Context: an optimization exercise on an open-source flow, tuned for small area. The choices shown serve that exercise and are no tape-out recipe. Only simulation tests tie the RTL to the original design; equivalence was not proved. Some runs may be left out. An edit can pass the tests and still lose a function that they never use.

==> flow/design.v <==
module transmitter #(
    parameter int clock_freq = 50_000_000,
    parameter int baud = 9600
)(
    input logic clk,   
    input logic rst,   
    input logic [7:0] data_in,  
    input  logic fifo_empty,  
    output logic fifo_read,  
    output logic transmit_wire,  
    output logic state_busy  
);
    localparam int cycles_per_bit = clock_freq / baud;
    typedef enum logic [3:0] {
        IDLE = 4'b0000,  
        START = 4'b0001,  
        DATA = 4'b0010,  
        PARITY = 4'b0011,  
        STOP = 4'b0100  
    } uart_state_t;
    uart_state_t current_state, next_state;
    logic [31:0] bit_counter;
    logic [2:0] bit_index;
    logic [7:0] trans_data_reg;  
    logic parity_bit;  
    assign parity_bit = ^trans_data_reg;  
    wire bit_period_complete = (bit_counter == cycles_per_bit-1);
    always_ff @(posedge clk or posedge rst) begin
        if (rst)
            current_state <= IDLE;  
        else 
            current_state <= next_state;  
    end
    always_ff @(posedge clk or posedge rst) begin
        if (rst)
            trans_data_reg <= 8'b0;  
        else if (fifo_read)
            trans_data_reg <= data_in;  
    end 
    always_ff @(posedge clk or posedge rst) begin
        if (rst)
            bit_index <= 3'b0;  
        else if (current_state == IDLE)
            bit_index <= 3'b0;  
        else if (current_state == DATA && bit_counter == cycles_per_bit -1) begin
            bit_index <= bit_index + 1;  
        end 
    end 
    always_ff @(posedge clk or posedge rst) begin
        if (rst)
            bit_counter <= 0;  
        else if (current_state == IDLE)
            bit_counter <= 0;  
        else begin
            if (bit_counter == cycles_per_bit-1)
                bit_counter <= 0;  
            else
                bit_counter <= bit_counter + 1;  
        end
    end
    always_ff @(posedge clk or posedge rst) begin
        if (rst)
            transmit_wire <= 1'b1;  
        else begin
            case (current_state)
            IDLE:
                transmit_wire <= 1'b1;  
            START:
                transmit_wire <= 1'b0;  
            DATA:
                transmit_wire <= trans_data_reg[bit_index];  
            PARITY:
                transmit_wire <= parity_bit;  
            STOP: 
                transmit_wire <= 1'b1;  
            default:
                transmit_wire <= 1'b1;  
            endcase
        end
    end
    always_comb begin
        next_state = current_state;  
        fifo_read = 1'b0;  
        case (current_state)
            IDLE: begin
                if (!fifo_empty) begin
                    fifo_read = 1'b1;  
                    next_state = START;  
                end
            end
            START: begin
                if (bit_period_complete) begin
                    next_state = DATA;
                end
            end
            DATA: begin
                if (bit_period_complete) begin
                    if (bit_index == 7)  
                        next_state = PARITY; 
                    else
                        next_state = DATA;
                end
            end
            PARITY: begin
                if (bit_period_complete)
                    next_state = STOP;
            end
            STOP: begin
                if (bit_period_complete)
                    next_state = IDLE;
            end
            default: begin
                next_state = IDLE;
            end
        endcase
    end
    assign state_busy = (current_state != IDLE);
endmodule
module receiver #(
        parameter int clk_freq = 50_000_000,
        parameter int baud = 9600
)(
        input  logic clk,
        input  logic rst,
        input  logic data_trans,  
        output logic [7:0] data_received,
        output logic state_busy
);
        localparam int cycles_per_bit = clk_freq / baud;
        localparam int half_cycle = cycles_per_bit / 2;
        typedef enum logic [2:0] {
                IDLE  = 3'b000,
                START = 3'b001,
                DATA  = 3'b010,
                PARITY= 3'b011,
                STOP  = 3'b100,
                SEND  = 3'b101
        } rx_state_t;
        rx_state_t current_state, next_state;
        logic [31:0] sample_counter;  
        logic [2:0]  bit_index;       
        logic [7:0]  shift_reg;       
        logic        parity_recv;     
        logic        prev_data;       
        wire parity_calc = ^shift_reg;
        always_ff @(posedge clk or posedge rst) begin
                if (rst) begin
                        current_state   <= IDLE;
                        sample_counter  <= 32'd0;
                        bit_index       <= 3'd0;
                        shift_reg       <= 8'd0;
                        parity_recv     <= 1'b0;
                        data_received   <= 8'd0;
                        state_busy      <= 1'b0;
                        prev_data       <= 1'b1;
                end else begin
                        current_state <= next_state;
                        prev_data <= data_trans;
                        case (current_state)
                                IDLE: begin
                                        sample_counter <= 32'd0;
                                        bit_index <= 3'd0;
                                        state_busy <= 1'b0;
                                end
                                START: begin
                                        state_busy <= 1'b1;
                                        if (sample_counter < half_cycle)
                                                sample_counter <= sample_counter + 1;
                                        else
                                                sample_counter <= 32'd0;
                                end
                                DATA: begin
                                        state_busy <= 1'b1;
                                        if (sample_counter < cycles_per_bit - 1)
                                                sample_counter <= sample_counter + 1;
                                        else begin
                                                sample_counter <= 32'd0;
                                                shift_reg[bit_index] <= data_trans;
                                                if (bit_index < 3'd7)
                                                        bit_index <= bit_index + 1;
                                        end
                                end
                                PARITY: begin
                                        state_busy <= 1'b1;
                                        if (sample_counter < cycles_per_bit - 1)
                                                sample_counter <= sample_counter + 1;
                                        else begin
                                                sample_counter <= 32'd0;
                                                parity_recv <= data_trans;
                                        end
                                end
                                STOP: begin
                                        state_busy <= 1'b1;
                                        if (sample_counter < cycles_per_bit - 1)
                                                sample_counter <= sample_counter + 1;
                                        else
                                                sample_counter <= 32'd0;
                                end
                                SEND: begin
                                        data_received <= shift_reg;
                                        state_busy <= 1'b0;
                                end
                                default: begin
                                        sample_counter <= 32'd0;
                                        bit_index <= 3'd0;
                                        state_busy <= 1'b0;
                                end
                        endcase
                end
        end
        always_comb begin
                next_state = current_state;
                case (current_state)
                        IDLE: begin
                                if (prev_data == 1'b1 && data_trans == 1'b0)
                                        next_state = START;
                        end
                        START: begin
                                if (sample_counter == half_cycle)
                                        next_state = DATA;
                        end
                        DATA: begin
                                if (sample_counter == cycles_per_bit - 1 && bit_index == 3'd7)
                                        next_state = PARITY;
                                else if (sample_counter == cycles_per_bit - 1)
                                        next_state = DATA;
                        end
                        PARITY: begin
                                if (sample_counter == cycles_per_bit - 1)
                                        next_state = STOP;
                        end
                        STOP: begin
                                if (sample_counter == cycles_per_bit - 1)
                                        next_state = SEND;
                        end
                        SEND: begin
                                next_state = IDLE;
                        end
                        default: next_state = IDLE;
                endcase
        end
endmodule
module scoring_model #(
    parameter int SCALE = 100   
)(
    input  logic        clk,
    input  logic        rst,
    input  logic        compute_enable,   
    input  logic [15:0] cpu_freq_mhz,     
    input  logic [15:0] disk_speed_mbps,  
    input  logic [15:0] memory_usage,     
    input  logic [15:0] temperature_c,    
    output logic [31:0] score,            
    output logic        valid             
);
    localparam int COEFF_F = 35;
    localparam int COEFF_D = 30;
    localparam int COEFF_M = 20;
    localparam int COEFF_T = 15;
    logic [31:0] term_f, term_d, term_m, term_t;
    logic [31:0] sum_intermediate;
    logic [31:0] score_reg;
    logic        valid_reg;
    logic        compute_done;
    always_ff @(posedge clk or posedge rst) begin
        if (rst) begin
            term_f <= 32'd0;
            term_d <= 32'd0;
            term_m <= 32'd0;
            term_t <= 32'd0;
            sum_intermediate <= 32'd0;
            score_reg <= 32'd0;
            valid_reg <= 1'b0;
            compute_done <= 1'b0;
        end else if (compute_enable && !compute_done) begin
            term_f <= COEFF_F * cpu_freq_mhz;
            term_d <= COEFF_D * disk_speed_mbps;
            term_m <= COEFF_M * memory_usage;
            term_t <= COEFF_T * temperature_c;
            compute_done <= 1'b1;
            valid_reg <= 1'b0;
        end else if (compute_done) begin
            sum_intermediate <= term_f + term_d + term_m + term_t;
            score_reg <= term_f + term_d + term_m + term_t;
            valid_reg <= 1'b1;
            compute_done <= 1'b0;  
        end
    end
    assign score = score_reg;
    assign valid = valid_reg;
endmodule
module packet_assembler (
    input  logic        clk,
    input  logic        rst,
    input  logic [7:0]  rx_data,          
    input  logic        rx_busy,          
    output logic [15:0] cpu_freq_mhz,
    output logic [15:0] disk_speed_mbps,
    output logic [15:0] memory_usage,
    output logic [15:0] temperature_c,
    output logic        compute_enable
);
    logic [7:0] received_bytes [0:6];
    logic [2:0] rx_byte_index;
    logic       prev_rx_busy;
    always_ff @(posedge clk or posedge rst) begin
        if (rst) begin
            rx_byte_index   <= 3'd0;
            prev_rx_busy    <= 1'b0;
            compute_enable  <= 1'b0;
            cpu_freq_mhz    <= 16'd0;
            disk_speed_mbps <= 16'd0;
            memory_usage    <= 16'd0;
            temperature_c   <= 16'd0;
            for (int i = 0; i < 7; i++)
                received_bytes[i] <= 8'd0;
        end else begin
            prev_rx_busy <= rx_busy;
            if (prev_rx_busy && !rx_busy) begin
                if (rx_byte_index == 3'd7) begin
                    cpu_freq_mhz    <= {received_bytes[1], received_bytes[0]};
                    disk_speed_mbps <= {received_bytes[3], received_bytes[2]};
                    memory_usage    <= {received_bytes[5], received_bytes[4]};
                    temperature_c   <= {rx_data, received_bytes[6]};
                    compute_enable  <= 1'b1;
                    rx_byte_index   <= 3'd0;
                end else begin
                    received_bytes[rx_byte_index] <= rx_data;
                    rx_byte_index  <= rx_byte_index + 3'd1;
                    compute_enable <= 1'b0;
                end
            end else begin
                compute_enable <= 1'b0;
            end
        end
    end
endmodule
module uart_telemetry (
    input  logic        clk,
    input  logic        rst,
    input  logic [7:0]  tx_data,
    input  logic        tx_fifo_empty,
    output logic        tx_fifo_read,
    output logic        tx,
    output logic        tx_busy,
    input  logic        rx,
    output logic [7:0]  rx_data,
    output logic        rx_busy,
    output logic [31:0] score,
    output logic        score_valid
);
    logic [15:0] cpu_freq_mhz, disk_speed_mbps, memory_usage, temperature_c;
    logic        compute_enable;
    transmitter #(
        .clock_freq(50_000_000),
        .baud(9600)
    ) u_transmitter (
        .clk(clk),
        .rst(rst),
        .data_in(tx_data),
        .fifo_empty(tx_fifo_empty),
        .fifo_read(tx_fifo_read),
        .transmit_wire(tx),
        .state_busy(tx_busy)
    );
    receiver #(
        .clk_freq(50_000_000),
        .baud(9600)
    ) u_receiver (
        .clk(clk),
        .rst(rst),
        .data_trans(rx),
        .data_received(rx_data),
        .state_busy(rx_busy)
    );
    packet_assembler u_assembler (
        .clk(clk),
        .rst(rst),
        .rx_data(rx_data),
        .rx_busy(rx_busy),
        .cpu_freq_mhz(cpu_freq_mhz),
        .disk_speed_mbps(disk_speed_mbps),
        .memory_usage(memory_usage),
        .temperature_c(temperature_c),
        .compute_enable(compute_enable)
    );
    scoring_model #(
        .SCALE(100)
    ) u_scoring (
        .clk(clk),
        .rst(rst),
        .compute_enable(compute_enable),
        .cpu_freq_mhz(cpu_freq_mhz),
        .disk_speed_mbps(disk_speed_mbps),
        .memory_usage(memory_usage),
        .temperature_c(temperature_c),
        .score(score),
        .valid(score_valid)
    );
endmodule
==> flow/run.sh <==
#!/bin/bash
# synth_recipe.tcl (not shown) runs the flow's synth.tcl, then flattens the netlist and writes it again
# the make line also repeats each setting of config.mk as NAME=value (left out here)
make -C /OpenROAD-flow-scripts/flow DESIGN_CONFIG=/design/flow/config.mk WORK_HOME=/design/flow/orfs CLKGATE_MAP_FILE= SYNTH_SCRIPT=/design/flow/synth_recipe.tcl finish
==> flow/config.mk <==
export PLATFORM = sky130hd
export DESIGN_NAME = uart_telemetry
export DESIGN_NICKNAME = uart_telemetry
export VERILOG_FILES = /design/flow/design.v
export SDC_FILE = /design/flow/constraint.sdc
export NUM_CORES = 4
export LEC_CHECK = 0
export CAP_MARGIN = 20
export CORE_MARGIN = 2
export CORE_UTILIZATION = 40
export SLEW_MARGIN = 20
==> flow/constraint.sdc <==
create_clock -name core_clock -period 20.0 [get_ports {clk}]
set_input_delay 4.0000 -clock core_clock [delete_from_list [all_inputs] [get_ports {clk}]]
set_output_delay 4.0000 -clock core_clock [all_outputs]
set_load 0.01 [all_outputs]
==> summary.txt, run 1 <==
CP Launch Type input port; GRT Overall Usage 0.167; CP Capture Type output port; Mean Syn Cell Area 10.2 um2; max-slew violations 0; outcome complete, no violations; worst-skew pair later-pin latency 0.58 ns; post-DP HPWL 32,900 um; Hold-fix buffers, CTS 0; RSZ-0062 raised after global routing false; Initial DRC Count 672; layout cells sized above 1 0.105; CP Cell Sequence clkdlybuf4s50_1, nor2_2, clkdlybuf4s50_1; Final setup violation count 0; post-route antenna net violation count 0; critical path's slowest cell clkdlybuf4s50_1; period utilization 0.470; commonest cells after routing, fill and taps aside dfrtp_1, inv_1, nand2_1; clock sink count 335; nets 2,417; Via density 5.17; CP top delay family buffers and inverters; Worst EP arrival 5.41 ns; DRT Pass-1 Iters 5; Area Overhead vs Synth 11.2%; most common cell after layout, fill and taps aside dfrtp_1; Req. time, crit path 16.00 ns; Num CTS Buffers 40; Reg clk slew, reported paths 0.05 ns; synthesized cell area 0.0215 mm2; Final Hold Viols 0; CP bufs+invs 2; DR DRC count 0; cell mode on critical path clkdlybuf4s50_1; Max stage delay on crit path 0.62 ns; buffers added on ports 48; first-pass GRT wire length 75,700 um; Placer Congestion 0.836; via count 14,700; instance count of the mapped netlist 2,101; wire per inst 15.8 um; Worst-Margin Slew 0.979 ns; post-synthesis sequential area ratio 0.390; Biggest register u_assembler.received_bytes; Die W 236 um; synth unique cells 85; Row Count 84; CTS tree yes; MaxCap Viol Count 0; Overflow after GRT 0; worst slack, placed 10.59 ns; number of flip-flops under the largest register name 56; Placed Cells 2,778; number of H-tree levels 2; largest net degree at the start of global routing 117; Die Y 236 um; boundary pin count 57; EDFF count, synth 0; initial antenna violation count 0; PostCTS Resize Cnt 0
[run 1: worst register-to-register path, stage by stage (launching register included)]
cell,delay (ns)
dfrtp_1,0.40
inv_1,0.18
fa_1,0.47
fa_1,0.51
inv_1,0.04
ha_1,0.37
a2111oi_0,0.44
o21ai_0,0.27
a2111oi_2,0.55
o31ai_1,0.18
xnor2_1,0.22
o21ai_1,0.09
[run 1: synthesized netlist by cell type (8+ instances only)]
cell type  instances  area, um2
dfrtp_1          333       8330
inv_1            273       1020
nand2_1          184        691
ha_1             163       2040
o21ai_0          140        701
mux2_2           124       1400
fa_1             110       2200
nor2_1           105        394
a21oi_1           72        360
clkbuf_1          49        184
xnor2_1           48        420
nand3_1           47        235
xor2_1            43        377
a21o_1            41        308
and3_1            40        250
nor3_1            21        105
a211oi_1          17        128
nand4_1           16        100
o21a_1            13       97.6
nor2b_1           12       75.1
a22o_1            11       96.3
nand2b_1          11       68.8
nand3b_1          11       82.6
nor4_1            11       68.8
o31ai_1           11       82.6
a31oi_1           10       62.6
nor3b_1           10       75.1
o211ai_1           9       67.6
a21boi_0           8       60.1
buf_1              8       30.0
buf_4              8       60.1
o21ai_1            8       40.0
or3_1              8       50.1
[run 1: per-stage QoR]
step                      hold slack [ns]  cell area (um2)
after floorplan                     0.422            21500
after global placement              0.411            22600
after detailed placement            0.410            22600
after CTS                           0.423            23900
after global routing                0.433            23900
final                               0.421            23900
[run 1: cells by family (layout without fill, tap and decap cells)]
logic type,after synthesis,count (layout),share of synthesized area
flip-flops,335,335,0.390
buffers and inverters,350,404,0.0643
AND/OR/NAND/NOR,515,515,0.120
adder cells (fa/ha/maj),273,273,0.197
other,1,8,0.000175
multiplexers,134,134,0.0710
XOR/XNOR,91,91,0.0371
AO/OA/AOI/OAI,402,402,0.119
[run 1: per-layer routing]
metal  global-route usage  part of all wire
met5                    0                 0
met4               0.0591             0.030
met3               0.0235             0.034
met2                0.269              0.45
met1                0.230              0.48
[run 1: path summary, 6_finish.rpt]
kind	cells past startpoint	endpoint	start	slack, ns
min in group asynchronous	2	u_receiver.shift_reg[0]	rst	3.96
max in group asynchronous	4	u_scoring.score_reg[20]	rst	13.70
worst min register to register	0	u_assembler.prev_rx_busy	u_receiver.state_busy	0.42
worst max-delay path	3	tx_fifo_read	tx_fifo_empty	10.59
worst min-delay path	0	u_assembler.prev_rx_busy	u_receiver.state_busy	0.42
worst max register to register	11	u_scoring.term_t[19]	u_assembler.temperature_c[7]	16.12
[run 1: layout make-up]
cell class	instances	area, um2
Tap cell	688	861
Sequential cell	335	8390
Multi-Input combinational cell	1423	11800
Fill cell	4956	29000
Timing Repair Buffer	57	548
Inverter	275	1040
Clock buffer	55	1120
Clock inverter	17	185
**Run 1: critical path on the layout**

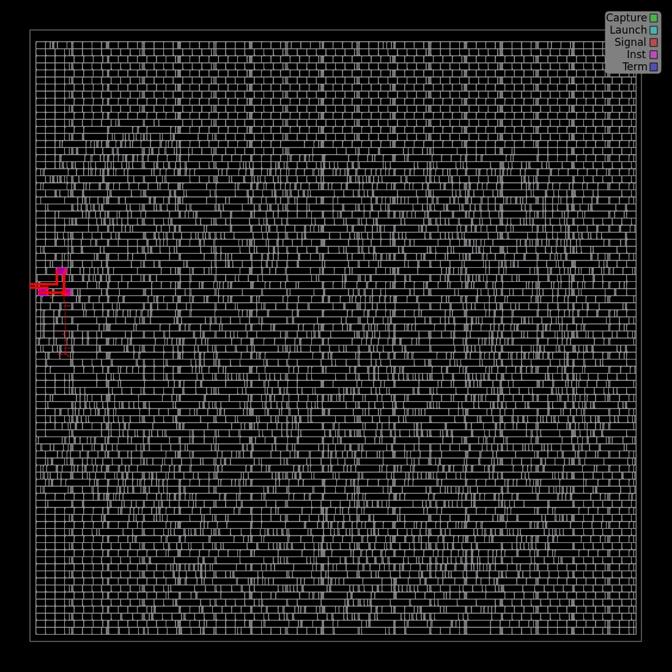
fin crit period: 9.41 ns
setup slack after layout: 10.59 ns
Setup TNS: 0 ns
Post-Layout Cell Count: 2,850
final design utilization: 0.452

**Run 1: M3 wires**

Bar = 50 um.
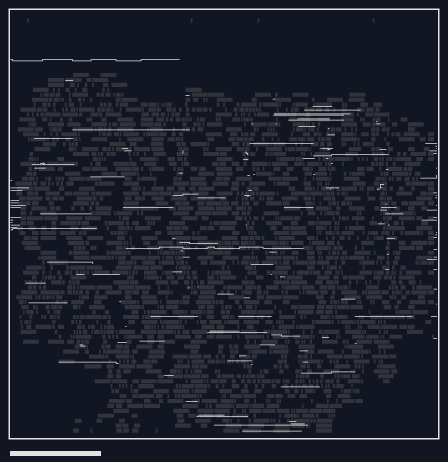
share of all routed wire	3.4%
wire length on this layer	1,540 um
met3 Usage GRT: 0.0235
final WL: 45,000 um

**Run 1: close-up of the layout**

Region (167, 49) to (187, 69) um. Cells in grey, sequential cells in the stronger grey; small squares are vias.
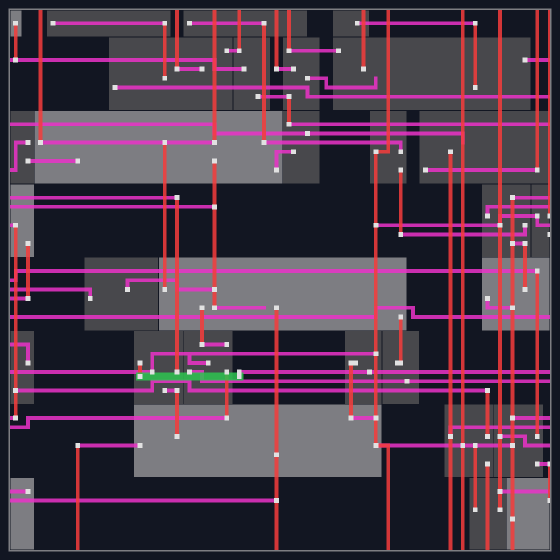
colour	layer
red	metal 2
magenta	metal 1
green	metal 3
sequential cells in the window	3
cells with their middle in the window	21
most frequent	o21ai_0 (5), inv_1 (5), nand2_1 (4)
netlist names of flops here include	u_scoring.term_m (2), u_scoring.term_d (1)

**Run 1: flops by top-level scope**

Bar = 50 um. Other sequential cells in the stronger grey, the rest of the logic in the fainter grey.
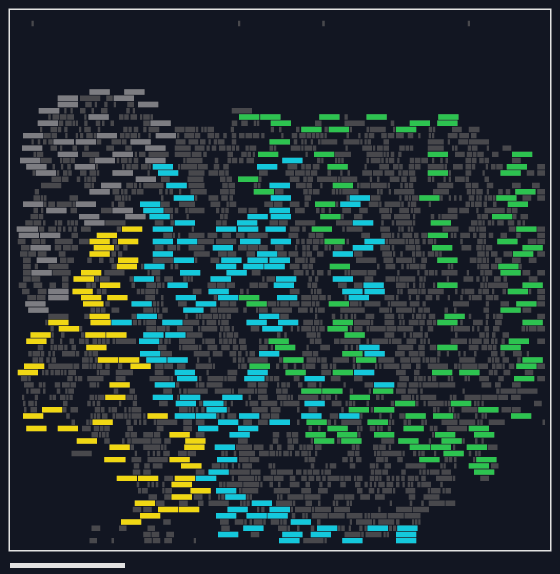

## Run 2: files that changed since run 1, shown whole
==> flow/design.v <==
module transmitter #(
    parameter int clock_freq = 50_000_000,
    parameter int baud = 9600
)(
    input  logic       clk,
    input  logic       rst,
    input  logic [7:0] data_in,
    input  logic       fifo_empty,
    output logic       fifo_read,
    output logic       transmit_wire,
    output logic       state_busy
);
    localparam int cycles_per_bit = clock_freq / baud;
    localparam logic [12:0] LAST = 13'(cycles_per_bit - 1);
    logic [10:0] frame;         
    logic [12:0] bit_counter;   
    wire idle    = ~|frame;
    wire bit_end = (bit_counter & LAST) == LAST;
    assign fifo_read  = idle & ~fifo_empty;
    assign state_busy = ~idle;
    always_ff @(posedge clk or posedge rst) begin
        if (rst)
            frame <= '0;
        else if (fifo_read)
            frame <= {1'b1, ^data_in, data_in, 1'b0};
        else if (bit_end)
            frame <= {1'b0, frame[10:1]};
    end
    always_ff @(posedge clk) begin
        if (idle | bit_end)
            bit_counter <= '0;
        else
            bit_counter <= bit_counter + 13'd1;
    end
    always_ff @(posedge clk or posedge rst) begin
        if (rst)
            transmit_wire <= 1'b1;
        else
            transmit_wire <= frame[0] | idle;
    end
endmodule
module receiver #(
        parameter int clk_freq = 50_000_000,
        parameter int baud = 9600
)(
        input  logic        clk,
        input  logic        rst,
        input  logic        data_trans,
        output logic [7:0]  data_received,
        output logic        state_busy,
        output logic [3:0]  phase,         
        output logic [12:0] counter,       
        output logic        sample_bit,    
        output logic        send           
);
        localparam int cycles_per_bit = clk_freq / baud;
        localparam int half_cycle = cycles_per_bit / 2;
        localparam logic [12:0] LAST = 13'(cycles_per_bit - 1);
        localparam logic [12:0] START_PRESET = 13'(cycles_per_bit - 1 - half_cycle);
        logic [7:0] shift_reg;
        logic       prev_data;
        wire idle    = (phase == 4'd3);
        wire start0  = (phase == 4'd6);
        assign send  = (phase == 4'd2);
        wire bit_end = (counter & LAST) == LAST;
        assign state_busy = ~(idle | start0);
        assign sample_bit = shift_reg[7];
        always_ff @(posedge clk or posedge rst) begin
                if (rst)
                        prev_data <= 1'b1;
                else
                        prev_data <= data_trans;
        end
        always_ff @(posedge clk or posedge rst) begin
                if (rst)
                        phase <= 4'd3;
                else if (idle) begin
                        if (prev_data & ~data_trans)
                                phase <= 4'd6;
                end else if (bit_end | send | start0)
                        phase <= phase + 4'd1;
        end
        always_ff @(posedge clk) begin
                if (idle)
                        counter <= START_PRESET;
                else if (bit_end)
                        counter <= '0;
                else
                        counter <= counter + 13'd1;
        end
        always_ff @(posedge clk) begin
                if (bit_end & phase[3])
                        shift_reg <= {data_trans, shift_reg[7:1]};
        end
        always_ff @(posedge clk or posedge rst) begin
                if (rst)
                        data_received <= 8'd0;
                else if (send)
                        data_received <= shift_reg;
        end
endmodule
module scoring_model (
    input  logic        clk,
    input  logic        rst,
    input  logic [3:0]  phase,
    input  logic [12:0] counter,
    input  logic        sample_bit,
    input  logic [2:0]  byte_index,
    input  logic        update,
    output logic [31:0] score,
    output logic        valid
);
    logic [22:0] acc;
    logic        carry;
    logic [22:0] score_reg;
    logic        scored;
    wire after_sample = phase[3] ? (phase[2:0] != 3'd0) : (phase == 4'd0);
    wire field_end    = (phase == 4'd0) & byte_index[0];
    wire low24        = (counter[12:5] == 8'd0) & ~(counter[4] & counter[3]);
    wire low8         = (counter[12:3] == 10'd0);
    wire rotate       = after_sample & (field_end ? low8 : low24);
    logic [5:0] coeff;
    always_comb begin
        case (byte_index[2:1])
            2'd0: coeff = 6'd35;
            2'd1: coeff = 6'd30;
            2'd2: coeff = 6'd20;
            default: coeff = 6'd15;
        endcase
    end
    wire [7:0] coeff8 = {2'b00, coeff};
    wire addend = sample_bit & low8 & coeff8[counter[2:0]];
    wire clear = (byte_index == 3'd0) & (phase == 4'd9)
               & ~(counter[4] & counter[2] & counter[1] & counter[0]);
    wire a   = acc[0] & ~clear;
    wire sum = a ^ addend ^ carry;
    wire cout = (a & addend) | (a & carry) | (addend & carry);
    always_ff @(posedge clk) begin
        if (rotate)
            acc <= {sum, acc[22:1]};
        carry <= rotate & cout;
    end
    always_ff @(posedge clk or posedge rst) begin
        if (rst) begin
            score_reg <= '0;
            scored <= 1'b0;
        end else if (update) begin
            score_reg <= acc;
            scored <= 1'b1;
        end
    end
    assign score = {9'd0, score_reg};
    assign valid = scored & ~update;
endmodule
module packet_assembler (
    input  logic       clk,
    input  logic       rst,
    input  logic       send,
    output logic [2:0] byte_index,
    output logic       update
);
    logic [1:0] delay;
    always_ff @(posedge clk or posedge rst) begin
        if (rst)
            byte_index <= 3'd0;
        else if (send)
            byte_index <= byte_index + 3'd1;
    end
    always_ff @(posedge clk or posedge rst) begin
        if (rst)
            delay <= 2'd0;
        else if (send & (byte_index == 3'd7))
            delay <= 2'd1;
        else if (delay != 2'd0)
            delay <= delay + 2'd1;
    end
    assign update = (delay == 2'd3);
endmodule
module uart_telemetry (
    input  logic        clk,
    input  logic        rst,
    input  logic [7:0]  tx_data,
    input  logic        tx_fifo_empty,
    output logic        tx_fifo_read,
    output logic        tx,
    output logic        tx_busy,
    input  logic        rx,
    output logic [7:0]  rx_data,
    output logic        rx_busy,
    output logic [31:0] score,
    output logic        score_valid
);
    logic [3:0]  rx_phase;
    logic [12:0] rx_counter;
    logic        rx_sample;
    logic        rx_send;
    logic [2:0]  byte_index;
    logic        update;
    transmitter #(
        .clock_freq(50_000_000),
        .baud(9600)
    ) u_transmitter (
        .clk(clk),
        .rst(rst),
        .data_in(tx_data),
        .fifo_empty(tx_fifo_empty),
        .fifo_read(tx_fifo_read),
        .transmit_wire(tx),
        .state_busy(tx_busy)
    );
    receiver #(
        .clk_freq(50_000_000),
        .baud(9600)
    ) u_receiver (
        .clk(clk),
        .rst(rst),
        .data_trans(rx),
        .data_received(rx_data),
        .state_busy(rx_busy),
        .phase(rx_phase),
        .counter(rx_counter),
        .sample_bit(rx_sample),
        .send(rx_send)
    );
    packet_assembler u_assembler (
        .clk(clk),
        .rst(rst),
        .send(rx_send),
        .byte_index(byte_index),
        .update(update)
    );
    scoring_model u_scoring (
        .clk(clk),
        .rst(rst),
        .phase(rx_phase),
        .counter(rx_counter),
        .sample_bit(rx_sample),
        .byte_index(byte_index),
        .update(update),
        .score(score),
        .valid(score_valid)
    );
endmodule
**Run 2: flops by top-level scope**

Bar = 20 um. Other sequential cells in the stronger grey, the rest of the logic in the fainter grey.
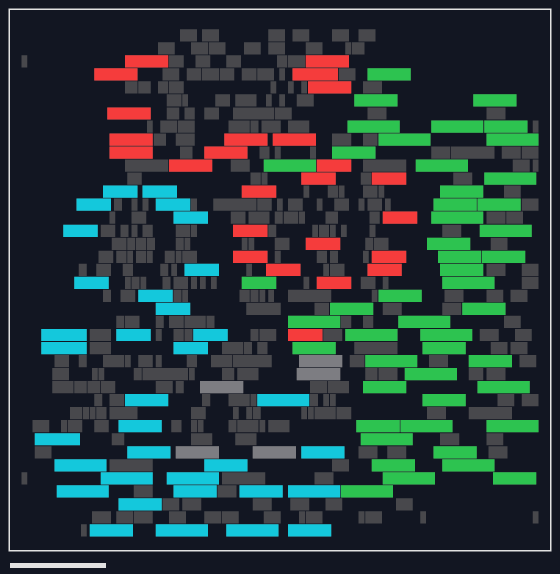
colour	scope	placed flops
cyan	u_receiver	34
red	u_transmitter	25
green	u_scoring	48
not coloured	5
Post-Layout Cell Count: 571
final design utilization: 0.490

**Run 2: close-up of the layout**

Region (75, 18) to (95, 38) um. Cells in grey, sequential cells in the stronger grey; small squares are vias.
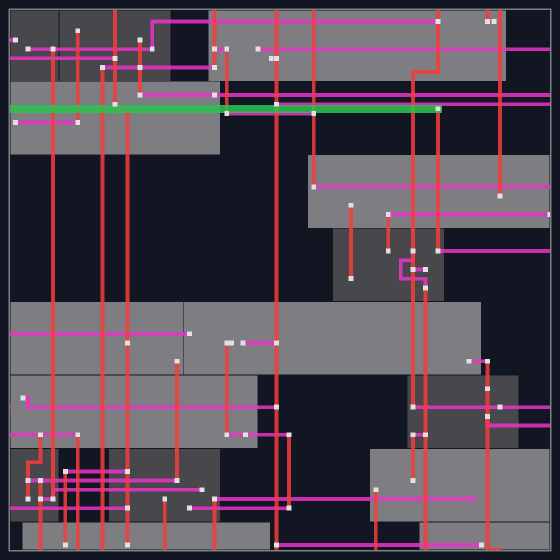

==> run 2 against run 1 <==
Net effect:
- still clean
- global-route usage decreased by 2.6 points
- sequential share of layout area is 15 points higher
- final area decreased by 76%
- sequential cell count down 223
- clock skew decreased by 0.016 ns
- die area down 77%
- core utilization rose by 3.8 points
- worst hold slack better by 0.025 ns
- fmax decreased by 4.0%
- register-to-register slack improved by 1.6 ns
- highest routed layer unchanged
==> summary.txt, run 2 <==
nets 452 (was 2,417); Compound-Gate Fraction of Synth Area 0.0532 (was 0.119); Post-Synth Adder-Cell Area 0.0466 (was 0.197); most common cell after layout, fill and taps aside dfrtp_1 (unchanged); commonest cells after routing, fill and taps aside dfrtp_1, clkdlybuf4s50_1, edfxtp_1 (was dfrtp_1, inv_1, nand2_1); fmax 102 MHz (was 106 MHz); Area Overhead vs Synth 18.8% (was 11.2%); clock sink count 112 (was 335); initial cell density of the core 0.412 (was 0.406); Row Count 39 (was 84); Max clock buf depth 2 (was 3); largest net degree at the start of global routing 55 (was 117); main combinational cell family by area after synthesis simple AND/OR/NAND/NOR gates (was adder cells); Post-synth top cells dfrtp_1, edfxtp_1, mux2_2, nor2_1, dfxtp_1 (was dfrtp_1, inv_1, nand2_1); Num CTS Buffers 9 (was 40); CP Capture Type output port (unchanged); via count 2,823 (was 14,700); DR DRC count 0 (unchanged); Synth Area in Simple Gates 0.109 (was 0.120); instance count of the mapped netlist 373 (was 2,101); period utilization 0.490 (was 0.470); DRT Pass-1 Iters 4 (was 5); top-count cell post-synth dfrtp_1 (unchanged); #FFs+latches synth 112 (was 335); top cells by area, synth dfrtp_1, edfxtp_1, dfxtp_1, mux2_2, xnor2_1 (was dfrtp_1, fa_1, ha_1, mux2_2, inv_1); Placed Cells 555 (was 2,778); Placer Congestion 0.739 (was 0.836); core area 0.0115 mm2 (was 0.0529 mm2); post-synthesis mux area share 0.0937 (was 0.0710); synth unique cells 55 (was 85); main flop type after synthesis dfrtp_1 (unchanged); full die area 0.0127 mm2 (was 0.0556 mm2); GRT Overall Usage 0.141 (was 0.167); post-DP HPWL 5600 um (was 32,900 um); wire per inst 14.2 um (was 15.8 um); CP Launch Type input port (unchanged); post-route antenna net violation count 0 (unchanged); Initial DRC Count 111 (was 672); Fin Hold WS 0.446 ns (was 0.421 ns); MaxCap Viol Count 0 (unchanged); Mean Syn Cell Area 12.7 um2 (was 10.2 um2); Filler cells 1,035 (was 4,956); RSZ-0062 raised after global routing false (unchanged); boundary pin count 57 (unchanged); EDFF count, synth 31 (was 0); area of the multi-input gates 0.00176 mm2 (was 0.0118 mm2); clock root cell clkbuf_16 (unchanged); synthesized cell area 0.00473 mm2 (was 0.0215 mm2); PostCTS Resize Cnt 0 (unchanged); Final setup violation count 0 (unchanged); top cell type's share of synthesized area 0.265 (was 0.388); Worst EP arrival 5.80 ns (was 5.41 ns); HP Class reg -> reg (unchanged); Post-Synth XOR/XNOR Area 0.0574 (was 0.0371); Post-CTS Setup Bufs 0 (unchanged); Synth Warn # 4 (was 5); first-pass GRT wire length 14,200 um (was 75,700 um); CTS tree yes (unchanged); layout cells sized above 1 0.157 (was 0.105); Die W 113 um (was 236 um); max-slew violations 0 (unchanged); Setup TNS 0 ns (unchanged); Overflow after GRT 0 (unchanged); Reg clk slew, reported paths 0.07 ns (was 0.05 ns); buffers added on ports 47 (was 48); Final Hold Viols 0 (unchanged); post-synthesis sequential area ratio 0.598 (was 0.390); CP Class in -> out (unchanged); number of H-tree levels 3 (was 2); Via density 4.94 (was 5.17); ant diodes 0 (unchanged); skew final 0.00757 ns (was 0.0235 ns); CP max FO 13 (was 9); Hold-fix buffers, CTS 0 (unchanged); number of global-route vias before repair 2,888 (was 14,800); Sequential Area 0.00283 mm2 (was 0.00839 mm2); share of flip-flops with an asynchronous set or reset 0.482 (was 1.00); final WL 8080 um (was 45,000 um); outcome complete, no violations (unchanged); worst-skew pair later-pin latency 0.35 ns (was 0.58 ns); initial antenna violation count 0 (unchanged); Die Y 113 um (was 236 um); Worst-Margin Slew 0.977 ns (was 0.979 ns); Synth area leader dfrtp_1 (unchanged); Req. time, crit path 16.00 ns (about the same); max_slew headroom 0.346 (was 0.345)
**Run 2: critical path on the layout**

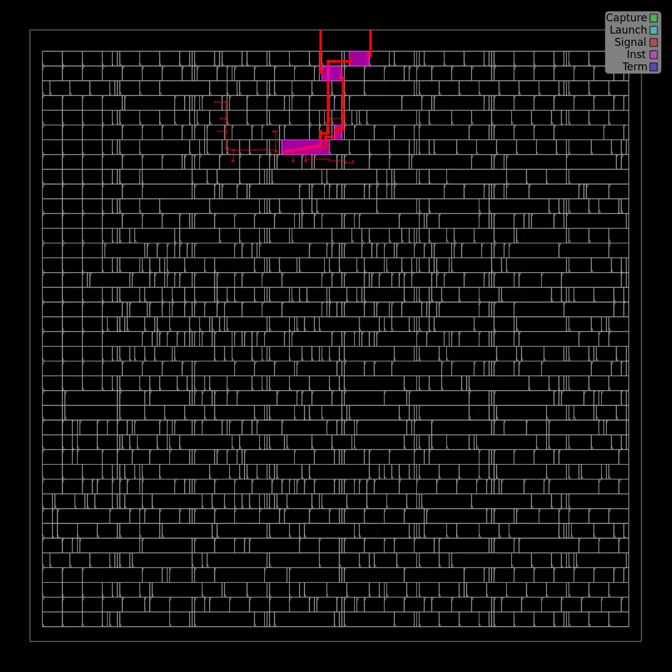
fin crit period: 9.80 ns
setup slack after layout: 10.20 ns

==> run 2: metal layers <==
metal / part of all wire / vias to the layer above / GRT usage
li1: - / 1383 / -
met1: 0.46 / 1387 / 0.183
met2: 0.48 / 45 / 0.225
met3: 0.039 / 8 / 0.0428
met4: 0.016 / 0 / 0.0512
met5: 0 / - / 0
==> run 2: kinds of logic after synthesis <==
family / count (synthesis)
AO/OA/AOI/OAI: 37
XOR/XNOR: 31
adder cells (fa/ha/maj): 17
buffers and inverters: 40
flip-flops: 112
multiplexers: 39
other: 1
AND/OR/NAND/NOR: 96
==> run 2: metrics by stage <==
| stage | utilization | setup slack [ns] | area (um2) |
|---|---|---|---|
| finish | 0.490 | 10.20 | 5620 |
| global route | 0.490 | 10.04 | 5620 |
| CTS | 0.489 | 10.20 | 5610 |
| detailed placement | 0.465 | 10.20 | 5330 |
| global placement | 0.465 | 10.21 | 5330 |
| floorplan | - | 11.48 | 4760 |
==> run 2: final timing paths <==
kind                                                to  cells past startpoint                 startpoint  slack, ns
setup reg to reg                     u_scoring.acc[22]                      7  u_assembler.byte_index[2]      17.71
setup / recovery                          tx_fifo_read                      4              tx_fifo_empty      10.20
hold reg to reg                      u_scoring.acc[18]                      0          u_scoring.acc[19]       0.45
max in group asynchronous  u_receiver.data_received[5]                      3                        rst      15.38
hold / removal                       u_scoring.acc[18]                      0          u_scoring.acc[19]       0.45
min in group asynchronous      u_scoring.score_reg[20]                      3                        rst       4.16
==> run 2: layout make-up <==
type	instances	area share
Sequential cell	112	0.503
Clock buffer	9	0.0401
Multi-Input combinational cell	229	0.313
Inverter	21	0.0140
Timing Repair Buffer	50	0.0877
Tap cell	143	0.0318
Clock inverter	7	0.0100
==> run 2: worst max-delay path: stages <==
cell,delay (ns)
clkdlybuf4s50_1,0.42
nor2_1,0.10
nor4b_4,0.61
clkdlybuf4s50_1,0.67
**Run 2: where the registers sit**

Bar = 20 um. Other sequential cells in the stronger grey, the rest of the logic in the fainter grey.
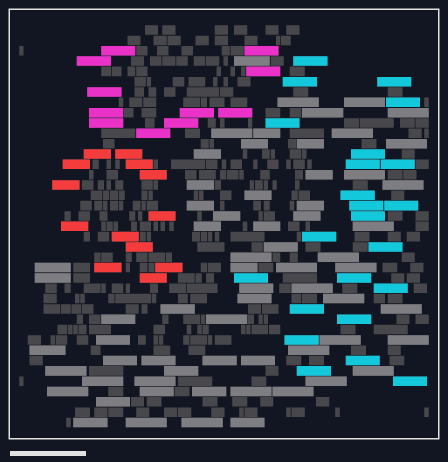

==> run 3, diff against run 2 <==
--- a/flow/config.mk
+++ b/flow/config.mk
@@ -5,6 +5,7 @@
 export SDC_FILE = /design/flow/constraint.sdc
 export NUM_CORES = 4
 export LEC_CHECK = 0
+export ABC_AREA = 1
 export CAP_MARGIN = 20
 export CORE_MARGIN = 2
 export CORE_UTILIZATION = 40
**Run 3: where the registers sit**

Bar = 20 um. Other sequential cells in the stronger grey, the rest of the logic in the fainter grey.
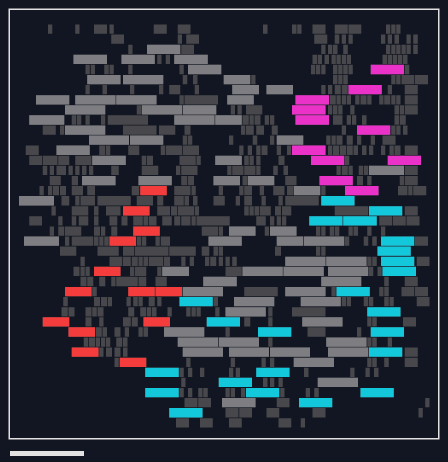
colour	netlist name	placed flops
magenta	u_transmitter.frame	11
red	u_receiver.counter	13
cyan	u_scoring.score_reg	23
final design utilization: 0.488
Sequential Area: 0.00283 mm2
Seq area share: 0.481

**Run 3: critical path on the layout**

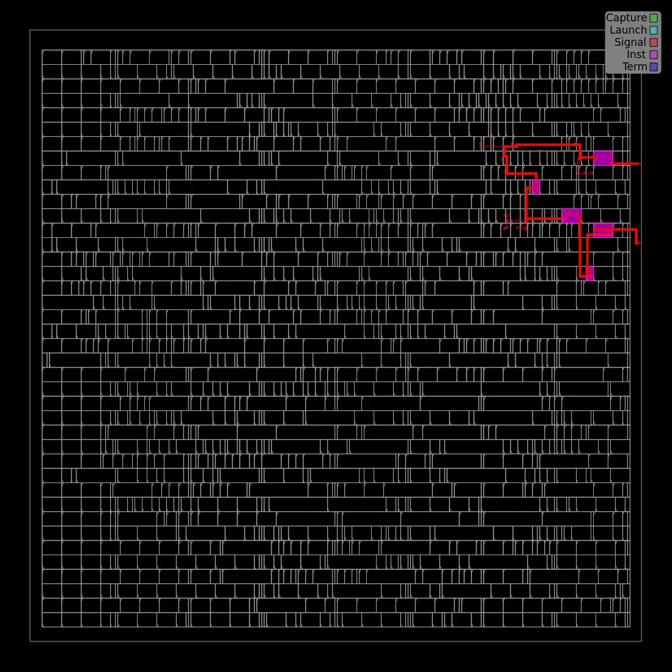
setup slack after layout: 10.68 ns
fin crit period: 9.32 ns
Post-Layout Cell Count: 774

==> run 3 against run 2 <==
Net effect:
- still clean
- final cell count is 36% higher
- sequential cell count stayed put
- register-to-register slack better by 0.12 ns
- clock skew is 0.0022 ns higher
- area after synthesis is 4.8% higher
- critical path type unchanged
- largest cell class unchanged
==> summary.txt, run 3 <==
largest net degree at the start of global routing 55 (unchanged); clock root cell clkbuf_16 (unchanged); Area Overhead vs Synth 18.7% (was 18.8%); nets 630 (was 452); met2 wire length 4170 um (was 3890 um); Reg clk slew, reported paths 0.07 ns (about the same); via count 3,522 (was 2,823); Req. time, crit path 16.00 ns (about the same); Worst Hold Depth 0 (unchanged); Synth area leader dfrtp_1 (unchanged); clock sink count 112 (unchanged); Initial DRC Count 201 (was 111); Max clock buf depth 2 (unchanged); top cell type's share of synthesized area 0.252 (was 0.265); top cells by area, synth dfrtp_1, edfxtp_1, nand2_1, dfxtp_1, inv_1 (was dfrtp_1, edfxtp_1, dfxtp_1, mux2_2, xnor2_1); Final Hold Viols 0 (unchanged); Synth Warn # 4 (unchanged); initial antenna violation count 0 (unchanged); main flop type after synthesis dfrtp_1 (unchanged); CP Class in -> out (unchanged); commonest cells after routing, fill and taps aside nand2_1, inv_1, dfrtp_1 (was dfrtp_1, clkdlybuf4s50_1, edfxtp_1); Overflow after GRT 0 (unchanged); Worst-Margin Slew 0.890 ns (was 0.977 ns); max_slew headroom 0.407 (was 0.346); layout cells sized above 1 0.0693 (was 0.157); HP Class reg -> reg (unchanged); boundary pin count 57 (unchanged); DRT Pass-1 Iters 4 (unchanged); core area 0.0121 mm2 (was 0.0115 mm2); period utilization 0.466 (was 0.490); #FFs+latches synth 112 (unchanged); ant diodes 0 (unchanged); Die W 115 um (was 113 um); Die Y 115 um (was 113 um); final WL 8690 um (was 8080 um); number of global-route vias before repair 3,398 (was 2,888); Final setup violation count 0 (unchanged); post-DP HPWL 6090 um (was 5600 um); PostCTS Resize Cnt 0 (unchanged); Hold-fix buffers, CTS 0 (unchanged); skew final 0.00981 ns (was 0.00757 ns); Post-CTS Setup Bufs 0 (unchanged); most common cell after layout, fill and taps aside nand2_1 (was dfrtp_1); first-pass GRT wire length 15,000 um (was 14,200 um); WL met3 262 um (was 317 um); wire per inst 11.2 um (was 14.2 um); EDFF count, synth 31 (unchanged); synthesized cell area 0.00496 mm2 (was 0.00473 mm2); GRT Overall Usage 0.138 (was 0.141); CP max FO 9 (was 13); Placed Cells 758 (was 555); MaxCap Viol Count 0 (unchanged); reg2reg path depth 8 (was 7); Worst EP arrival 5.32 ns (was 5.80 ns); CP Launch Type input port (unchanged); max-slew violations 0 (unchanged); instance count of the mapped netlist 552 (was 373); post-synthesis sequential area ratio 0.571 (was 0.598); full die area 0.0133 mm2 (was 0.0127 mm2); Row Count 40 (was 39); Metal-1 WL 4180 um (was 3750 um); post-route antenna net violation count 0 (unchanged); outcome complete, no violations (unchanged); CP Capture Type output port (unchanged); worst-skew pair later-pin latency 0.34 ns (was 0.35 ns); Num CTS Buffers 9 (unchanged); Mean Syn Cell Area 8.98 um2 (was 12.7 um2); initial cell density of the core 0.411 (was 0.412); synth unique cells 40 (was 55)
**Run 3: close-up of the layout**

Region (76, 19) to (96, 39) um. Cells in grey, sequential cells in the stronger grey; small squares are vias.
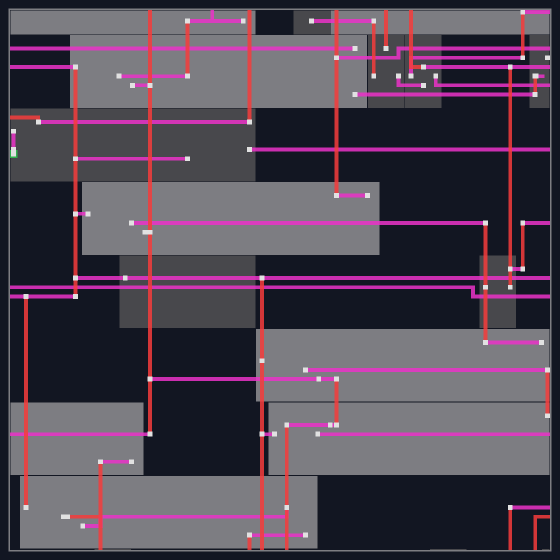
colour	layer
red	metal 2
green	metal 3
magenta	metal 1
most frequent	edfxtp_1 (5), nand2_1 (4)
cells with their middle in the window	11
netlist names of flops here include	u_scoring.acc (5)
sequential cells in the window	5

[run 3: cell types whose count changed after synthesis, moves of 6 or more]
cell | previous run | this run
nand2_1 | 21 | 202
inv_1 | 21 | 58
mux2_2 | 29 | 0
xnor2_1 | 24 | 2
nand3_1 | 8 | 22
o21ai_0 | 9 | 21
a21oi_1 | 4 | 12
nor2_1 | 29 | 37
a21o_1 | 6 | 0
mux2i_1 | 6 | 0
[run 3: layer usage]
metal,GRT usage,vias up
met2,0.234,47
met3,0.0322,7
met4,0.0402,0
met1,0.177,1651
li1,-,1817
met5,0,-
[run 3: final timing paths]
kind                                               end                      start  slack, ns
min                                  u_scoring.acc[16]          u_scoring.acc[17]       0.45
max                                       tx_fifo_read              tx_fifo_empty      10.68
min reg2reg                          u_scoring.acc[16]          u_scoring.acc[17]       0.45
max in group asynchronous  u_receiver.data_received[2]                        rst      15.36
max reg2reg                          u_scoring.acc[22]  u_assembler.byte_index[2]      17.83
min in group asynchronous       u_transmitter.frame[1]                        rst       4.18
[run 3: cell type report]
cell class                      count  area (um2)
Fill cell                        1159        6180
Inverter                           61         229
Sequential cell                   112        2830
Clock buffer                       10         239
Multi-Input combinational cell    369        1820
Timing Repair Buffer               48         478
Tap cell                          168         210
Clock inverter                      6        77.6
[run 3: metrics by stage]
step / hold WS, ns / instance area (um2) / setup slack, ns
2_1_floorplan: 0.418 / 4990 / 11.71
5_1_grt: 0.461 / 5880 / 10.60
6_report: 0.451 / 5880 / 10.68
4_1_cts: 0.453 / 5880 / 10.68
3_3_place_gp: 0.431 / 5560 / 10.71
3_5_place_dp: 0.434 / 5560 / 10.69
[run 3: logic make-up (layout without fill, tap and decap cells)]
logic type | Yosys count | in the layout | synth area share
XOR/XNOR | 10 | 10 | 0.0177
adder cells (fa/ha/maj) | 17 | 17 | 0.0444
other | 1 | 9 | 0.000757
buffers and inverters | 79 | 125 | 0.0699
AND/OR/NAND/NOR | 292 | 292 | 0.249
flip-flops | 112 | 112 | 0.571
AO/OA/AOI/OAI | 41 | 41 | 0.0472
[run 3: critical path, cell delays in order]
cell             delay, ns
clkdlybuf4s50_1       0.41
inv_1                 0.07
nand3_2               0.12
inv_2                 0.16
clkdlybuf4s50_1       0.55
**Run 3: flops by top-level scope**

Bar = 20 um. Other sequential cells in the stronger grey, the rest of the logic in the fainter grey.
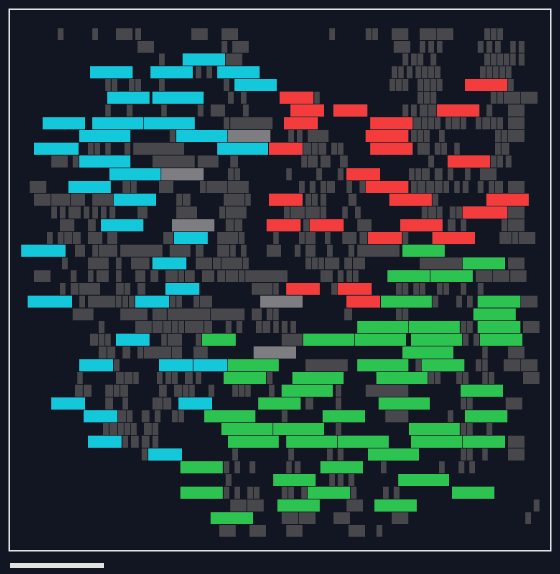

==> run 4, diff against run 3 <==
--- a/flow/design.v
+++ b/flow/design.v
@@ -11,11 +11,11 @@
     output logic       state_busy
 );
     localparam int cycles_per_bit = clock_freq / baud;
-    localparam logic [12:0] LAST = 13'(cycles_per_bit - 1);
     logic [10:0] frame;         
-    logic [12:0] bit_counter;   
+    localparam logic [12:0] LFSR_LAST = 13'd3826;
+    logic [12:0] bit_counter;
     wire idle    = ~|frame;
-    wire bit_end = (bit_counter & LAST) == LAST;
+    wire bit_end = (bit_counter == LFSR_LAST);
     assign fifo_read  = idle & ~fifo_empty;
     assign state_busy = ~idle;
     always_ff @(posedge clk or posedge rst) begin
@@ -30,7 +30,8 @@
         if (idle | bit_end)
             bit_counter <= '0;
         else
-            bit_counter <= bit_counter + 13'd1;
+            bit_counter <= {bit_counter[11:0],
+                            ~(bit_counter[12] ^ bit_counter[3] ^ bit_counter[2] ^ bit_counter[0])};
     end
     always_ff @(posedge clk or posedge rst) begin
         if (rst)
@@ -110,10 +111,10 @@
     output logic [31:0] score,
     output logic        valid
 );
-    logic [22:0] acc;
+    logic [22:0] acc_n;       
     logic        carry;
-    logic [22:0] score_reg;
-    logic        scored;
+    logic [22:0] score_n;     
+    logic        unscored;    
     wire after_sample = phase[3] ? (phase[2:0] != 3'd0) : (phase == 4'd0);
     wire field_end    = (phase == 4'd0) & byte_index[0];
     wire low24        = (counter[12:5] == 8'd0) & ~(counter[4] & counter[3]);
@@ -132,25 +133,26 @@
     wire addend = sample_bit & low8 & coeff8[counter[2:0]];
     wire clear = (byte_index == 3'd0) & (phase == 4'd9)
                & ~(counter[4] & counter[2] & counter[1] & counter[0]);
-    wire a   = acc[0] & ~clear;
-    wire sum = a ^ addend ^ carry;
+    wire a    = ~acc_n[0] & ~clear;
+    wire sum  = a ^ addend ^ carry;
     wire cout = (a & addend) | (a & carry) | (addend & carry);
     always_ff @(posedge clk) begin
         if (rotate)
-            acc <= {sum, acc[22:1]};
+            acc_n <= {~sum, acc_n[22:1]};
         carry <= rotate & cout;
     end
-    always_ff @(posedge clk or posedge rst) begin
-        if (rst) begin
-            score_reg <= '0;
-            scored <= 1'b0;
-        end else if (update) begin
-            score_reg <= acc;
-            scored <= 1'b1;
-        end
-    end
-    assign score = {9'd0, score_reg};
-    assign valid = scored & ~update;
+    always_ff @(posedge clk) begin
+        if (update)
+            score_n <= acc_n;
+    end
+    always_ff @(posedge clk or posedge rst) begin
+        if (rst)
+            unscored <= 1'b1;
+        else if (update)
+            unscored <= 1'b0;
+    end
+    assign score = {9'd0, ~(score_n | {23{unscored}})};
+    assign valid = ~(unscored | update);
 endmodule
 module packet_assembler (
     input  logic       clk,
@@ -159,22 +161,17 @@
     output logic [2:0] byte_index,
     output logic       update
 );
-    logic [1:0] delay;
-    always_ff @(posedge clk or posedge rst) begin
-        if (rst)
-            byte_index <= 3'd0;
-        else if (send)
-            byte_index <= byte_index + 3'd1;
-    end
-    always_ff @(posedge clk or posedge rst) begin
-        if (rst)
-            delay <= 2'd0;
-        else if (send & (byte_index == 3'd7))
-            delay <= 2'd1;
-        else if (delay != 2'd0)
-            delay <= delay + 2'd1;
-    end
-    assign update = (delay == 2'd3);
+    logic [3:0] count;
+    always_ff @(posedge clk or posedge rst) begin
+        if (rst)
+            count <= 4'd0;
+        else if (update)
+            count <= 4'd0;
+        else if (send | count[3])
+            count <= count + 4'd1;
+    end
+    assign byte_index = count[2:0];
+    assign update = count[3] & count[1];
 endmodule
 module uart_telemetry (
     input  logic        clk,
--- a/flow/config.mk
+++ b/flow/config.mk
@@ -5,8 +5,8 @@
 export SDC_FILE = /design/flow/constraint.sdc
 export NUM_CORES = 4
 export LEC_CHECK = 0
-export ABC_AREA = 1
 export CAP_MARGIN = 20
 export CORE_MARGIN = 2
 export CORE_UTILIZATION = 40
+export CTS_BUF_LIST = sky130_fd_sc_hd__clkbuf_8
 export SLEW_MARGIN = 20
**Run 4: flops by top-level scope**

Bar = 20 um. Other sequential cells in the stronger grey, the rest of the logic in the fainter grey.
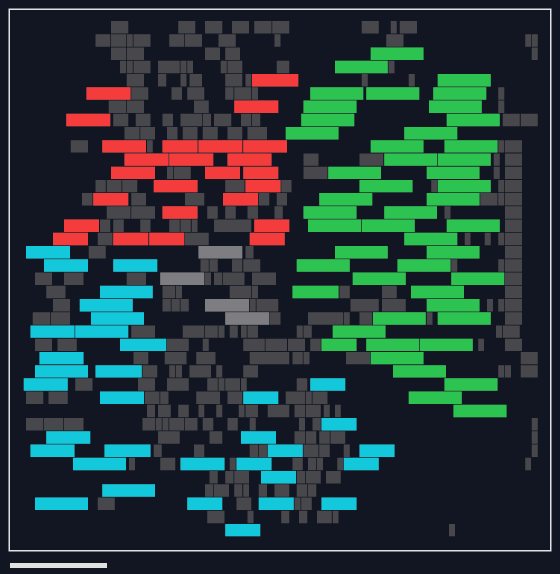
colour	scope	placed flops
cyan	u_receiver	34
green	u_scoring	48
red	u_transmitter	25
Post-Layout Cell Count: 550
final design utilization: 0.472
full die area: 0.0123 mm2

**Run 4: critical path on the layout**

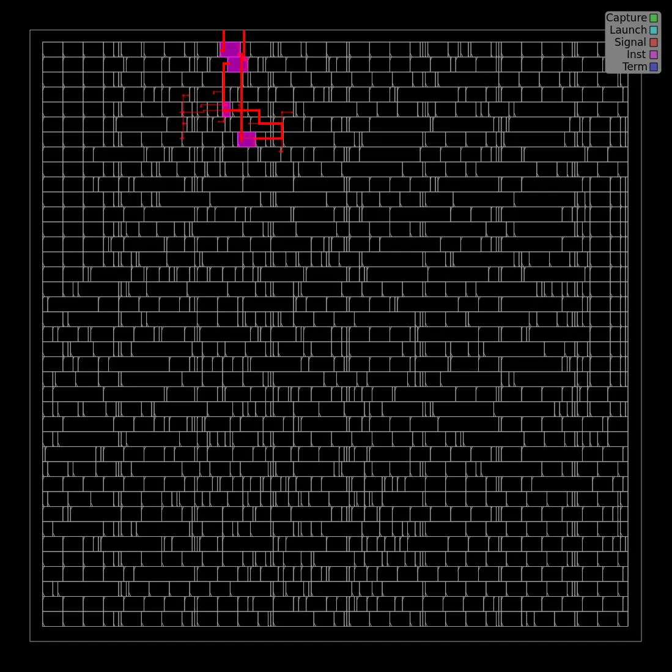
setup slack after layout: 10.24 ns
fin crit period: 9.76 ns

==> run 4 against run 3 <==
Net effect:
- worst hold slack is essentially flat
- setup slack lost 0.45 ns
- wire length shrank 15%
- non-clock buffer count grew 2
- die area shrank 7.3%
- still clean
- final area shrank 9.4%
- first-iteration DRC count shrank 31%
==> summary.txt, run 4 <==
outcome complete, no violations (unchanged); boundary pin count 57 (unchanged); HP Class reg -> reg (unchanged); number of global-route vias before repair 2,605 (was 3,398); Initial DRC Count 139 (was 201); Mean Syn Cell Area 12.8 um2 (was 8.98 um2); synthesized cell area 0.00458 mm2 (was 0.00496 mm2); initial cell density of the core 0.406 (was 0.411); CTS tree yes (unchanged); instance count of the mapped netlist 358 (was 552); CP max FO 10 (was 9); CP Launch Type input port (unchanged); Synth area leader edfxtp_1 (was dfrtp_1); synth unique cells 50 (was 40); initial antenna violation count 0 (unchanged); clock sink count 111 (was 112); DRT Pass-1 Iters 4 (unchanged); number of H-tree levels 3 (unchanged); clock root cell clkbuf_8 (was clkbuf_16); post-DP HPWL 5120 um (was 6090 um); Area Overhead vs Synth 16.3% (was 18.7%); critical path's slowest cell clkdlybuf4s50_1 (unchanged); max_slew headroom 0.287 (was 0.407); Setup TNS 0 ns (unchanged); Die Y 111 um (was 115 um); Placer Congestion 0.838 (was 0.819); core area 0.0113 mm2 (was 0.0121 mm2); top cell type's share of synthesized area 0.354 (was 0.252); cell mode on critical path clkdlybuf4s50_1 (unchanged); main flop type after synthesis edfxtp_1 (was dfrtp_1); CP Cell Sequence clkdlybuf4s50_1, nand4b_1, inv_2, clkdlybuf4s50_1 (was clkdlybuf4s50_1, inv_1, nand3_2, inv_2, clkdlybuf4s50_1); placed inst area 0.00513 mm2 (was 0.00556 mm2); Row Count 39 (was 40); share of flip-flops with an asynchronous set or reset 0.270 (was 0.482); first-pass GRT wire length 12,600 um (was 15,000 um); max-slew violations 0 (unchanged); Post-CTS Setup Bufs 0 (unchanged); fin area 0.00533 mm2 (was 0.00588 mm2); MaxCap Viol Count 0 (unchanged); most common cell after layout, fill and taps aside edfxtp_1 (was nand2_1); Synth Warn # 4 (unchanged); fmax 102 MHz (was 107 MHz); Reg clk slew, reported paths 0.11 ns (was 0.07 ns); Via density 4.79 (was 4.55); Worst EP arrival 5.76 ns (was 5.32 ns); wire per inst 13.4 um (was 11.2 um); buffers added on ports 47 (unchanged); skew final 0.0158 ns (was 0.00981 ns); Req. time, crit path 16.00 ns (about the same); layout cells sized above 1 0.111 (was 0.0693); worst slack, placed 10.22 ns (was 10.69 ns); worst-skew pair later-pin latency 0.37 ns (was 0.34 ns); post-synthesis sequential area ratio 0.637 (was 0.571); Post-synth top cells edfxtp_1, nor2_1, dfxtp_1 (was nand2_1, inv_1, dfrtp_1); Overflow after GRT 0 (unchanged); Max clock buf depth 2 (unchanged); top cells by area, synth edfxtp_1, dfrtp_1, dfxtp_1, nor2_1, ha_1 (was dfrtp_1, edfxtp_1, nand2_1, dfxtp_1, inv_1); Num CTS Buffers 9 (unchanged); period utilization 0.488 (was 0.466); GRT Overall Usage 0.126 (was 0.138); post-route antenna net violation count 0 (unchanged); DR DRC count 0 (unchanged); Max stage delay on crit path 0.56 ns (was 0.55 ns); largest net degree at the start of global routing 31 (was 55); nets 426 (was 630); #FFs+latches synth 111 (was 112); top-count cell post-synth edfxtp_1 (was nand2_1); Die W 111 um (was 115 um); PostCTS Resize Cnt 0 (unchanged); CP Capture Type output port (unchanged); Hold-fix buffers, CTS 0 (unchanged); CP Class in -> out (unchanged); RSZ-0062 raised after global routing false (unchanged); Final setup violation count 0 (unchanged); commonest cells after routing, fill and taps aside edfxtp_1, clkdlybuf4s50_1, nor2_1 (was nand2_1, inv_1, dfrtp_1); Final Hold Viols 0 (unchanged); Worst-Margin Slew 1.07 ns (was 0.890 ns); ant diodes 0 (unchanged); EDFF count, synth 54 (was 31)
**Run 4: M3 wires**

Bar = 20 um.
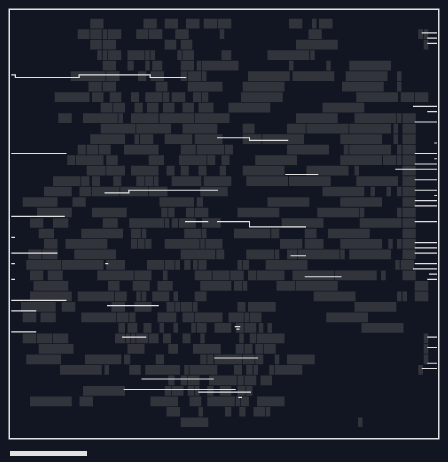
nets with wire on the layer	47
main direction	horizontal
share of all routed wire	5.7%
longest straight run	28.7 um
wire length on this layer	422 um
met3 Usage GRT: 0.0344
final WL: 7390 um
via count: 2,632

run 4: worst max-delay path: cells and delay by family:
kind          cells  cell delay, ns
simple gates      1            0.54
buf+inv           3            1.22
run 4: logic make-up (layout without fill, tap and decap cells):
logic type               count (synthesis)  count (layout)  synth area share
adder cells (fa/ha/maj)                 12              12            0.0344
flip-flops                             111             111             0.637
AO/OA/AOI/OAI                           37              37            0.0579
XOR/XNOR                                23              23            0.0440
other                                    1               9          0.000819
AND/OR/NAND/NOR                        109             109             0.127
buffers and inverters                   45              86            0.0500
multiplexers                            20              20            0.0489
run 4: worst paths after layout:
check	to	start	slack, ns	cells after the start
max reg2reg	u_scoring.acc_n[22]	u_assembler.count[1]	17.55	7
max in group asynchronous	u_receiver.phase[0]	rst	15.67	3
min in group asynchronous	u_transmitter.frame[10]	rst	4.00	3
min reg2reg	u_transmitter.bit_counter[9]	u_transmitter.bit_counter[8]	0.45	1
min	u_transmitter.bit_counter[9]	u_transmitter.bit_counter[8]	0.45	1
max	tx_fifo_read	tx_fifo_empty	10.24	4
run 4: final cells by class:
cell class	count	area, um2
Clock inverter	7	73.8
Sequential cell	111	2920
Tap cell	143	179
Timing Repair Buffer	50	493
Clock buffer	9	124
Fill cell	1028	5950
Inverter	20	75.1
Multi-Input combinational cell	210	1460
run 4: metal layers:
layer	wire [um]	up-vias	track usage
met2	3210	65	0.184
met5	0	-	0
met4	122	0	0.0525
met3	421	12	0.0344
li1	-	1308	-
met1	3630	1247	0.177
run 4: stage by stage:
step	hold slack, ns	util	std cells
2_1_floorplan	0.420	-	366
3_3_place_gp	0.429	0.455	534
3_5_place_dp	0.432	0.455	534
4_1_cts	0.455	0.472	550
5_1_grt	0.466	0.472	550
6_report	0.450	0.472	550
**Run 4: where the registers sit**

Bar = 20 um. Other sequential cells in the stronger grey, the rest of the logic in the fainter grey.
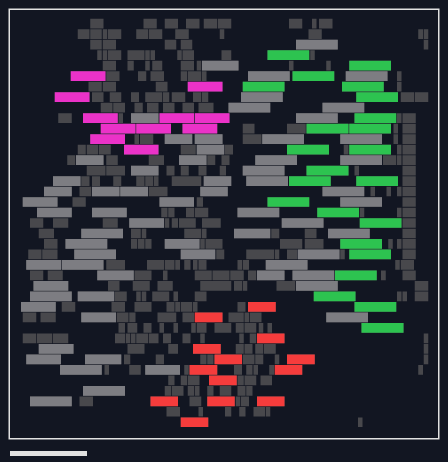

==> run 5, diff against run 4 <==
==> flow/flow/run.sh (new file) <==
#!/bin/bash
set -euo pipefail
export BUFFER_PORTS_ARGS="-buffer_cell sky130_fd_sc_hd__buf_1"
bash standard.sh finish > standard_flow.log 2>&1
==> flow/standard.sh (new file) <==
#!/bin/bash
# synth_recipe.tcl (not shown) runs the flow's synth.tcl, then flattens the netlist and writes it again
# the make line also repeats each setting of config.mk as NAME=value (left out here)
make -C /OpenROAD-flow-scripts/flow DESIGN_CONFIG=/design/flow/config.mk WORK_HOME=/design/flow/orfs CLKGATE_MAP_FILE= SYNTH_SCRIPT=/design/flow/synth_recipe.tcl "${@:-finish}"
removed: flow/run.sh
**Run 5: where the registers sit**

Bar = 20 um. Other sequential cells in the stronger grey, the rest of the logic in the fainter grey.
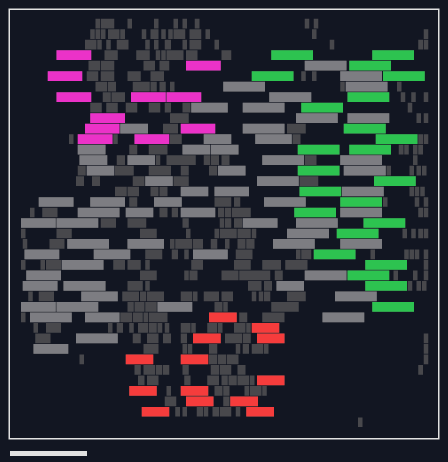
colour	netlist name	placed flops
magenta	u_transmitter.frame	11
green	u_scoring.score_n	23
red	u_receiver.counter	13
not coloured	64
Sequential Area: 0.00292 mm2
final design utilization: 0.447
Seq area share: 0.579

**Run 5: M3 wires**

Bar = 20 um.
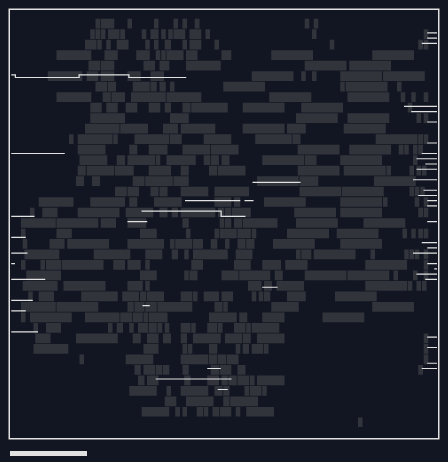
final WL: 7260 um
met3 Usage GRT: 0.0290
via count: 2,635

==> run 5 against run 4 <==
Net effect:
- fmax is 8.2% higher
- final cell count down 0.18%
- worst hold slack gained 0.0047 ns
- still clean on timing, DRC and antenna
- setup slack better by 0.74 ns
- sequential share of layout area rose by 3.1 points
- die area did not move
- count of clock-buffer cells in the layout unchanged
- synthesized cell count did not move
==> summary.txt, run 5 <==
Worst EP arrival 5.03 ns (was 5.76 ns); Worst-Margin Slew 1.06 ns (was 1.07 ns); Row Count 39 (unchanged); CP Class in -> out (unchanged); EDFF count, synth 54 (unchanged); synthesized cell area 0.00458 mm2 (unchanged); Req. time, crit path 16.00 ns (about the same); clock root cell clkbuf_8 (unchanged); first-pass GRT wire length 12,300 um (was 12,600 um); R2R setup slack 17.53 ns (was 17.55 ns); ant diodes 0 (unchanged); clock sink count 111 (unchanged); commonest cells after routing, fill and taps aside edfxtp_1, buf_1, nor2_1 (was edfxtp_1, clkdlybuf4s50_1, nor2_1); worst-skew pair later-pin latency 0.37 ns (about the same); reg2reg path depth 7 (unchanged); largest net degree at the start of global routing 31 (unchanged); Area Overhead vs Synth 10.0% (was 16.3%); buffers added on ports 47 (unchanged); outcome complete, no violations (unchanged); number of H-tree levels 3 (unchanged); full die area 0.0123 mm2 (unchanged); Setup TNS 0 ns (unchanged); fin crit period 9.03 ns (was 9.76 ns); boundary pin count 57 (unchanged); layout cells sized above 1 0.108 (was 0.111); Final Hold Viols 0 (unchanged); Via density 4.80 (was 4.79); #FFs+latches synth 111 (unchanged); instance count of the mapped netlist 358 (unchanged); share of flip-flops with an asynchronous set or reset 0.270 (unchanged); CP Capture Type output port (unchanged); Reg clk slew, reported paths 0.12 ns (was 0.11 ns); most common cell after layout, fill and taps aside edfxtp_1 (unchanged); CP Launch Type input port (unchanged); Worst Hold Depth 1 (unchanged); Synth Warn # 4 (unchanged); MaxCap Viol Count 0 (unchanged); CTS tree yes (unchanged); top cells by area, synth edfxtp_1, dfrtp_1, dfxtp_1, nor2_1, ha_1 (unchanged); HP Class reg -> reg (unchanged); Max clock buf depth 2 (unchanged); fmax 111 MHz (was 102 MHz); Final setup violation count 0 (unchanged); DRT Pass-1 Iters 4 (unchanged); top-count cell post-synth edfxtp_1 (unchanged); post-DP HPWL 5010 um (was 5120 um); Die Y 111 um (unchanged); max_slew headroom 0.291 (was 0.287); CP max FO 10 (unchanged); Filler cells 1,017 (was 1,028); synth unique cells 50 (unchanged); post-synthesis sequential area ratio 0.637 (unchanged); Num CTS Buffers 9 (unchanged); max-slew violations 0 (unchanged); RSZ-0062 raised after global routing false (unchanged); PostCTS Resize Cnt 0 (unchanged); top cell type's share of synthesized area 0.354 (unchanged); GRT Overall Usage 0.123 (was 0.126); core area 0.0113 mm2 (unchanged); wire per inst 13.2 um (was 13.4 um); skew final 0.0131 ns (was 0.0158 ns); Mean Syn Cell Area 12.8 um2 (unchanged); Die W 111 um (unchanged); post-route antenna net violation count 0 (unchanged); DR DRC count 0 (unchanged); initial antenna violation count 0 (unchanged); Overflow after GRT 0 (unchanged); initial cell density of the core 0.406 (unchanged); nets 425 (was 426); Placer Congestion 0.837 (was 0.838); number of global-route vias before repair 2,574 (was 2,605); Post-synth top cells edfxtp_1, nor2_1, dfxtp_1 (unchanged); Initial DRC Count 131 (was 139); Synth area leader edfxtp_1 (unchanged); period utilization 0.451 (was 0.488); Hold-fix buffers, CTS 0 (unchanged); Post-CTS Setup Bufs 0 (unchanged); main flop type after synthesis edfxtp_1 (unchanged)
**Run 5: flops by top-level scope**

Bar = 20 um. Other sequential cells in the stronger grey, the rest of the logic in the fainter grey.
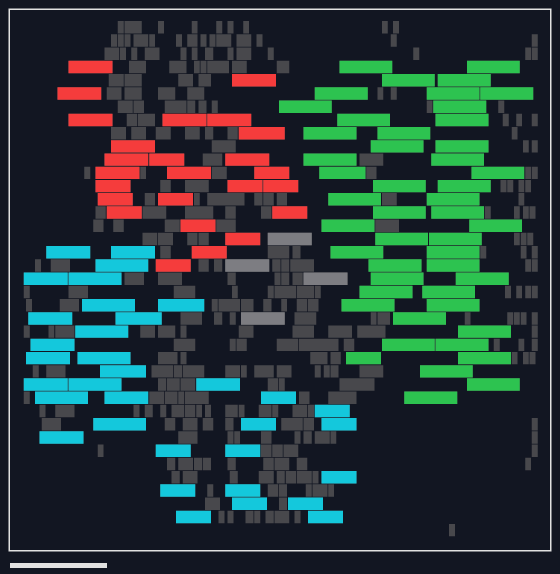
Post-Layout Cell Count: 549

## run 5: cell count changes in the layout (fill, tap and decap cells not counted)
cell             change
buf_1               +47
inv_6                +1
inv_12               +1
clkinv_8             +1
clkinv_4             -3
buf_4                -1
clkdlybuf4s50_1     -47
## run 5: cells by family after synthesis
| kind of cell | count (synthesis) | synth area share |
|---|---|---|
| compound gates | 37 | 0.0579 |
| xor+xnor | 23 | 0.0440 |
| fa+ha+maj | 12 | 0.0344 |
| buf+inv | 45 | 0.0500 |
| flops | 111 | 0.637 |
| mux | 20 | 0.0489 |
| other cells | 1 | 0.000819 |
| simple gates | 109 | 0.127 |
## run 5: metrics by stage
stage / worst slack [ns] / instances / hold WS [ns] / cell area [um2] / utilization
2_1_floorplan: 11.57 / 366 / 0.420 / 4610 / -
4_1_cts: 10.98 / 549 / 0.460 / 5040 / 0.447
3_5_place_dp: 10.98 / 533 / 0.430 / 4830 / 0.428
5_1_grt: 10.88 / 549 / 0.464 / 5040 / 0.447
6_report: 10.97 / 549 / 0.455 / 5040 / 0.447
3_3_place_gp: 11.03 / 533 / 0.426 / 4830 / 0.428
## run 5: routing by layer
metal | vias up | GRT usage | wire [um]
li1 | 1312 | - | -
met1 | 1263 | 0.176 | 3680
met2 | 54 | 0.183 | 3230
met3 | 6 | 0.0290 | 286
met4 | 0 | 0.0483 | 59
met5 | - | 0 | 0
## run 5: layout make-up
type,instances,area [um2],area share
clock buffer,9,124,0.0246
timing repair buffer,49,191,0.0380
tap,143,179,0.0355
multi-input combinational,210,1460,0.290
sequential,111,2920,0.579
clock inverter,7,88.8,0.0176
inverter,20,75.1,0.0149
## run 5: worst paths after layout
path | endpoint | from
worst max-delay path | tx_fifo_read | tx_fifo_empty
worst min register to register | u_transmitter.bit_counter[10] | u_transmitter.bit_counter[9]
max in group asynchronous | u_receiver.phase[0] | rst
min in group asynchronous | u_transmitter.frame[9] | rst
worst max register to register | u_scoring.acc_n[22] | u_assembler.count[1]
worst min-delay path | u_transmitter.bit_counter[10] | u_transmitter.bit_counter[9]
## run 5: critical path, stage by stage
cell	delay, ns
buf_1	0.07
nand4b_1	0.53
inv_2	0.26
buf_1	0.17
**Run 5: critical path on the layout**

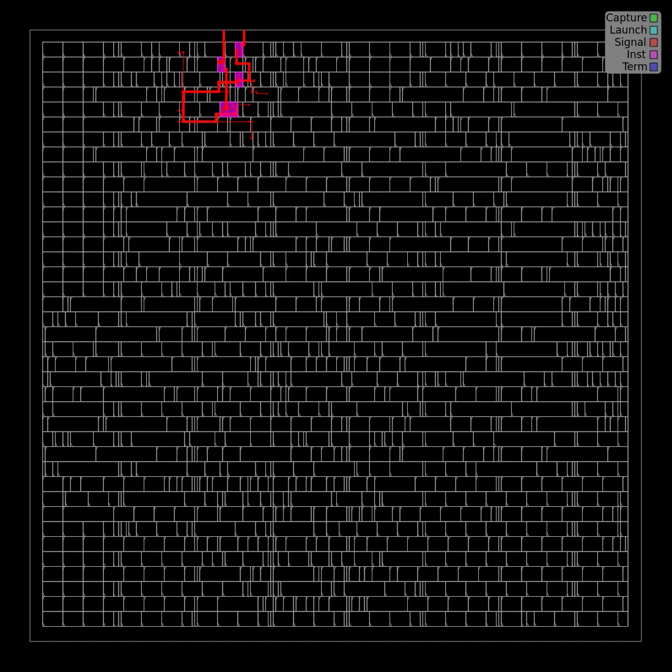

==> run 6, diff against run 5 <==
==> flow/flow/run.sh (replaced) <==
#!/bin/bash
# The standard layout (standard.sh) with three changes to how it is made:
#  - synthesis maps logic with an area-oriented abc script (area.abc) instead of
#    the speed script, and without the separate adder mapping step; register
#    mapping and naming are the standard synthesis's (synth_wrap.tcl);
#  - the port buffers inserted in global placement use the smallest buffer cell.
# The whole make output goes to standard_flow.log; each step logs under orfs/logs.
set -euo pipefail
here=$(pwd)
std_synth=$(grep -o 'SYNTH_SCRIPT=[^ ]*' standard.sh | head -1 | cut -d= -f2)
export FLOW_SYNTH_TCL="$std_synth"
export UART_ABC_SCRIPT="$here/flow/area.abc"
export BUFFER_PORTS_ARGS="-buffer_cell sky130_fd_sc_hd__buf_1"
bash standard.sh SYNTH_SCRIPT="$here/flow/synth_wrap.tcl" ADDER_MAP_FILE= finish > standard_flow.log 2>&1
==> flow/flow/area.abc (new file) <==
&get -n
&st
&dch -f
&nf -R 1000
&put
==> flow/flow/synth_wrap.tcl (new file) <==
# The standard synthesis script (FLOW_SYNTH_TCL, the standard flow's own), except that
# abc maps the logic with the area-oriented script in UART_ABC_SCRIPT.
# Registers are mapped before abc runs, so they are the standard synthesis's.
proc abc {args} {
  set i [lsearch -exact $args -script]
  if {$i >= 0} {
    set args [lreplace $args [expr {$i + 1}] [expr {$i + 1}] $::env(UART_ABC_SCRIPT)]
  }
  yosys abc {*}$args
}
source $::env(FLOW_SYNTH_TCL)
**Run 6: critical path on the layout**

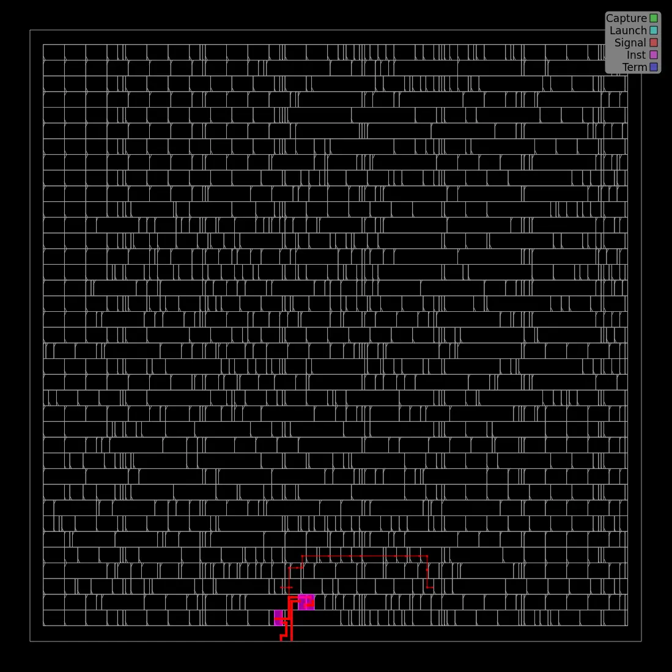
fin crit period: 8.78 ns
setup slack after layout: 11.22 ns
Post-Layout Cell Count: 528

**Run 6: flops by top-level scope**

Bar = 20 um. Other sequential cells in the stronger grey, the rest of the logic in the fainter grey.
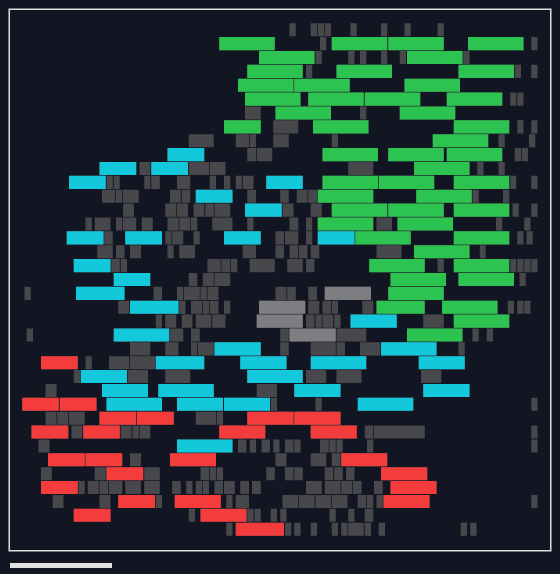
colour	scope	placed flops
cyan	u_receiver	34
red	u_transmitter	25
green	u_scoring	48
final design utilization: 0.461
full die area: 0.0112 mm2

**Run 6: where the registers sit**

Bar = 20 um. Other sequential cells in the stronger grey, the rest of the logic in the fainter grey.
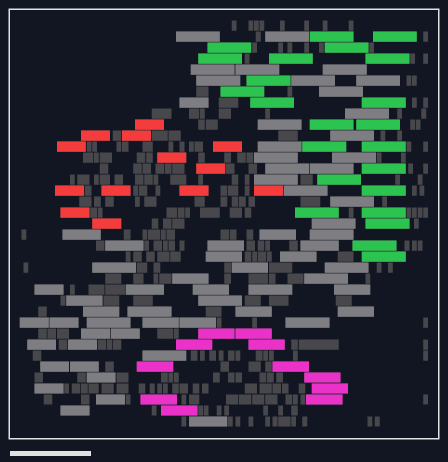
Seq area share: 0.621

==> run 6 against run 5 <==
Net effect:
- still clean
- core utilization rose by 1.4 points
- worst hold slack lost 0.0029 ns
- setup slack better by 0.24 ns
- via count decreased by 5.2%
- fmax rose by 2.8%
- sequential share of layout area is 4.2 points higher
- non-clock buffer count stayed put
- die area shrank 9.0%
- clock skew rose by 0.0018 ns
- synthesized cell count fell by 8.4%
- largest cell class unchanged
- highest routed layer unchanged
==> summary.txt, run 6 <==
outcome complete, no violations (unchanged); ant diodes 0 (unchanged); cell mode on critical path buf_1 (unchanged); clock root cell clkbuf_8 (unchanged); Critical Path Source tx_fifo_empty (unchanged); Hold-fix buffers, CTS 0 (unchanged); Max clock buf depth 2 (unchanged); Die Y 106 um (was 111 um); top cell type's share of synthesized area 0.391 (was 0.354); buffers added on ports 47 (unchanged); Req. time, crit path 16.00 ns (about the same); Row Count 37 (was 39); CTS tree yes (unchanged); number of global-route vias before repair 2,417 (was 2,574); largest net degree at the start of global routing 27 (was 31); Via density 4.73 (was 4.80); synth unique cells 36 (was 50); first-pass GRT wire length 11,600 um (was 12,300 um); CP Capture Type output port (unchanged); via count 2,498 (was 2,635); Area Overhead vs Synth 13.2% (was 10.0%); DR top layer met4 (unchanged); post-synthesis sequential area ratio 0.703 (was 0.637); placed inst area 0.00450 mm2 (was 0.00483 mm2); WL met3 268 um (was 286 um); CP max FO 12 (was 10); fin area 0.00470 mm2 (was 0.00504 mm2); Setup TNS 0 ns (unchanged); final WL 6630 um (was 7260 um); nets 399 (was 425); MaxCap Viol Count 0 (unchanged); Num CTS Buffers 9 (unchanged); R2R setup slack 17.69 ns (was 17.53 ns); post-route antenna net violation count 0 (unchanged); Synth Warn # 4 (unchanged); DRT Pass-1 Iters 4 (unchanged); Die W 106 um (was 111 um); initial antenna violation count 0 (unchanged); worst r2r src u_transmitter.frame[3] (was u_assembler.count[1]); period utilization 0.439 (was 0.451); top cells by area, synth edfxtp_1, dfrtp_1, dfxtp_1, nor2_1, dfstp_2 (was edfxtp_1, dfrtp_1, dfxtp_1, nor2_1, ha_1); Post-synth top cells edfxtp_1, nor2_1, dfxtp_1 (unchanged); worst-skew pair later-pin latency 0.37 ns (about the same); met2 wire length 2900 um (was 3230 um); Critical Path Sink tx_fifo_read (unchanged); most common cell after layout, fill and taps aside edfxtp_1 (unchanged); DR DRC count 0 (unchanged); EDFF count, synth 54 (unchanged); Final Hold Viols 0 (unchanged); #FFs+latches synth 111 (unchanged); max-slew violations 0 (unchanged); Placer Congestion 0.762 (was 0.837); max_slew headroom 0.364 (was 0.291); post-DP HPWL 4540 um (was 5010 um); core area 0.0102 mm2 (was 0.0113 mm2); Post-CTS Setup Bufs 0 (unchanged); skew final 0.0149 ns (was 0.0131 ns); Mean Syn Cell Area 12.7 um2 (was 12.8 um2); Fin Hold WS 0.452 ns (was 0.455 ns); GRT Overall Usage 0.131 (was 0.123); boundary pin count 57 (unchanged); PostCTS Resize Cnt 0 (unchanged); reg2reg path depth 6 (was 7); Final setup violation count 0 (unchanged); initial cell density of the core 0.408 (was 0.406); fmax 114 MHz (was 111 MHz); Metal-1 WL 3400 um (was 3680 um); commonest cells after routing, fill and taps aside edfxtp_1, buf_1, nor2_1 (unchanged); Worst-Margin Slew 0.950 ns (was 1.06 ns); CP Class in -> out (unchanged); clock sink count 111 (unchanged); top-count cell post-synth edfxtp_1 (unchanged); Synth area leader edfxtp_1 (unchanged); CP Cell Sequence buf_1, nor2_1, buf_1 (was buf_1, nand4b_1, inv_2, buf_1); Reg clk slew, reported paths 0.11 ns (was 0.12 ns); reg-to-reg critical path endpoint u_transmitter.frame[5] (was u_scoring.acc_n[22]); share of flip-flops with an asynchronous set or reset 0.270 (unchanged); Worst EP arrival 4.78 ns (was 5.03 ns); layout cells sized above 1 0.0612 (was 0.108); number of H-tree levels 3 (unchanged); synthesized cell area 0.00415 mm2 (was 0.00458 mm2); wire per inst 12.6 um (was 13.2 um); critical path's slowest cell nor2_1 (was nand4b_1); main flop type after synthesis edfxtp_1 (unchanged); RSZ-0062 raised after global routing false (unchanged); HP Class reg -> reg (unchanged); Initial DRC Count 109 (was 131); Max stage delay on crit path 0.50 ns (was 0.53 ns); instance count of the mapped netlist 328 (was 358); Overflow after GRT 0 (unchanged); CP Launch Type input port (unchanged)
-- run 6: how the worst min path moves through the flow --
stage               slack (ns)  depth (start not counted)               startpoint                      end
floorplan                 0.41                          1    u_receiver.counter[0]    u_receiver.counter[0]
global placement          0.43                          0  u_receiver.shift_reg[3]  u_receiver.shift_reg[2]
detailed placement        0.43                          0      u_scoring.acc_n[12]    u_scoring.score_n[12]
finish                    0.45                          0  u_receiver.shift_reg[5]  u_receiver.shift_reg[4]
global route              0.45                          0      u_scoring.acc_n[19]      u_scoring.acc_n[18]
CTS                       0.45                          0      u_scoring.acc_n[19]      u_scoring.acc_n[18]
-- run 6: cell type report --
| type | instances | area (um2) |
|---|---|---|
| Sequential cell | 111 | 2920 |
| Tap cell | 136 | 170 |
| Clock inverter | 7 | 72.6 |
| Inverter | 6 | 22.5 |
| Fill cell | 952 | 5490 |
| Clock buffer | 9 | 124 |
| Timing Repair Buffer | 49 | 211 |
| Multi-Input combinational cell | 210 | 1180 |
-- run 6: kinds of logic (layout without fill, tap and decap cells) --
logic type	Yosys count	count (layout)	share of synthesized area
AOI/OAI and AO/OA	52	52	0.0708
xor gates and xnor gates	19	19	0.0401
buffers and inverters	15	71	0.0217
DFF	111	111	0.703
muxes	8	8	0.0217
other	1	9	0.000903
and+or+nand+nor	122	122	0.142
-- run 6: routing by layer --
metal  vias to the layer above  global-route usage
li1                       1273                   -
met1                      1178               0.177
met2                        40               0.202
met3                         7              0.0402
met4                         0              0.0414
met5                         -                   0
-- run 6: stage by stage --
stage | cells | setup slack, ns
final | 528 | 11.22
after global routing | 528 | 11.06
after CTS | 528 | 11.21
after detailed placement | 512 | 11.21
after global placement | 511 | 11.21
after floorplan | 336 | 11.50
-- run 6: worst max-delay path, delay by kind of cell --
kind | cells | cell delay, ns
buffers and inverters | 2 | 0.28
AND/OR/NAND/NOR | 1 | 0.50
**Run 6: M3 wires**

Bar = 20 um.
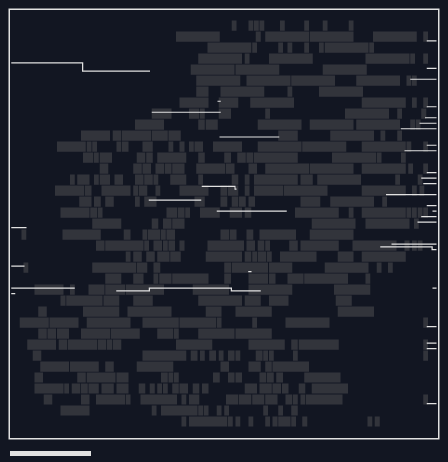

==> run 7, diff against run 6 <==
--- a/flow/design.v
+++ b/flow/design.v
@@ -13,7 +13,9 @@
     localparam int cycles_per_bit = clock_freq / baud;
     logic [10:0] frame;         
     localparam logic [12:0] LFSR_LAST = 13'd3826;
-    logic [12:0] bit_counter;
+    localparam logic [12:0] POLARITY = 13'b1010101010101;
+    logic [12:0] bit_counter_q;
+    wire  [12:0] bit_counter = bit_counter_q ^ POLARITY;
     wire idle    = ~|frame;
     wire bit_end = (bit_counter == LFSR_LAST);
     assign fifo_read  = idle & ~fifo_empty;
@@ -28,10 +30,11 @@
     end
     always_ff @(posedge clk) begin
         if (idle | bit_end)
-            bit_counter <= '0;
+            bit_counter_q <= POLARITY;
         else
-            bit_counter <= {bit_counter[11:0],
-                            ~(bit_counter[12] ^ bit_counter[3] ^ bit_counter[2] ^ bit_counter[0])};
+            bit_counter_q <= {bit_counter[11:0],
+                              ~(bit_counter[12] ^ bit_counter[3] ^ bit_counter[2] ^ bit_counter[0])}
+                             ^ POLARITY;
     end
     always_ff @(posedge clk or posedge rst) begin
         if (rst)
@@ -57,13 +60,14 @@
         localparam int cycles_per_bit = clk_freq / baud;
         localparam int half_cycle = cycles_per_bit / 2;
         localparam logic [12:0] LAST = 13'(cycles_per_bit - 1);
-        localparam logic [12:0] START_PRESET = 13'(cycles_per_bit - 1 - half_cycle);
+        localparam logic [12:0] HALF = 13'(half_cycle);
         logic [7:0] shift_reg;
         logic       prev_data;
         wire idle    = (phase == 4'd3);
         wire start0  = (phase == 4'd6);
         assign send  = (phase == 4'd2);
-        wire bit_end = (counter & LAST) == LAST;
+        wire bit_end = (phase == 4'd7) ? ((counter & HALF) == HALF)
+                                       : ((counter & LAST) == LAST);
         assign state_busy = ~(idle | start0);
         assign sample_bit = shift_reg[7];
         always_ff @(posedge clk or posedge rst) begin
@@ -82,9 +86,7 @@
                         phase <= phase + 4'd1;
         end
         always_ff @(posedge clk) begin
-                if (idle)
-                        counter <= START_PRESET;
-                else if (bit_end)
+                if (idle | bit_end)
                         counter <= '0;
                 else
                         counter <= counter + 13'd1;
**Run 7: M3 wires**

Bar = 20 um.
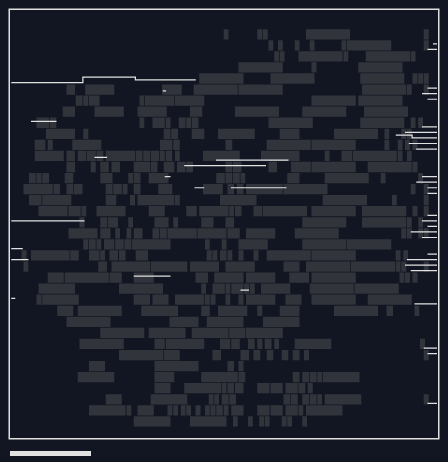
met3 Usage GRT: 0.0278
via count: 2,489
final WL: 6800 um

**Run 7: flops by top-level scope**

Bar = 20 um. Other sequential cells in the stronger grey, the rest of the logic in the fainter grey.
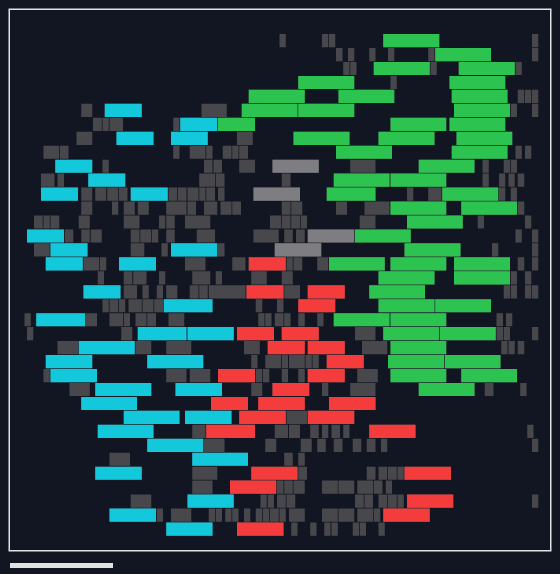
full die area: 0.0111 mm2
final design utilization: 0.471
Post-Layout Cell Count: 519

**Run 7: close-up of the layout**

Region (69, 16) to (89, 36) um. Cells in grey, sequential cells in the stronger grey; small squares are vias.
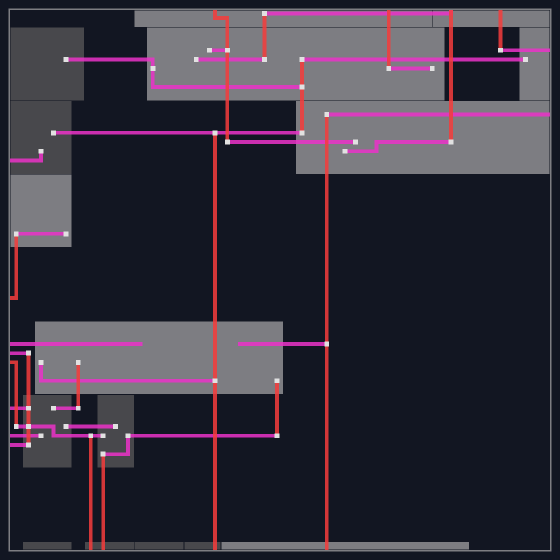

==> run 7 against run 6 <==
Net effect:
- still clean on timing, DRC and antenna
- first-iteration DRC count decreased by 34%
- count of clock-buffer cells in the layout unchanged
- clock skew decreased by 0.0035 ns
- non-clock buffer count increased by 2
- critical path type unchanged
- largest cell class unchanged
- highest routed layer unchanged
==> summary.txt, run 7 <==
outcome complete, no violations (unchanged); R2R setup slack 17.73 ns (was 17.69 ns); largest net degree at the start of global routing 31 (was 27); most common cell after layout, fill and taps aside edfxtp_1 (unchanged); Mean Syn Cell Area 12.8 um2 (was 12.7 um2); Die Y 105 um (was 106 um); buffers added on ports 47 (unchanged); worst r2r src u_transmitter.frame[8] (was u_transmitter.frame[3]); critical path's slowest cell nor2_1 (unchanged); boundary pin count 57 (unchanged); nets 393 (was 399); synth unique cells 36 (unchanged); skew final 0.0114 ns (was 0.0149 ns); Max stage delay on crit path 0.53 ns (was 0.50 ns); CP Launch Type input port (unchanged); Reg clk slew, reported paths 0.10 ns (was 0.11 ns); CP max FO 12 (unchanged); Area Overhead vs Synth 13.2% (about the same); top cells by area, synth edfxtp_1, dfrtp_1, dfxtp_1, nor2_1, dfstp_2 (unchanged); CP Cell Sequence buf_1, nor2_1, buf_1 (unchanged); end of the worst hold path u_transmitter.bit_counter_q[12] (was u_receiver.shift_reg[4]); Synth Warn # 4 (unchanged); reg-to-reg critical path endpoint u_transmitter.frame[2] (was u_transmitter.frame[5]); worst slack, placed 11.18 ns (was 11.21 ns); post-synthesis sequential area ratio 0.712 (was 0.703); reg2reg path depth 6 (unchanged); cell mode on critical path buf_1 (unchanged); fmax 113 MHz (was 114 MHz); DR DRC count 0 (unchanged); Final Hold Viols 0 (unchanged); Die W 105 um (was 106 um); Worst Hold Depth 1 (was 0); HP Class reg -> reg (unchanged); Worst EP arrival 4.82 ns (was 4.78 ns); post-DP HPWL 4620 um (was 4540 um); Post-CTS Setup Bufs 0 (unchanged); Placer Congestion 0.715 (was 0.762); fin crit period 8.82 ns (was 8.78 ns); busiest grt layer met2 (unchanged); Max clock buf depth 2 (unchanged); top cell type's share of synthesized area 0.395 (was 0.391); Worst Hold Launch u_transmitter.bit_counter_q[11] (was u_receiver.shift_reg[5]); #FFs+latches synth 111 (unchanged); EDFF count, synth 54 (unchanged); M1 GR Usage 0.182 (was 0.177); layout cells sized above 1 0.0699 (was 0.0612); RSZ-0062 raised after global routing false (unchanged); initial cell density of the core 0.416 (was 0.408); DRT Pass-1 Iters 4 (unchanged); Final setup violation count 0 (unchanged); Synth area leader edfxtp_1 (unchanged); Via density 4.80 (was 4.73); number of global-route vias before repair 2,313 (was 2,417); worst-skew pair later-pin latency 0.37 ns (about the same); synthesized cell area 0.00410 mm2 (was 0.00415 mm2); main flop type after synthesis edfxtp_1 (unchanged); Worst-Margin Slew 0.890 ns (was 0.950 ns)
[run 7: changes by cell type in the layout (fill, tap and decap cells not counted), moves of 4 or more]
| cell | previous run | this run |
|---|---|---|
| a21oi_1 | 19 | 24 |
| and2_0 | 16 | 3 |
| clkinv_1 | 6 | 2 |
| nor2_1 | 41 | 47 |
| o21ai_0 | 20 | 14 |
[run 7: worst max path at each step]
stage | from | to | slack (ns) | depth (start not counted)
6_report | tx_fifo_empty | tx_fifo_read | 11.18 | 3
5_1_grt | tx_fifo_empty | tx_fifo_read | 11.06 | 3
4_1_cts | tx_fifo_empty | tx_fifo_read | 11.17 | 3
3_5_place_dp | tx_fifo_empty | tx_fifo_read | 11.18 | 3
3_3_place_gp | tx_fifo_empty | tx_fifo_read | 11.18 | 3
2_1_floorplan | tx_fifo_empty | tx_fifo_read | 11.50 | 1
[run 7: kinds of logic (layout without fill, tap and decap cells)]
logic type / count (synthesis) / count (layout) / share of synthesized area
other cells: 1 / 9 / 0.000915
xor+xnor: 17 / 17 / 0.0363
simple gates: 119 / 119 / 0.135
buf+inv: 12 / 70 / 0.0192
mux: 10 / 10 / 0.0272
flops: 111 / 111 / 0.712
compound gates: 50 / 50 / 0.0690
[run 7: critical path: cells and delay by family]
family        cells  cell delay (ns)
simple gates      1             0.53
buf+inv           2             0.29
[run 7: layout make-up]
type | count | area, um2
fill | 910 | 5220
tap | 133 | 166
clock inverter | 7 | 70.1
sequential | 111 | 2920
inverter | 3 | 12.5
timing repair buffer | 51 | 206
multi-input combinational | 205 | 1140
clock buffer | 9 | 124
[run 7: per-stage QoR]
| stage | hold slack (ns) | instance area [um2] |
|---|---|---|
| floorplan | 0.358 | 4130 |
| global placement | 0.366 | 4450 |
| detailed placement | 0.376 | 4450 |
| CTS | 0.404 | 4640 |
| global route | 0.409 | 4640 |
| finish | 0.399 | 4640 |
[run 7: metal layers]
metal,up-vias,routed length [um]
li1,1257,-
met1,1179,3370
met3,4,252
met4,0,47
met5,-,0
met2,49,3120
**Run 7: critical path on the layout**

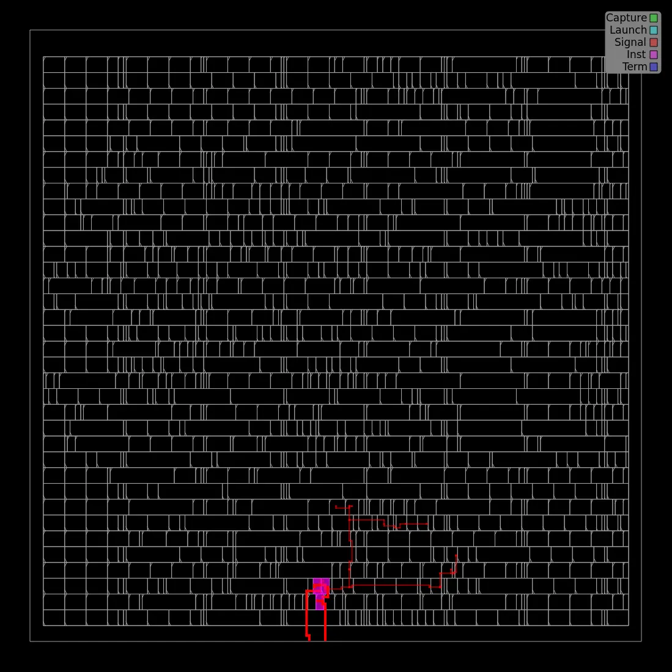

==> run 8, diff against run 7 <==
--- a/flow/design.v
+++ b/flow/design.v
@@ -12,12 +12,13 @@
 );
     localparam int cycles_per_bit = clock_freq / baud;
     logic [10:0] frame;         
-    localparam logic [12:0] LFSR_LAST = 13'd3826;
+    localparam logic [12:0] LFSR_LAST = 13'd2255;
+    localparam logic [12:0] LFSR_MASK = 13'b1011111011011;
     localparam logic [12:0] POLARITY = 13'b1010101010101;
     logic [12:0] bit_counter_q;
     wire  [12:0] bit_counter = bit_counter_q ^ POLARITY;
     wire idle    = ~|frame;
-    wire bit_end = (bit_counter == LFSR_LAST);
+    wire bit_end = ((bit_counter ^ LFSR_LAST) & LFSR_MASK) == 13'd0;
     assign fifo_read  = idle & ~fifo_empty;
     assign state_busy = ~idle;
     always_ff @(posedge clk or posedge rst) begin
@@ -33,7 +34,7 @@
             bit_counter_q <= POLARITY;
         else
             bit_counter_q <= {bit_counter[11:0],
-                              ~(bit_counter[12] ^ bit_counter[3] ^ bit_counter[2] ^ bit_counter[0])}
+                              ~(bit_counter[12] ^ bit_counter[9])}
                              ^ POLARITY;
     end
     always_ff @(posedge clk or posedge rst) begin
==> flow/flow/run.sh (replaced) <==
#!/bin/bash
# The standard layout (standard.sh) with these changes to how it is made:
#  - synthesis maps logic with an area-oriented abc script (area.abc) instead of
#    the speed script, and without the separate adder mapping step; register
#    mapping and naming are the standard synthesis's (synth_wrap.tcl);
#  - the port buffers inserted in global placement use the smallest buffer cell;
#  - clock tree synthesis adds no dummy loads to balance the leaf nets.
# The whole make output goes to standard_flow.log; each step logs under orfs/logs.
set -euo pipefail
here=$(pwd)
std_synth=$(grep -o 'SYNTH_SCRIPT=[^ ]*' standard.sh | head -1 | cut -d= -f2)
export FLOW_SYNTH_TCL="$std_synth"
export UART_ABC_SCRIPT="$here/flow/area.abc"
export BUFFER_PORTS_ARGS="-buffer_cell sky130_fd_sc_hd__buf_1"
export CTS_ARGS="-sink_clustering_enable -repair_clock_nets -buf_list sky130_fd_sc_hd__clkbuf_8 -dont_use_dummy_load"
bash standard.sh SYNTH_SCRIPT="$here/flow/synth_wrap.tcl" ADDER_MAP_FILE= finish > standard_flow.log 2>&1
**Run 8: critical path on the layout**

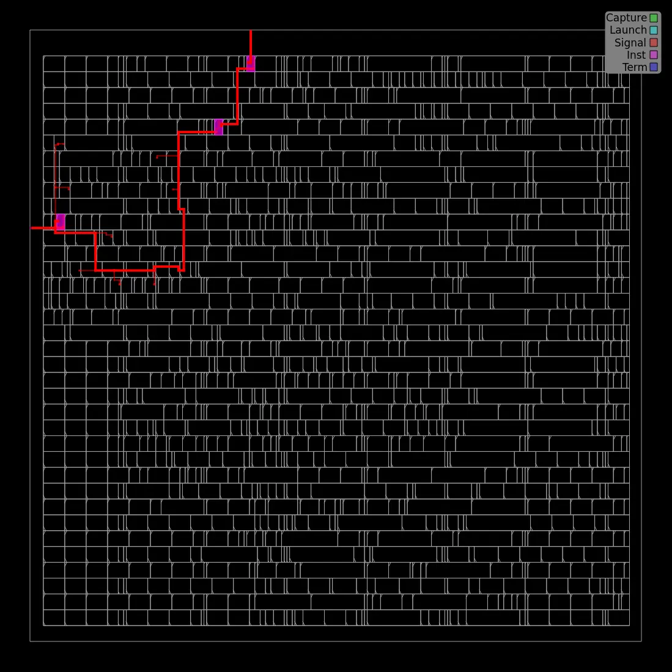
setup slack after layout: 11.11 ns
Post-Layout Cell Count: 513
fin crit period: 8.89 ns
final design utilization: 0.460

**Run 8: where the registers sit**

Bar = 20 um. Other sequential cells in the stronger grey, the rest of the logic in the fainter grey.
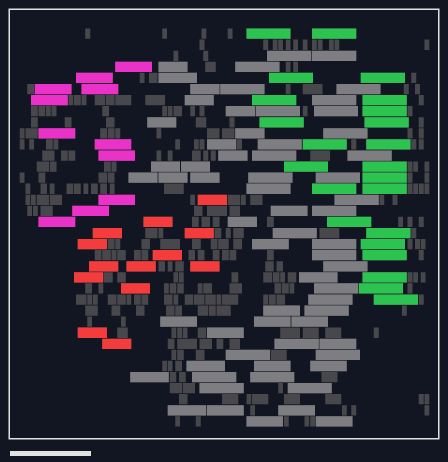
Seq area share: 0.643

==> run 8 against run 7 <==
Net effect:
- core utilization decreased by 1.1 points
- area after synthesis decreased by 0.31%
- critical endpoint unchanged
- sequential cell count unchanged
- non-clock buffer count decreased by 2
- first-iteration DRC count increased by 44%
- final area decreased by 2.2%
- critical path depth unchanged
- clock skew increased by 0.030 ns
- setup slack got worse by 0.069 ns
==> summary.txt, run 8 <==
outcome complete, no violations (unchanged); top-count cell post-synth edfxtp_1 (unchanged); Worst Hold Depth 1 (unchanged); Critical Path Source tx_fifo_empty (unchanged); CP Launch Type input port (unchanged); fmax 112 MHz (was 113 MHz); Die W 105 um (about the same); area of the multi-input gates 0.00113 mm2 (was 0.00114 mm2); first-pass GRT wire length 10,900 um (was 11,400 um); top cell type's share of synthesized area 0.397 (was 0.395); full die area 0.0110 mm2 (was 0.0111 mm2); max-slew violations 0 (unchanged); EDFF count, synth 54 (unchanged); Placer Congestion 0.759 (was 0.715); period utilization 0.445 (was 0.441); Initial DRC Count 104 (was 72); initial antenna violation count 0 (unchanged); fin area 0.00454 mm2 (was 0.00464 mm2); Max clock buf depth 2 (unchanged); clock sink count 111 (unchanged); top cells by area, synth edfxtp_1, dfrtp_1, dfxtp_1, nor2_1, dfstp_2 (unchanged); post-synthesis sequential area ratio 0.714 (was 0.712); Via density 4.84 (was 4.80); ant diodes 0 (unchanged); Worst EP arrival 4.89 ns (was 4.82 ns); Num CTS Buffers 9 (unchanged); worst-skew pair later-pin latency 0.37 ns (about the same); wire per inst 12.6 um (was 13.1 um); reg-to-reg critical path endpoint u_transmitter.frame[5] (was u_transmitter.frame[2]); layout cells sized above 1 0.0447 (was 0.0699); #FFs+latches synth 111 (unchanged); commonest cells after routing, fill and taps aside edfxtp_1, nor2_1, buf_1 (unchanged); DR DRC count 0 (unchanged); Hold-fix buffers, CTS 0 (unchanged); number of H-tree levels 3 (unchanged); clock root cell clkbuf_8 (unchanged); boundary pin count 57 (unchanged); nets 394 (was 393); Area Overhead vs Synth 11.0% (was 13.2%); post-DP HPWL 4310 um (was 4620 um); share of flip-flops with an asynchronous set or reset 0.270 (unchanged); Final setup violation count 0 (unchanged); placed inst area 0.00441 mm2 (was 0.00445 mm2); MaxCap Viol Count 0 (unchanged); post-route antenna net violation count 0 (unchanged); GRT Overall Usage 0.125 (was 0.128); Synth Warn # 4 (unchanged); reg2reg path depth 6 (unchanged); Filler cells 932 (was 910); Reg clk slew, reported paths 0.11 ns (was 0.10 ns); Req. time, crit path 16.00 ns (about the same); PostCTS Resize Cnt 0 (unchanged); Synth area leader edfxtp_1 (unchanged); RSZ-0062 raised after global routing false (unchanged); Post-synth top cells edfxtp_1, nor2_1, dfxtp_1 (unchanged); largest net degree at the start of global routing 31 (unchanged); initial cell density of the core 0.414 (was 0.416); R2R setup slack 17.58 ns (was 17.73 ns); main flop type after synthesis edfxtp_1 (unchanged); CP max FO 12 (unchanged); Worst-Margin Slew 0.933 ns (was 0.890 ns); synth unique cells 38 (was 36); Sequential Area 0.00292 mm2 (unchanged); buffers added on ports 47 (unchanged); skew final 0.0409 ns (was 0.0114 ns); most common cell after layout, fill and taps aside edfxtp_1 (unchanged); DRT Pass-1 Iters 5 (was 4); number of global-route vias before repair 2,308 (was 2,313); Final Hold Viols 0 (unchanged); CP Capture Type output port (unchanged); CTS tree yes (unchanged); worst r2r src u_transmitter.frame[2] (was u_transmitter.frame[8]); max_slew headroom 0.377 (was 0.406); worst slack, placed 11.08 ns (was 11.18 ns); Placed Cells 504 (was 503); Critical Path Sink tx_fifo_read (unchanged); Die Y 105 um (about the same); HP Class reg -> reg (unchanged); core area 0.00986 mm2 (unchanged); instance count of the mapped netlist 323 (was 320); CP Class in -> out (unchanged); Setup TNS 0 ns (unchanged); Row Count 36 (unchanged); Overflow after GRT 0 (unchanged); synthesized cell area 0.00409 mm2 (was 0.00410 mm2); Post-CTS Setup Bufs 0 (unchanged); Mean Syn Cell Area 12.7 um2 (was 12.8 um2)
**Run 8: M3 wires**

Bar = 20 um.
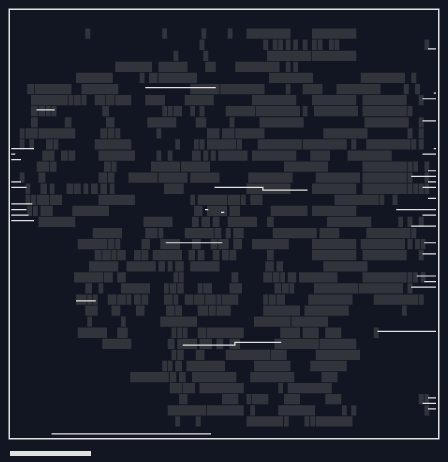
final WL: 6450 um
via count: 2,484

[run 8: changes by cell type after synthesis, moves of 2 or more]
cell,delta
a21oi_1,-4
nand3_1,+4
nor2_1,+4
and2_0,+3
nand2b_1,+3
a31oi_1,-2
nor4_1,+2
xnor2_1,-2
xor2_1,-2
[run 8: area by class of cell]
cell class / count / share of cell area
clock buffers: 9 / 0.0273
multi-input cells: 208 / 0.248
well taps: 133 / 0.0367
flip-flops and latches: 111 / 0.643
repair buffers: 49 / 0.0422
inverters: 3 / 0.00248
[run 8: worst min-delay path by stage]
| stage | end | start |
|---|---|---|
| floorplan | u_transmitter.bit_counter_q[12] | u_transmitter.bit_counter_q[11] |
| global placement | u_transmitter.bit_counter_q[6] | u_transmitter.bit_counter_q[5] |
| detailed placement | u_transmitter.bit_counter_q[12] | u_transmitter.bit_counter_q[11] |
| CTS | u_transmitter.bit_counter_q[12] | u_transmitter.bit_counter_q[11] |
| global route | u_transmitter.bit_counter_q[12] | u_transmitter.bit_counter_q[11] |
| finish | u_transmitter.bit_counter_q[12] | u_transmitter.bit_counter_q[11] |
[run 8: routing by layer]
layer	vias to the layer above	share of wire	GRT usage
met1	1194	0.48	0.159
li1	1239	-	-
met3	5	0.037	0.0437
met5	-	0	0
met2	46	0.47	0.194
met4	0	0.014	0.0543
[run 8: through the flow]
step	util	hold WS, ns
floorplan	-	0.343
global route	0.460	0.375
CTS	0.460	0.354
global placement	0.447	0.348
finish	0.460	0.350
detailed placement	0.447	0.354
[run 8: cells by family (layout without fill, tap and decap cells)]
family	after synthesis	in the layout	synth area share
and+or+nand+nor	132	132	0.152
DFF	111	111	0.714
AOI/OAI and AO/OA	45	45	0.0615
xor gates and xnor gates	13	13	0.0279
buffers and inverters	12	61	0.0193
muxes	9	9	0.0248
other	1	9	0.000917
[run 8: worst max-delay path, cell delays in order]
cell and delay, ns:
buf_1 0.08, nor2_1 0.60, buf_1 0.21
**Run 8: flops by top-level scope**

Bar = 20 um. Other sequential cells in the stronger grey, the rest of the logic in the fainter grey.
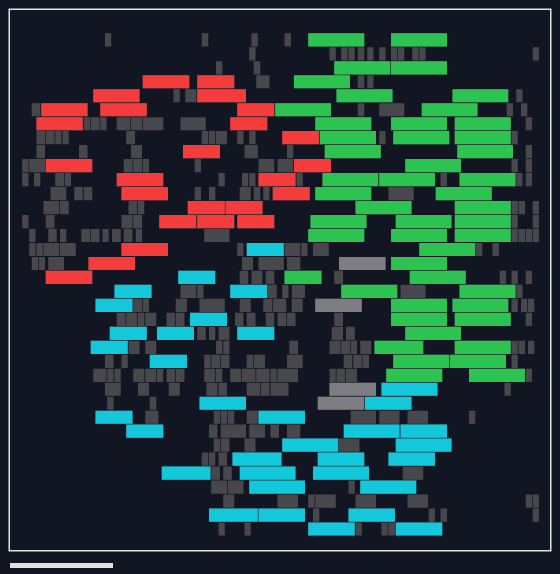

==> run 9, diff against run 8 <==
==> flow/flow/area.abc (replaced) <==
&get -n
&st
&dch -f
&if -K 6 -a
&mfs
&st
&dch -f -x
&nf -R 2000 -E 0
&put
**Run 9: flops by top-level scope**

Bar = 20 um. Other sequential cells in the stronger grey, the rest of the logic in the fainter grey.
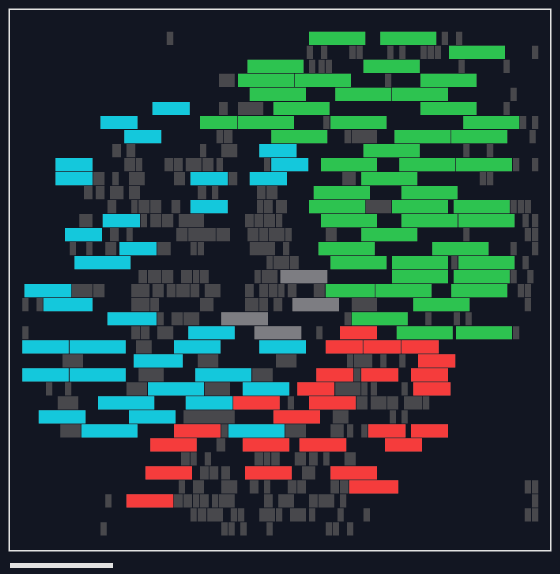
colour	scope	placed flops
green	u_scoring	48
cyan	u_receiver	34
red	u_transmitter	25
not coloured	4
final design utilization: 0.464
full die area: 0.0110 mm2
Post-Layout Cell Count: 504

**Run 9: close-up of the layout**

Region (69, 16) to (89, 36) um. Cells in grey, sequential cells in the stronger grey; small squares are vias.
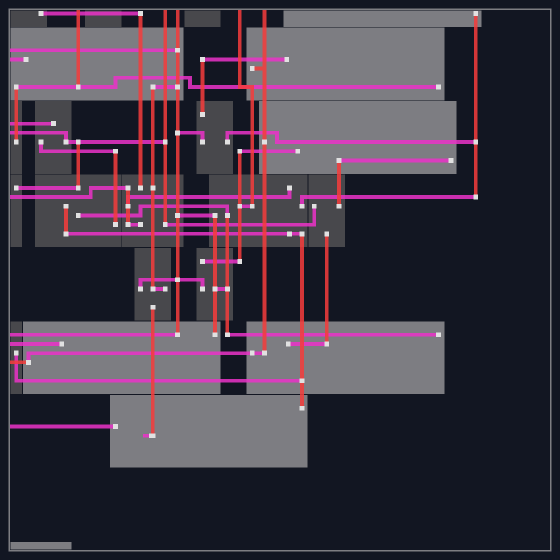

**Run 9: M3 wires**

Bar = 20 um.
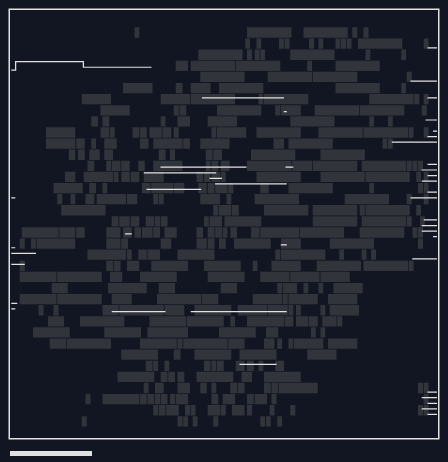
via count: 2,477
met3 Usage GRT: 0.0399
final WL: 6550 um

==> run 9 against run 8 <==
Net effect:
- critical path type unchanged
- core utilization rose by 0.34 points
- first-iteration DRC count grew 24%
- area after synthesis down 0.58%
- non-clock buffer count is 2 higher
- highest routed layer unchanged
- wire length up 1.6%
==> summary.txt, run 9 <==
Max clock buf depth 2 (unchanged); Critical Path Sink tx_fifo_read (unchanged); synth unique cells 37 (was 38); outcome complete, no violations (unchanged); initial cell density of the core 0.414 (about the same); fin crit period 8.91 ns (was 8.89 ns); CP Capture Type output port (unchanged); GRT Overall Usage 0.128 (was 0.125); cell mode on critical path buf_1 (unchanged); critical path's slowest cell nor2_1 (unchanged); top-count cell post-synth edfxtp_1 (unchanged); fmax 112 MHz (about the same); Req. time, crit path 16.00 ns (about the same); Area Overhead vs Synth 12.0% (was 11.0%); first-pass GRT wire length 11,300 um (was 10,900 um); Reg clk slew, reported paths 0.08 ns (was 0.11 ns); max-slew violations 0 (unchanged); Die Y 105 um (about the same); main flop type after synthesis edfxtp_1 (unchanged); worst-skew pair later-pin latency 0.36 ns (was 0.37 ns); CTS tree yes (unchanged); top cells by area, synth edfxtp_1, dfrtp_1, dfxtp_1, nor2_1, dfstp_2 (unchanged); busiest grt layer met2 (unchanged); Via density 4.91 (was 4.84); EDFF count, synth 54 (unchanged); Die W 105 um (about the same); Synth area leader edfxtp_1 (unchanged); Post-CTS Setup Bufs 0 (unchanged); clock root cell clkbuf_8 (unchanged); HP Class reg -> reg (unchanged); buffers added on ports 47 (unchanged); #FFs+latches synth 111 (unchanged); synthesized cell area 0.00406 mm2 (was 0.00409 mm2); number of global-route vias before repair 2,341 (was 2,308); CP Launch Type input port (unchanged); max_slew headroom 0.384 (was 0.377); post-route antenna net violation count 0 (unchanged); Critical Path Source tx_fifo_empty (unchanged); number of H-tree levels 3 (unchanged); Final setup violation count 0 (unchanged); core area 0.00982 mm2 (was 0.00986 mm2); most common cell after layout, fill and taps aside edfxtp_1 (unchanged); Filler cells 935 (was 932); CP Cell Sequence buf_1, nor2_1, buf_1 (unchanged); Hold-fix buffers, CTS 0 (unchanged); instance count of the mapped netlist 312 (was 323); CP Class in -> out (unchanged); Setup TNS 0 ns (unchanged); Final Hold Viols 0 (unchanged); Placer Congestion 0.763 (was 0.759); RSZ-0062 raised after global routing false (unchanged); nets 385 (was 394); CP max FO 12 (unchanged); Post-synth top cells edfxtp_1, nor2_1, dfxtp_1 (unchanged); DR DRC count 0 (unchanged); layout cells sized above 1 0.0539 (was 0.0447); initial antenna violation count 0 (unchanged); R2R setup slack 17.52 ns (was 17.58 ns); top cell type's share of synthesized area 0.399 (was 0.397); Worst-Margin Slew 0.922 ns (was 0.933 ns); DRT Pass-1 Iters 4 (was 5); skew final 0.0274 ns (was 0.0409 ns); M1 GR Usage 0.176 (was 0.159); Row Count 36 (unchanged); post-synthesis sequential area ratio 0.718 (was 0.714); largest net degree at the start of global routing 28 (was 31); ant diodes 0 (unchanged); worst r2r src u_transmitter.frame[2] (unchanged); wire per inst 13.0 um (was 12.6 um); MaxCap Viol Count 0 (unchanged); share of flip-flops with an asynchronous set or reset 0.270 (unchanged); reg2reg path depth 5 (was 6); area of the multi-input gates 0.00111 mm2 (was 0.00113 mm2); Initial DRC Count 129 (was 104); Synth Warn # 4 (unchanged); Sequential Area 0.00292 mm2 (unchanged); commonest cells after routing, fill and taps aside edfxtp_1, nor2_1, buf_1 (unchanged); PostCTS Resize Cnt 0 (unchanged); boundary pin count 57 (unchanged); clock sink count 111 (unchanged); post-DP HPWL 4370 um (was 4310 um); Max stage delay on crit path 0.62 ns (was 0.60 ns); reg-to-reg critical path endpoint u_transmitter.frame[0] (was u_transmitter.frame[5]); Overflow after GRT 0 (unchanged); M2 GR Usage 0.193 (was 0.194); Mean Syn Cell Area 13.0 um2 (was 12.7 um2); Worst EP arrival 4.91 ns (was 4.89 ns); Num CTS Buffers 9 (unchanged); Fin Hold WS 0.376 ns (was 0.350 ns); period utilization 0.446 (was 0.445)
## run 9: changes by cell type after synthesis, moves of 2 or more
cell / delta
nand2b_1: -4
nor2_1: -4
nand2_1: -3
nand3_1: -3
nor2b_1: +3
xor2_1: +3
nor4_1: -2
o21ai_0: -2
## run 9: how the worst min path moves through the flow
stage	from	endpoint	slack, ns	cells past startpoint
after floorplan	u_transmitter.bit_counter_q[11]	u_transmitter.bit_counter_q[12]	0.34	1
after global placement	u_transmitter.bit_counter_q[5]	u_transmitter.bit_counter_q[6]	0.35	1
after detailed placement	u_transmitter.bit_counter_q[11]	u_transmitter.bit_counter_q[12]	0.36	1
after CTS	u_transmitter.bit_counter_q[11]	u_transmitter.bit_counter_q[12]	0.38	1
after global routing	u_transmitter.bit_counter_q[1]	u_transmitter.bit_counter_q[2]	0.39	1
final	u_transmitter.bit_counter_q[11]	u_transmitter.bit_counter_q[12]	0.38	1
## run 9: logic make-up after synthesis
kind of cell / share of synthesized area
simple gates: 0.137
flops: 0.718
compound gates: 0.0634
xor+xnor: 0.0366
buf+inv: 0.0185
mux: 0.0249
other cells: 0.000923
## run 9: cell type report
cell class,instances,area share
Clock buffer,9,0.0272
Inverter,2,0.00165
Timing Repair Buffer,51,0.0498
Sequential cell,111,0.641
Tap cell,133,0.0366
Multi-Input combinational cell,198,0.244
## run 9: metrics by stage
stage                     worst slack, ns  cells  utilization  instance area, um2
after floorplan                     11.50    320            -                4090
after global placement              11.20    494        0.448                4400
after CTS                           11.15    504        0.463                4550
final                               11.09    504        0.464                4550
after detailed placement            11.15    495        0.451                4430
after global routing                11.02    504        0.464                4550
## run 9: layer usage
metal  share of wire  vias to the layer above
li1                -                     1212
met1            0.50                     1207
met2            0.44                       51
met3           0.040                        7
met4           0.012                        0
met5               0                        -
## run 9: critical path: cells and delay by family
kind / cells / cell delay (ns)
simple gates: 1 / 0.62
buf+inv: 2 / 0.29
**Run 9: critical path on the layout**

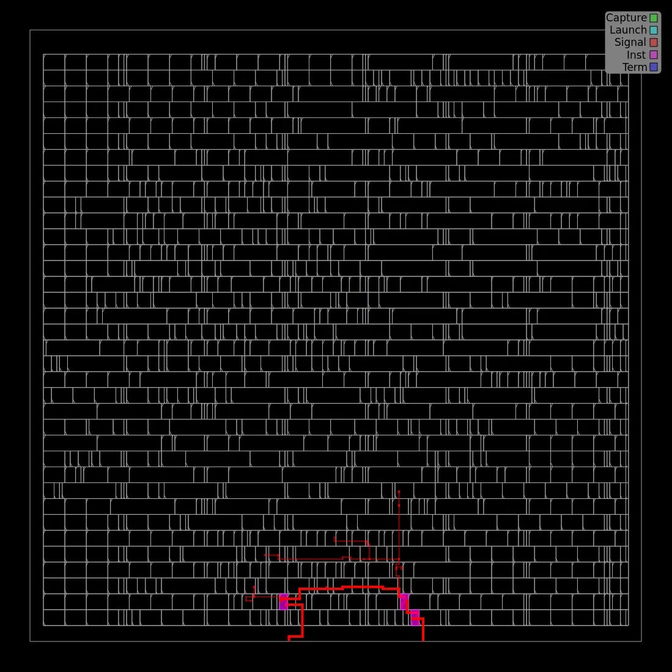

==> run 10, diff against run 9 <==
--- a/flow/config.mk
+++ b/flow/config.mk
@@ -5,8 +5,8 @@
 export SDC_FILE = /design/flow/constraint.sdc
 export NUM_CORES = 4
 export LEC_CHECK = 0
-export CAP_MARGIN = 20
+export CAP_MARGIN = 0
 export CORE_MARGIN = 2
-export CORE_UTILIZATION = 40
+export CORE_UTILIZATION = 65
 export CTS_BUF_LIST = sky130_fd_sc_hd__clkbuf_8
-export SLEW_MARGIN = 20
+export SLEW_MARGIN = 0
**Run 10: critical path on the layout**

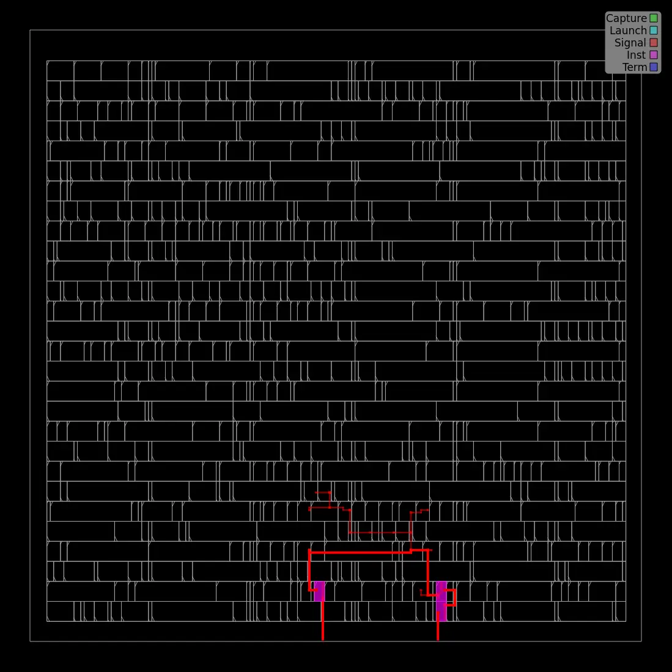
fin crit period: 8.82 ns
Post-Layout Cell Count: 445
final design utilization: 0.743
setup slack after layout: 11.18 ns

**Run 10: flops by top-level scope**

Bar = 20 um. Other sequential cells in the stronger grey, the rest of the logic in the fainter grey.
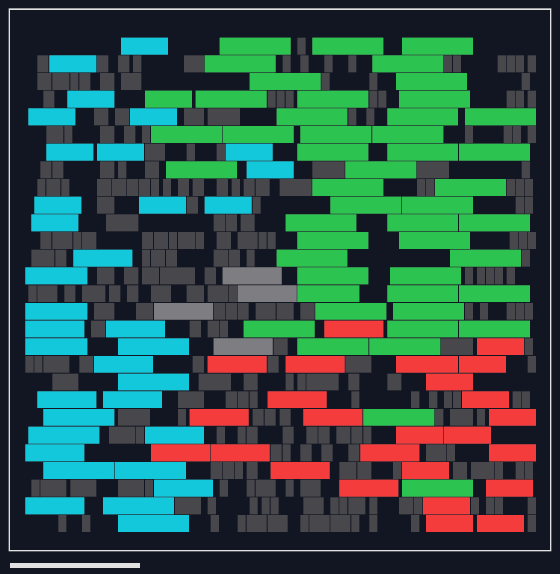
colour	scope	placed flops
cyan	u_receiver	34
red	u_transmitter	25
green	u_scoring	48
not coloured	4
full die area: 0.00690 mm2

**Run 10: close-up of the layout**

Region (52, 11) to (72, 31) um. Cells in grey, sequential cells in the stronger grey; small squares are vias.
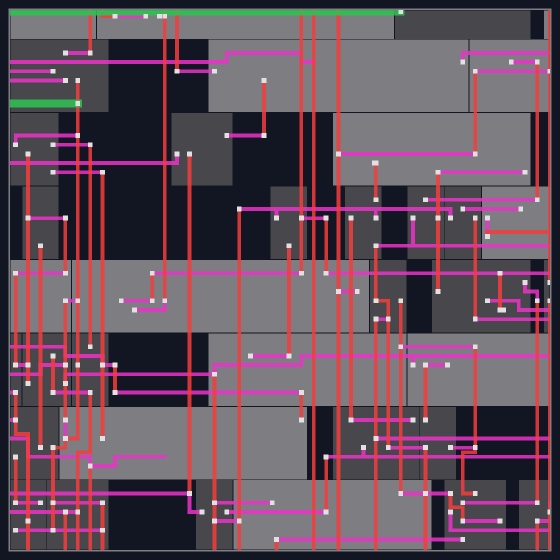
colour	layer
magenta	metal 1
green	metal 3
red	metal 2
sequential cells in the window	7
netlist names of flops here include	u_transmitter.bit_counter_q (4)
cells with their middle in the window	25
most frequent	nand2_1 (5), dfxtp_1 (4), nor2_1 (3)

==> run 10 against run 9 <==
Net effect:
- sequential share of layout area increased by 1.5 points
- clock skew is 0.0050 ns higher
- global-route usage rose by 7.4 points
- wire length shrank 1.3%
- core utilization increased by 28 points
==> summary.txt, run 10 <==
CTS tree yes (unchanged); Post-synth top cells edfxtp_1, nor2_1, dfxtp_1 (unchanged); main flop type after synthesis edfxtp_1 (unchanged); worst-skew pair later-pin latency 0.36 ns (about the same); Max clock buf depth 2 (unchanged); fmax 113 MHz (was 112 MHz); cell mode on critical path buf_1 (unchanged); buffers added on ports 47 (unchanged); Final Hold Viols 0 (unchanged); Mean Syn Cell Area 13.0 um2 (unchanged); post-synthesis sequential area ratio 0.718 (unchanged); Area Overhead vs Synth 9.48% (was 12.0%); outcome complete, no violations (unchanged); PostCTS Resize Cnt 0 (unchanged); worst slack, placed 11.17 ns (was 11.15 ns); Final setup violation count 0 (unchanged); Max stage delay on crit path 0.53 ns (was 0.62 ns); Synth area leader edfxtp_1 (unchanged); post-route antenna net violation count 0 (unchanged); Worst-Margin Slew 1.06 ns (was 0.922 ns); clock root cell clkbuf_8 (unchanged); largest net degree at the start of global routing 31 (was 28); via count 2,446 (was 2,477); number of H-tree levels 3 (unchanged); Fin Hold WS 0.374 ns (was 0.376 ns); post-DP HPWL 4310 um (was 4370 um); max_slew headroom 0.290 (was 0.384); initial cell density of the core 0.678 (was 0.414); core area 0.00599 mm2 (was 0.00982 mm2); Post-CTS Setup Bufs 0 (unchanged); commonest cells after routing, fill and taps aside edfxtp_1, nor2_1, buf_1 (unchanged); Die W 83.1 um (was 105 um); most common cell after layout, fill and taps aside edfxtp_1 (unchanged); Die Y 83.1 um (was 105 um); top-count cell post-synth edfxtp_1 (unchanged); synth unique cells 37 (unchanged); DR DRC count 0 (unchanged); Req. time, crit path 16.00 ns (about the same); nets 384 (was 385); Placer Congestion 0.790 (was 0.763); number of global-route vias before repair 2,377 (was 2,341); Num CTS Buffers 9 (unchanged); Row Count 28 (was 36); ant diodes 0 (unchanged); critical path's slowest cell nor2_1 (unchanged); share of flip-flops with an asynchronous set or reset 0.270 (unchanged); Hold-fix buffers, CTS 0 (unchanged); period utilization 0.441 (was 0.446); Synth Warn # 4 (unchanged); RSZ-0062 raised after global routing false (unchanged); instance count of the mapped netlist 312 (unchanged); skew final 0.0323 ns (was 0.0274 ns); final WL 6460 um (was 6550 um); top cell type's share of synthesized area 0.399 (unchanged); area of the multi-input gates 0.00111 mm2 (about the same); wire per inst 14.5 um (was 13.0 um); Filler cells 406 (was 935); MaxCap Viol Count 0 (unchanged); Reg clk slew, reported paths 0.10 ns (was 0.08 ns); #FFs+latches synth 111 (unchanged); CP Launch Type input port (unchanged); max-slew violations 0 (unchanged)
[run 10: kinds of logic after synthesis]
logic type,count (synthesis),synth area share
AOI/OAI and AO/OA,45,0.0634
xor gates and xnor gates,17,0.0366
buffers and inverters,11,0.0185
DFF,111,0.718
muxes,9,0.0249
other,1,0.000923
and+or+nand+nor,118,0.137
[run 10: layout make-up]
type                       instances  area share
clock buffer                       9      0.0278
tap                               75      0.0211
multi-input combinational        198       0.249
sequential                       111       0.656
timing repair buffer              50      0.0447
inverter                           2     0.00169
[run 10: critical path: cells and delay by family]
kind | cells | cell delay (ns)
buffers and inverters | 2 | 0.28
AND/OR/NAND/NOR | 1 | 0.53
[run 10: metal layers]
layer / part of all wire / track usage / vias to the layer above
met5: 0 / 0 / -
li1: - / - / 1208
met1: 0.46 / 0.266 / 1182
met4: 0.0037 / 0.0447 / 0
met3: 0.041 / 0.0616 / 4
met2: 0.50 / 0.333 / 52
[run 10: path summary, 6_finish.rpt]
path | endpoint | slack (ns) | startpoint
max | tx_fifo_read | 11.18 | tx_fifo_empty
max in group asynchronous | u_receiver.phase[2] | 15.75 | rst
min reg2reg | u_transmitter.bit_counter_q[6] | 0.37 | u_transmitter.bit_counter_q[5]
min | u_transmitter.bit_counter_q[6] | 0.37 | u_transmitter.bit_counter_q[5]
min in group asynchronous | u_transmitter.frame[8] | 3.73 | rst
max reg2reg | u_transmitter.frame[9] | 17.46 | u_transmitter.frame[2]
[run 10: stage by stage]
step                      instance area (um2)  instances
after detailed placement                 4330        436
after global routing                     4450        445
after floorplan                          4090        320
after CTS                                4450        445
final                                    4450        445
after global placement                   4330        436

[what the ideal ports hide]
No port has a modelled driver above. Below, the same layouts with a new extraction and two added sets of constraints. Step 1 assumes that a clkbuf_16 drives the clock port and a buf_2 every other input. Step 2 adds t to the input delays and takes it off the output delays; t is the mean of the earliest and latest rising clock arrival at the registers after step 1. Input paths then give back, and output paths get back, about the clock's delay inside the block. Slacks: no drivers / after step 1 / after step 2; pairs: no drivers / after step 1.
run | shift t [ns] | slack for setup (ns) | slew at the worst register clock pin (ns) | cell pins on the clock port's net
run 1 | 0.627 | 10.594 / 10.567 / 10.567 | 0.06 / 0.06 | 1
run 2 | 0.387 | 10.204 / 10.182 / 10.182 | 0.07 / 0.07 | 1
run 3 | 0.375 | 10.681 / 10.657 / 10.657 | 0.08 / 0.08 | 1
run 4 | 0.392 | 10.236 / 10.215 / 10.215 | 0.11 / 0.11 | 1
run 5 | 0.399 | 10.973 / 10.952 / 10.952 | 0.12 / 0.12 | 1
run 6 | 0.389 | 11.215 / 11.193 / 11.193 | 0.12 / 0.12 | 1
run 7 | 0.389 | 11.176 / 11.152 / 11.152 | 0.11 / 0.11 | 1
run 8 | 0.383 | 11.107 / 11.087 / 11.087 | 0.11 / 0.11 | 1
run 9 | 0.379 | 11.090 / 11.070 / 11.070 | 0.10 / 0.10 | 1
run 10 | 0.374 | 11.181 / 11.163 / 11.163 | 0.10 / 0.10 | 1
After both steps every run listed still meets setup and hold. For run 1, which loses most, drivers alone change the setup slack by -0.027 ns; drivers and shift together by -0.027 ns.
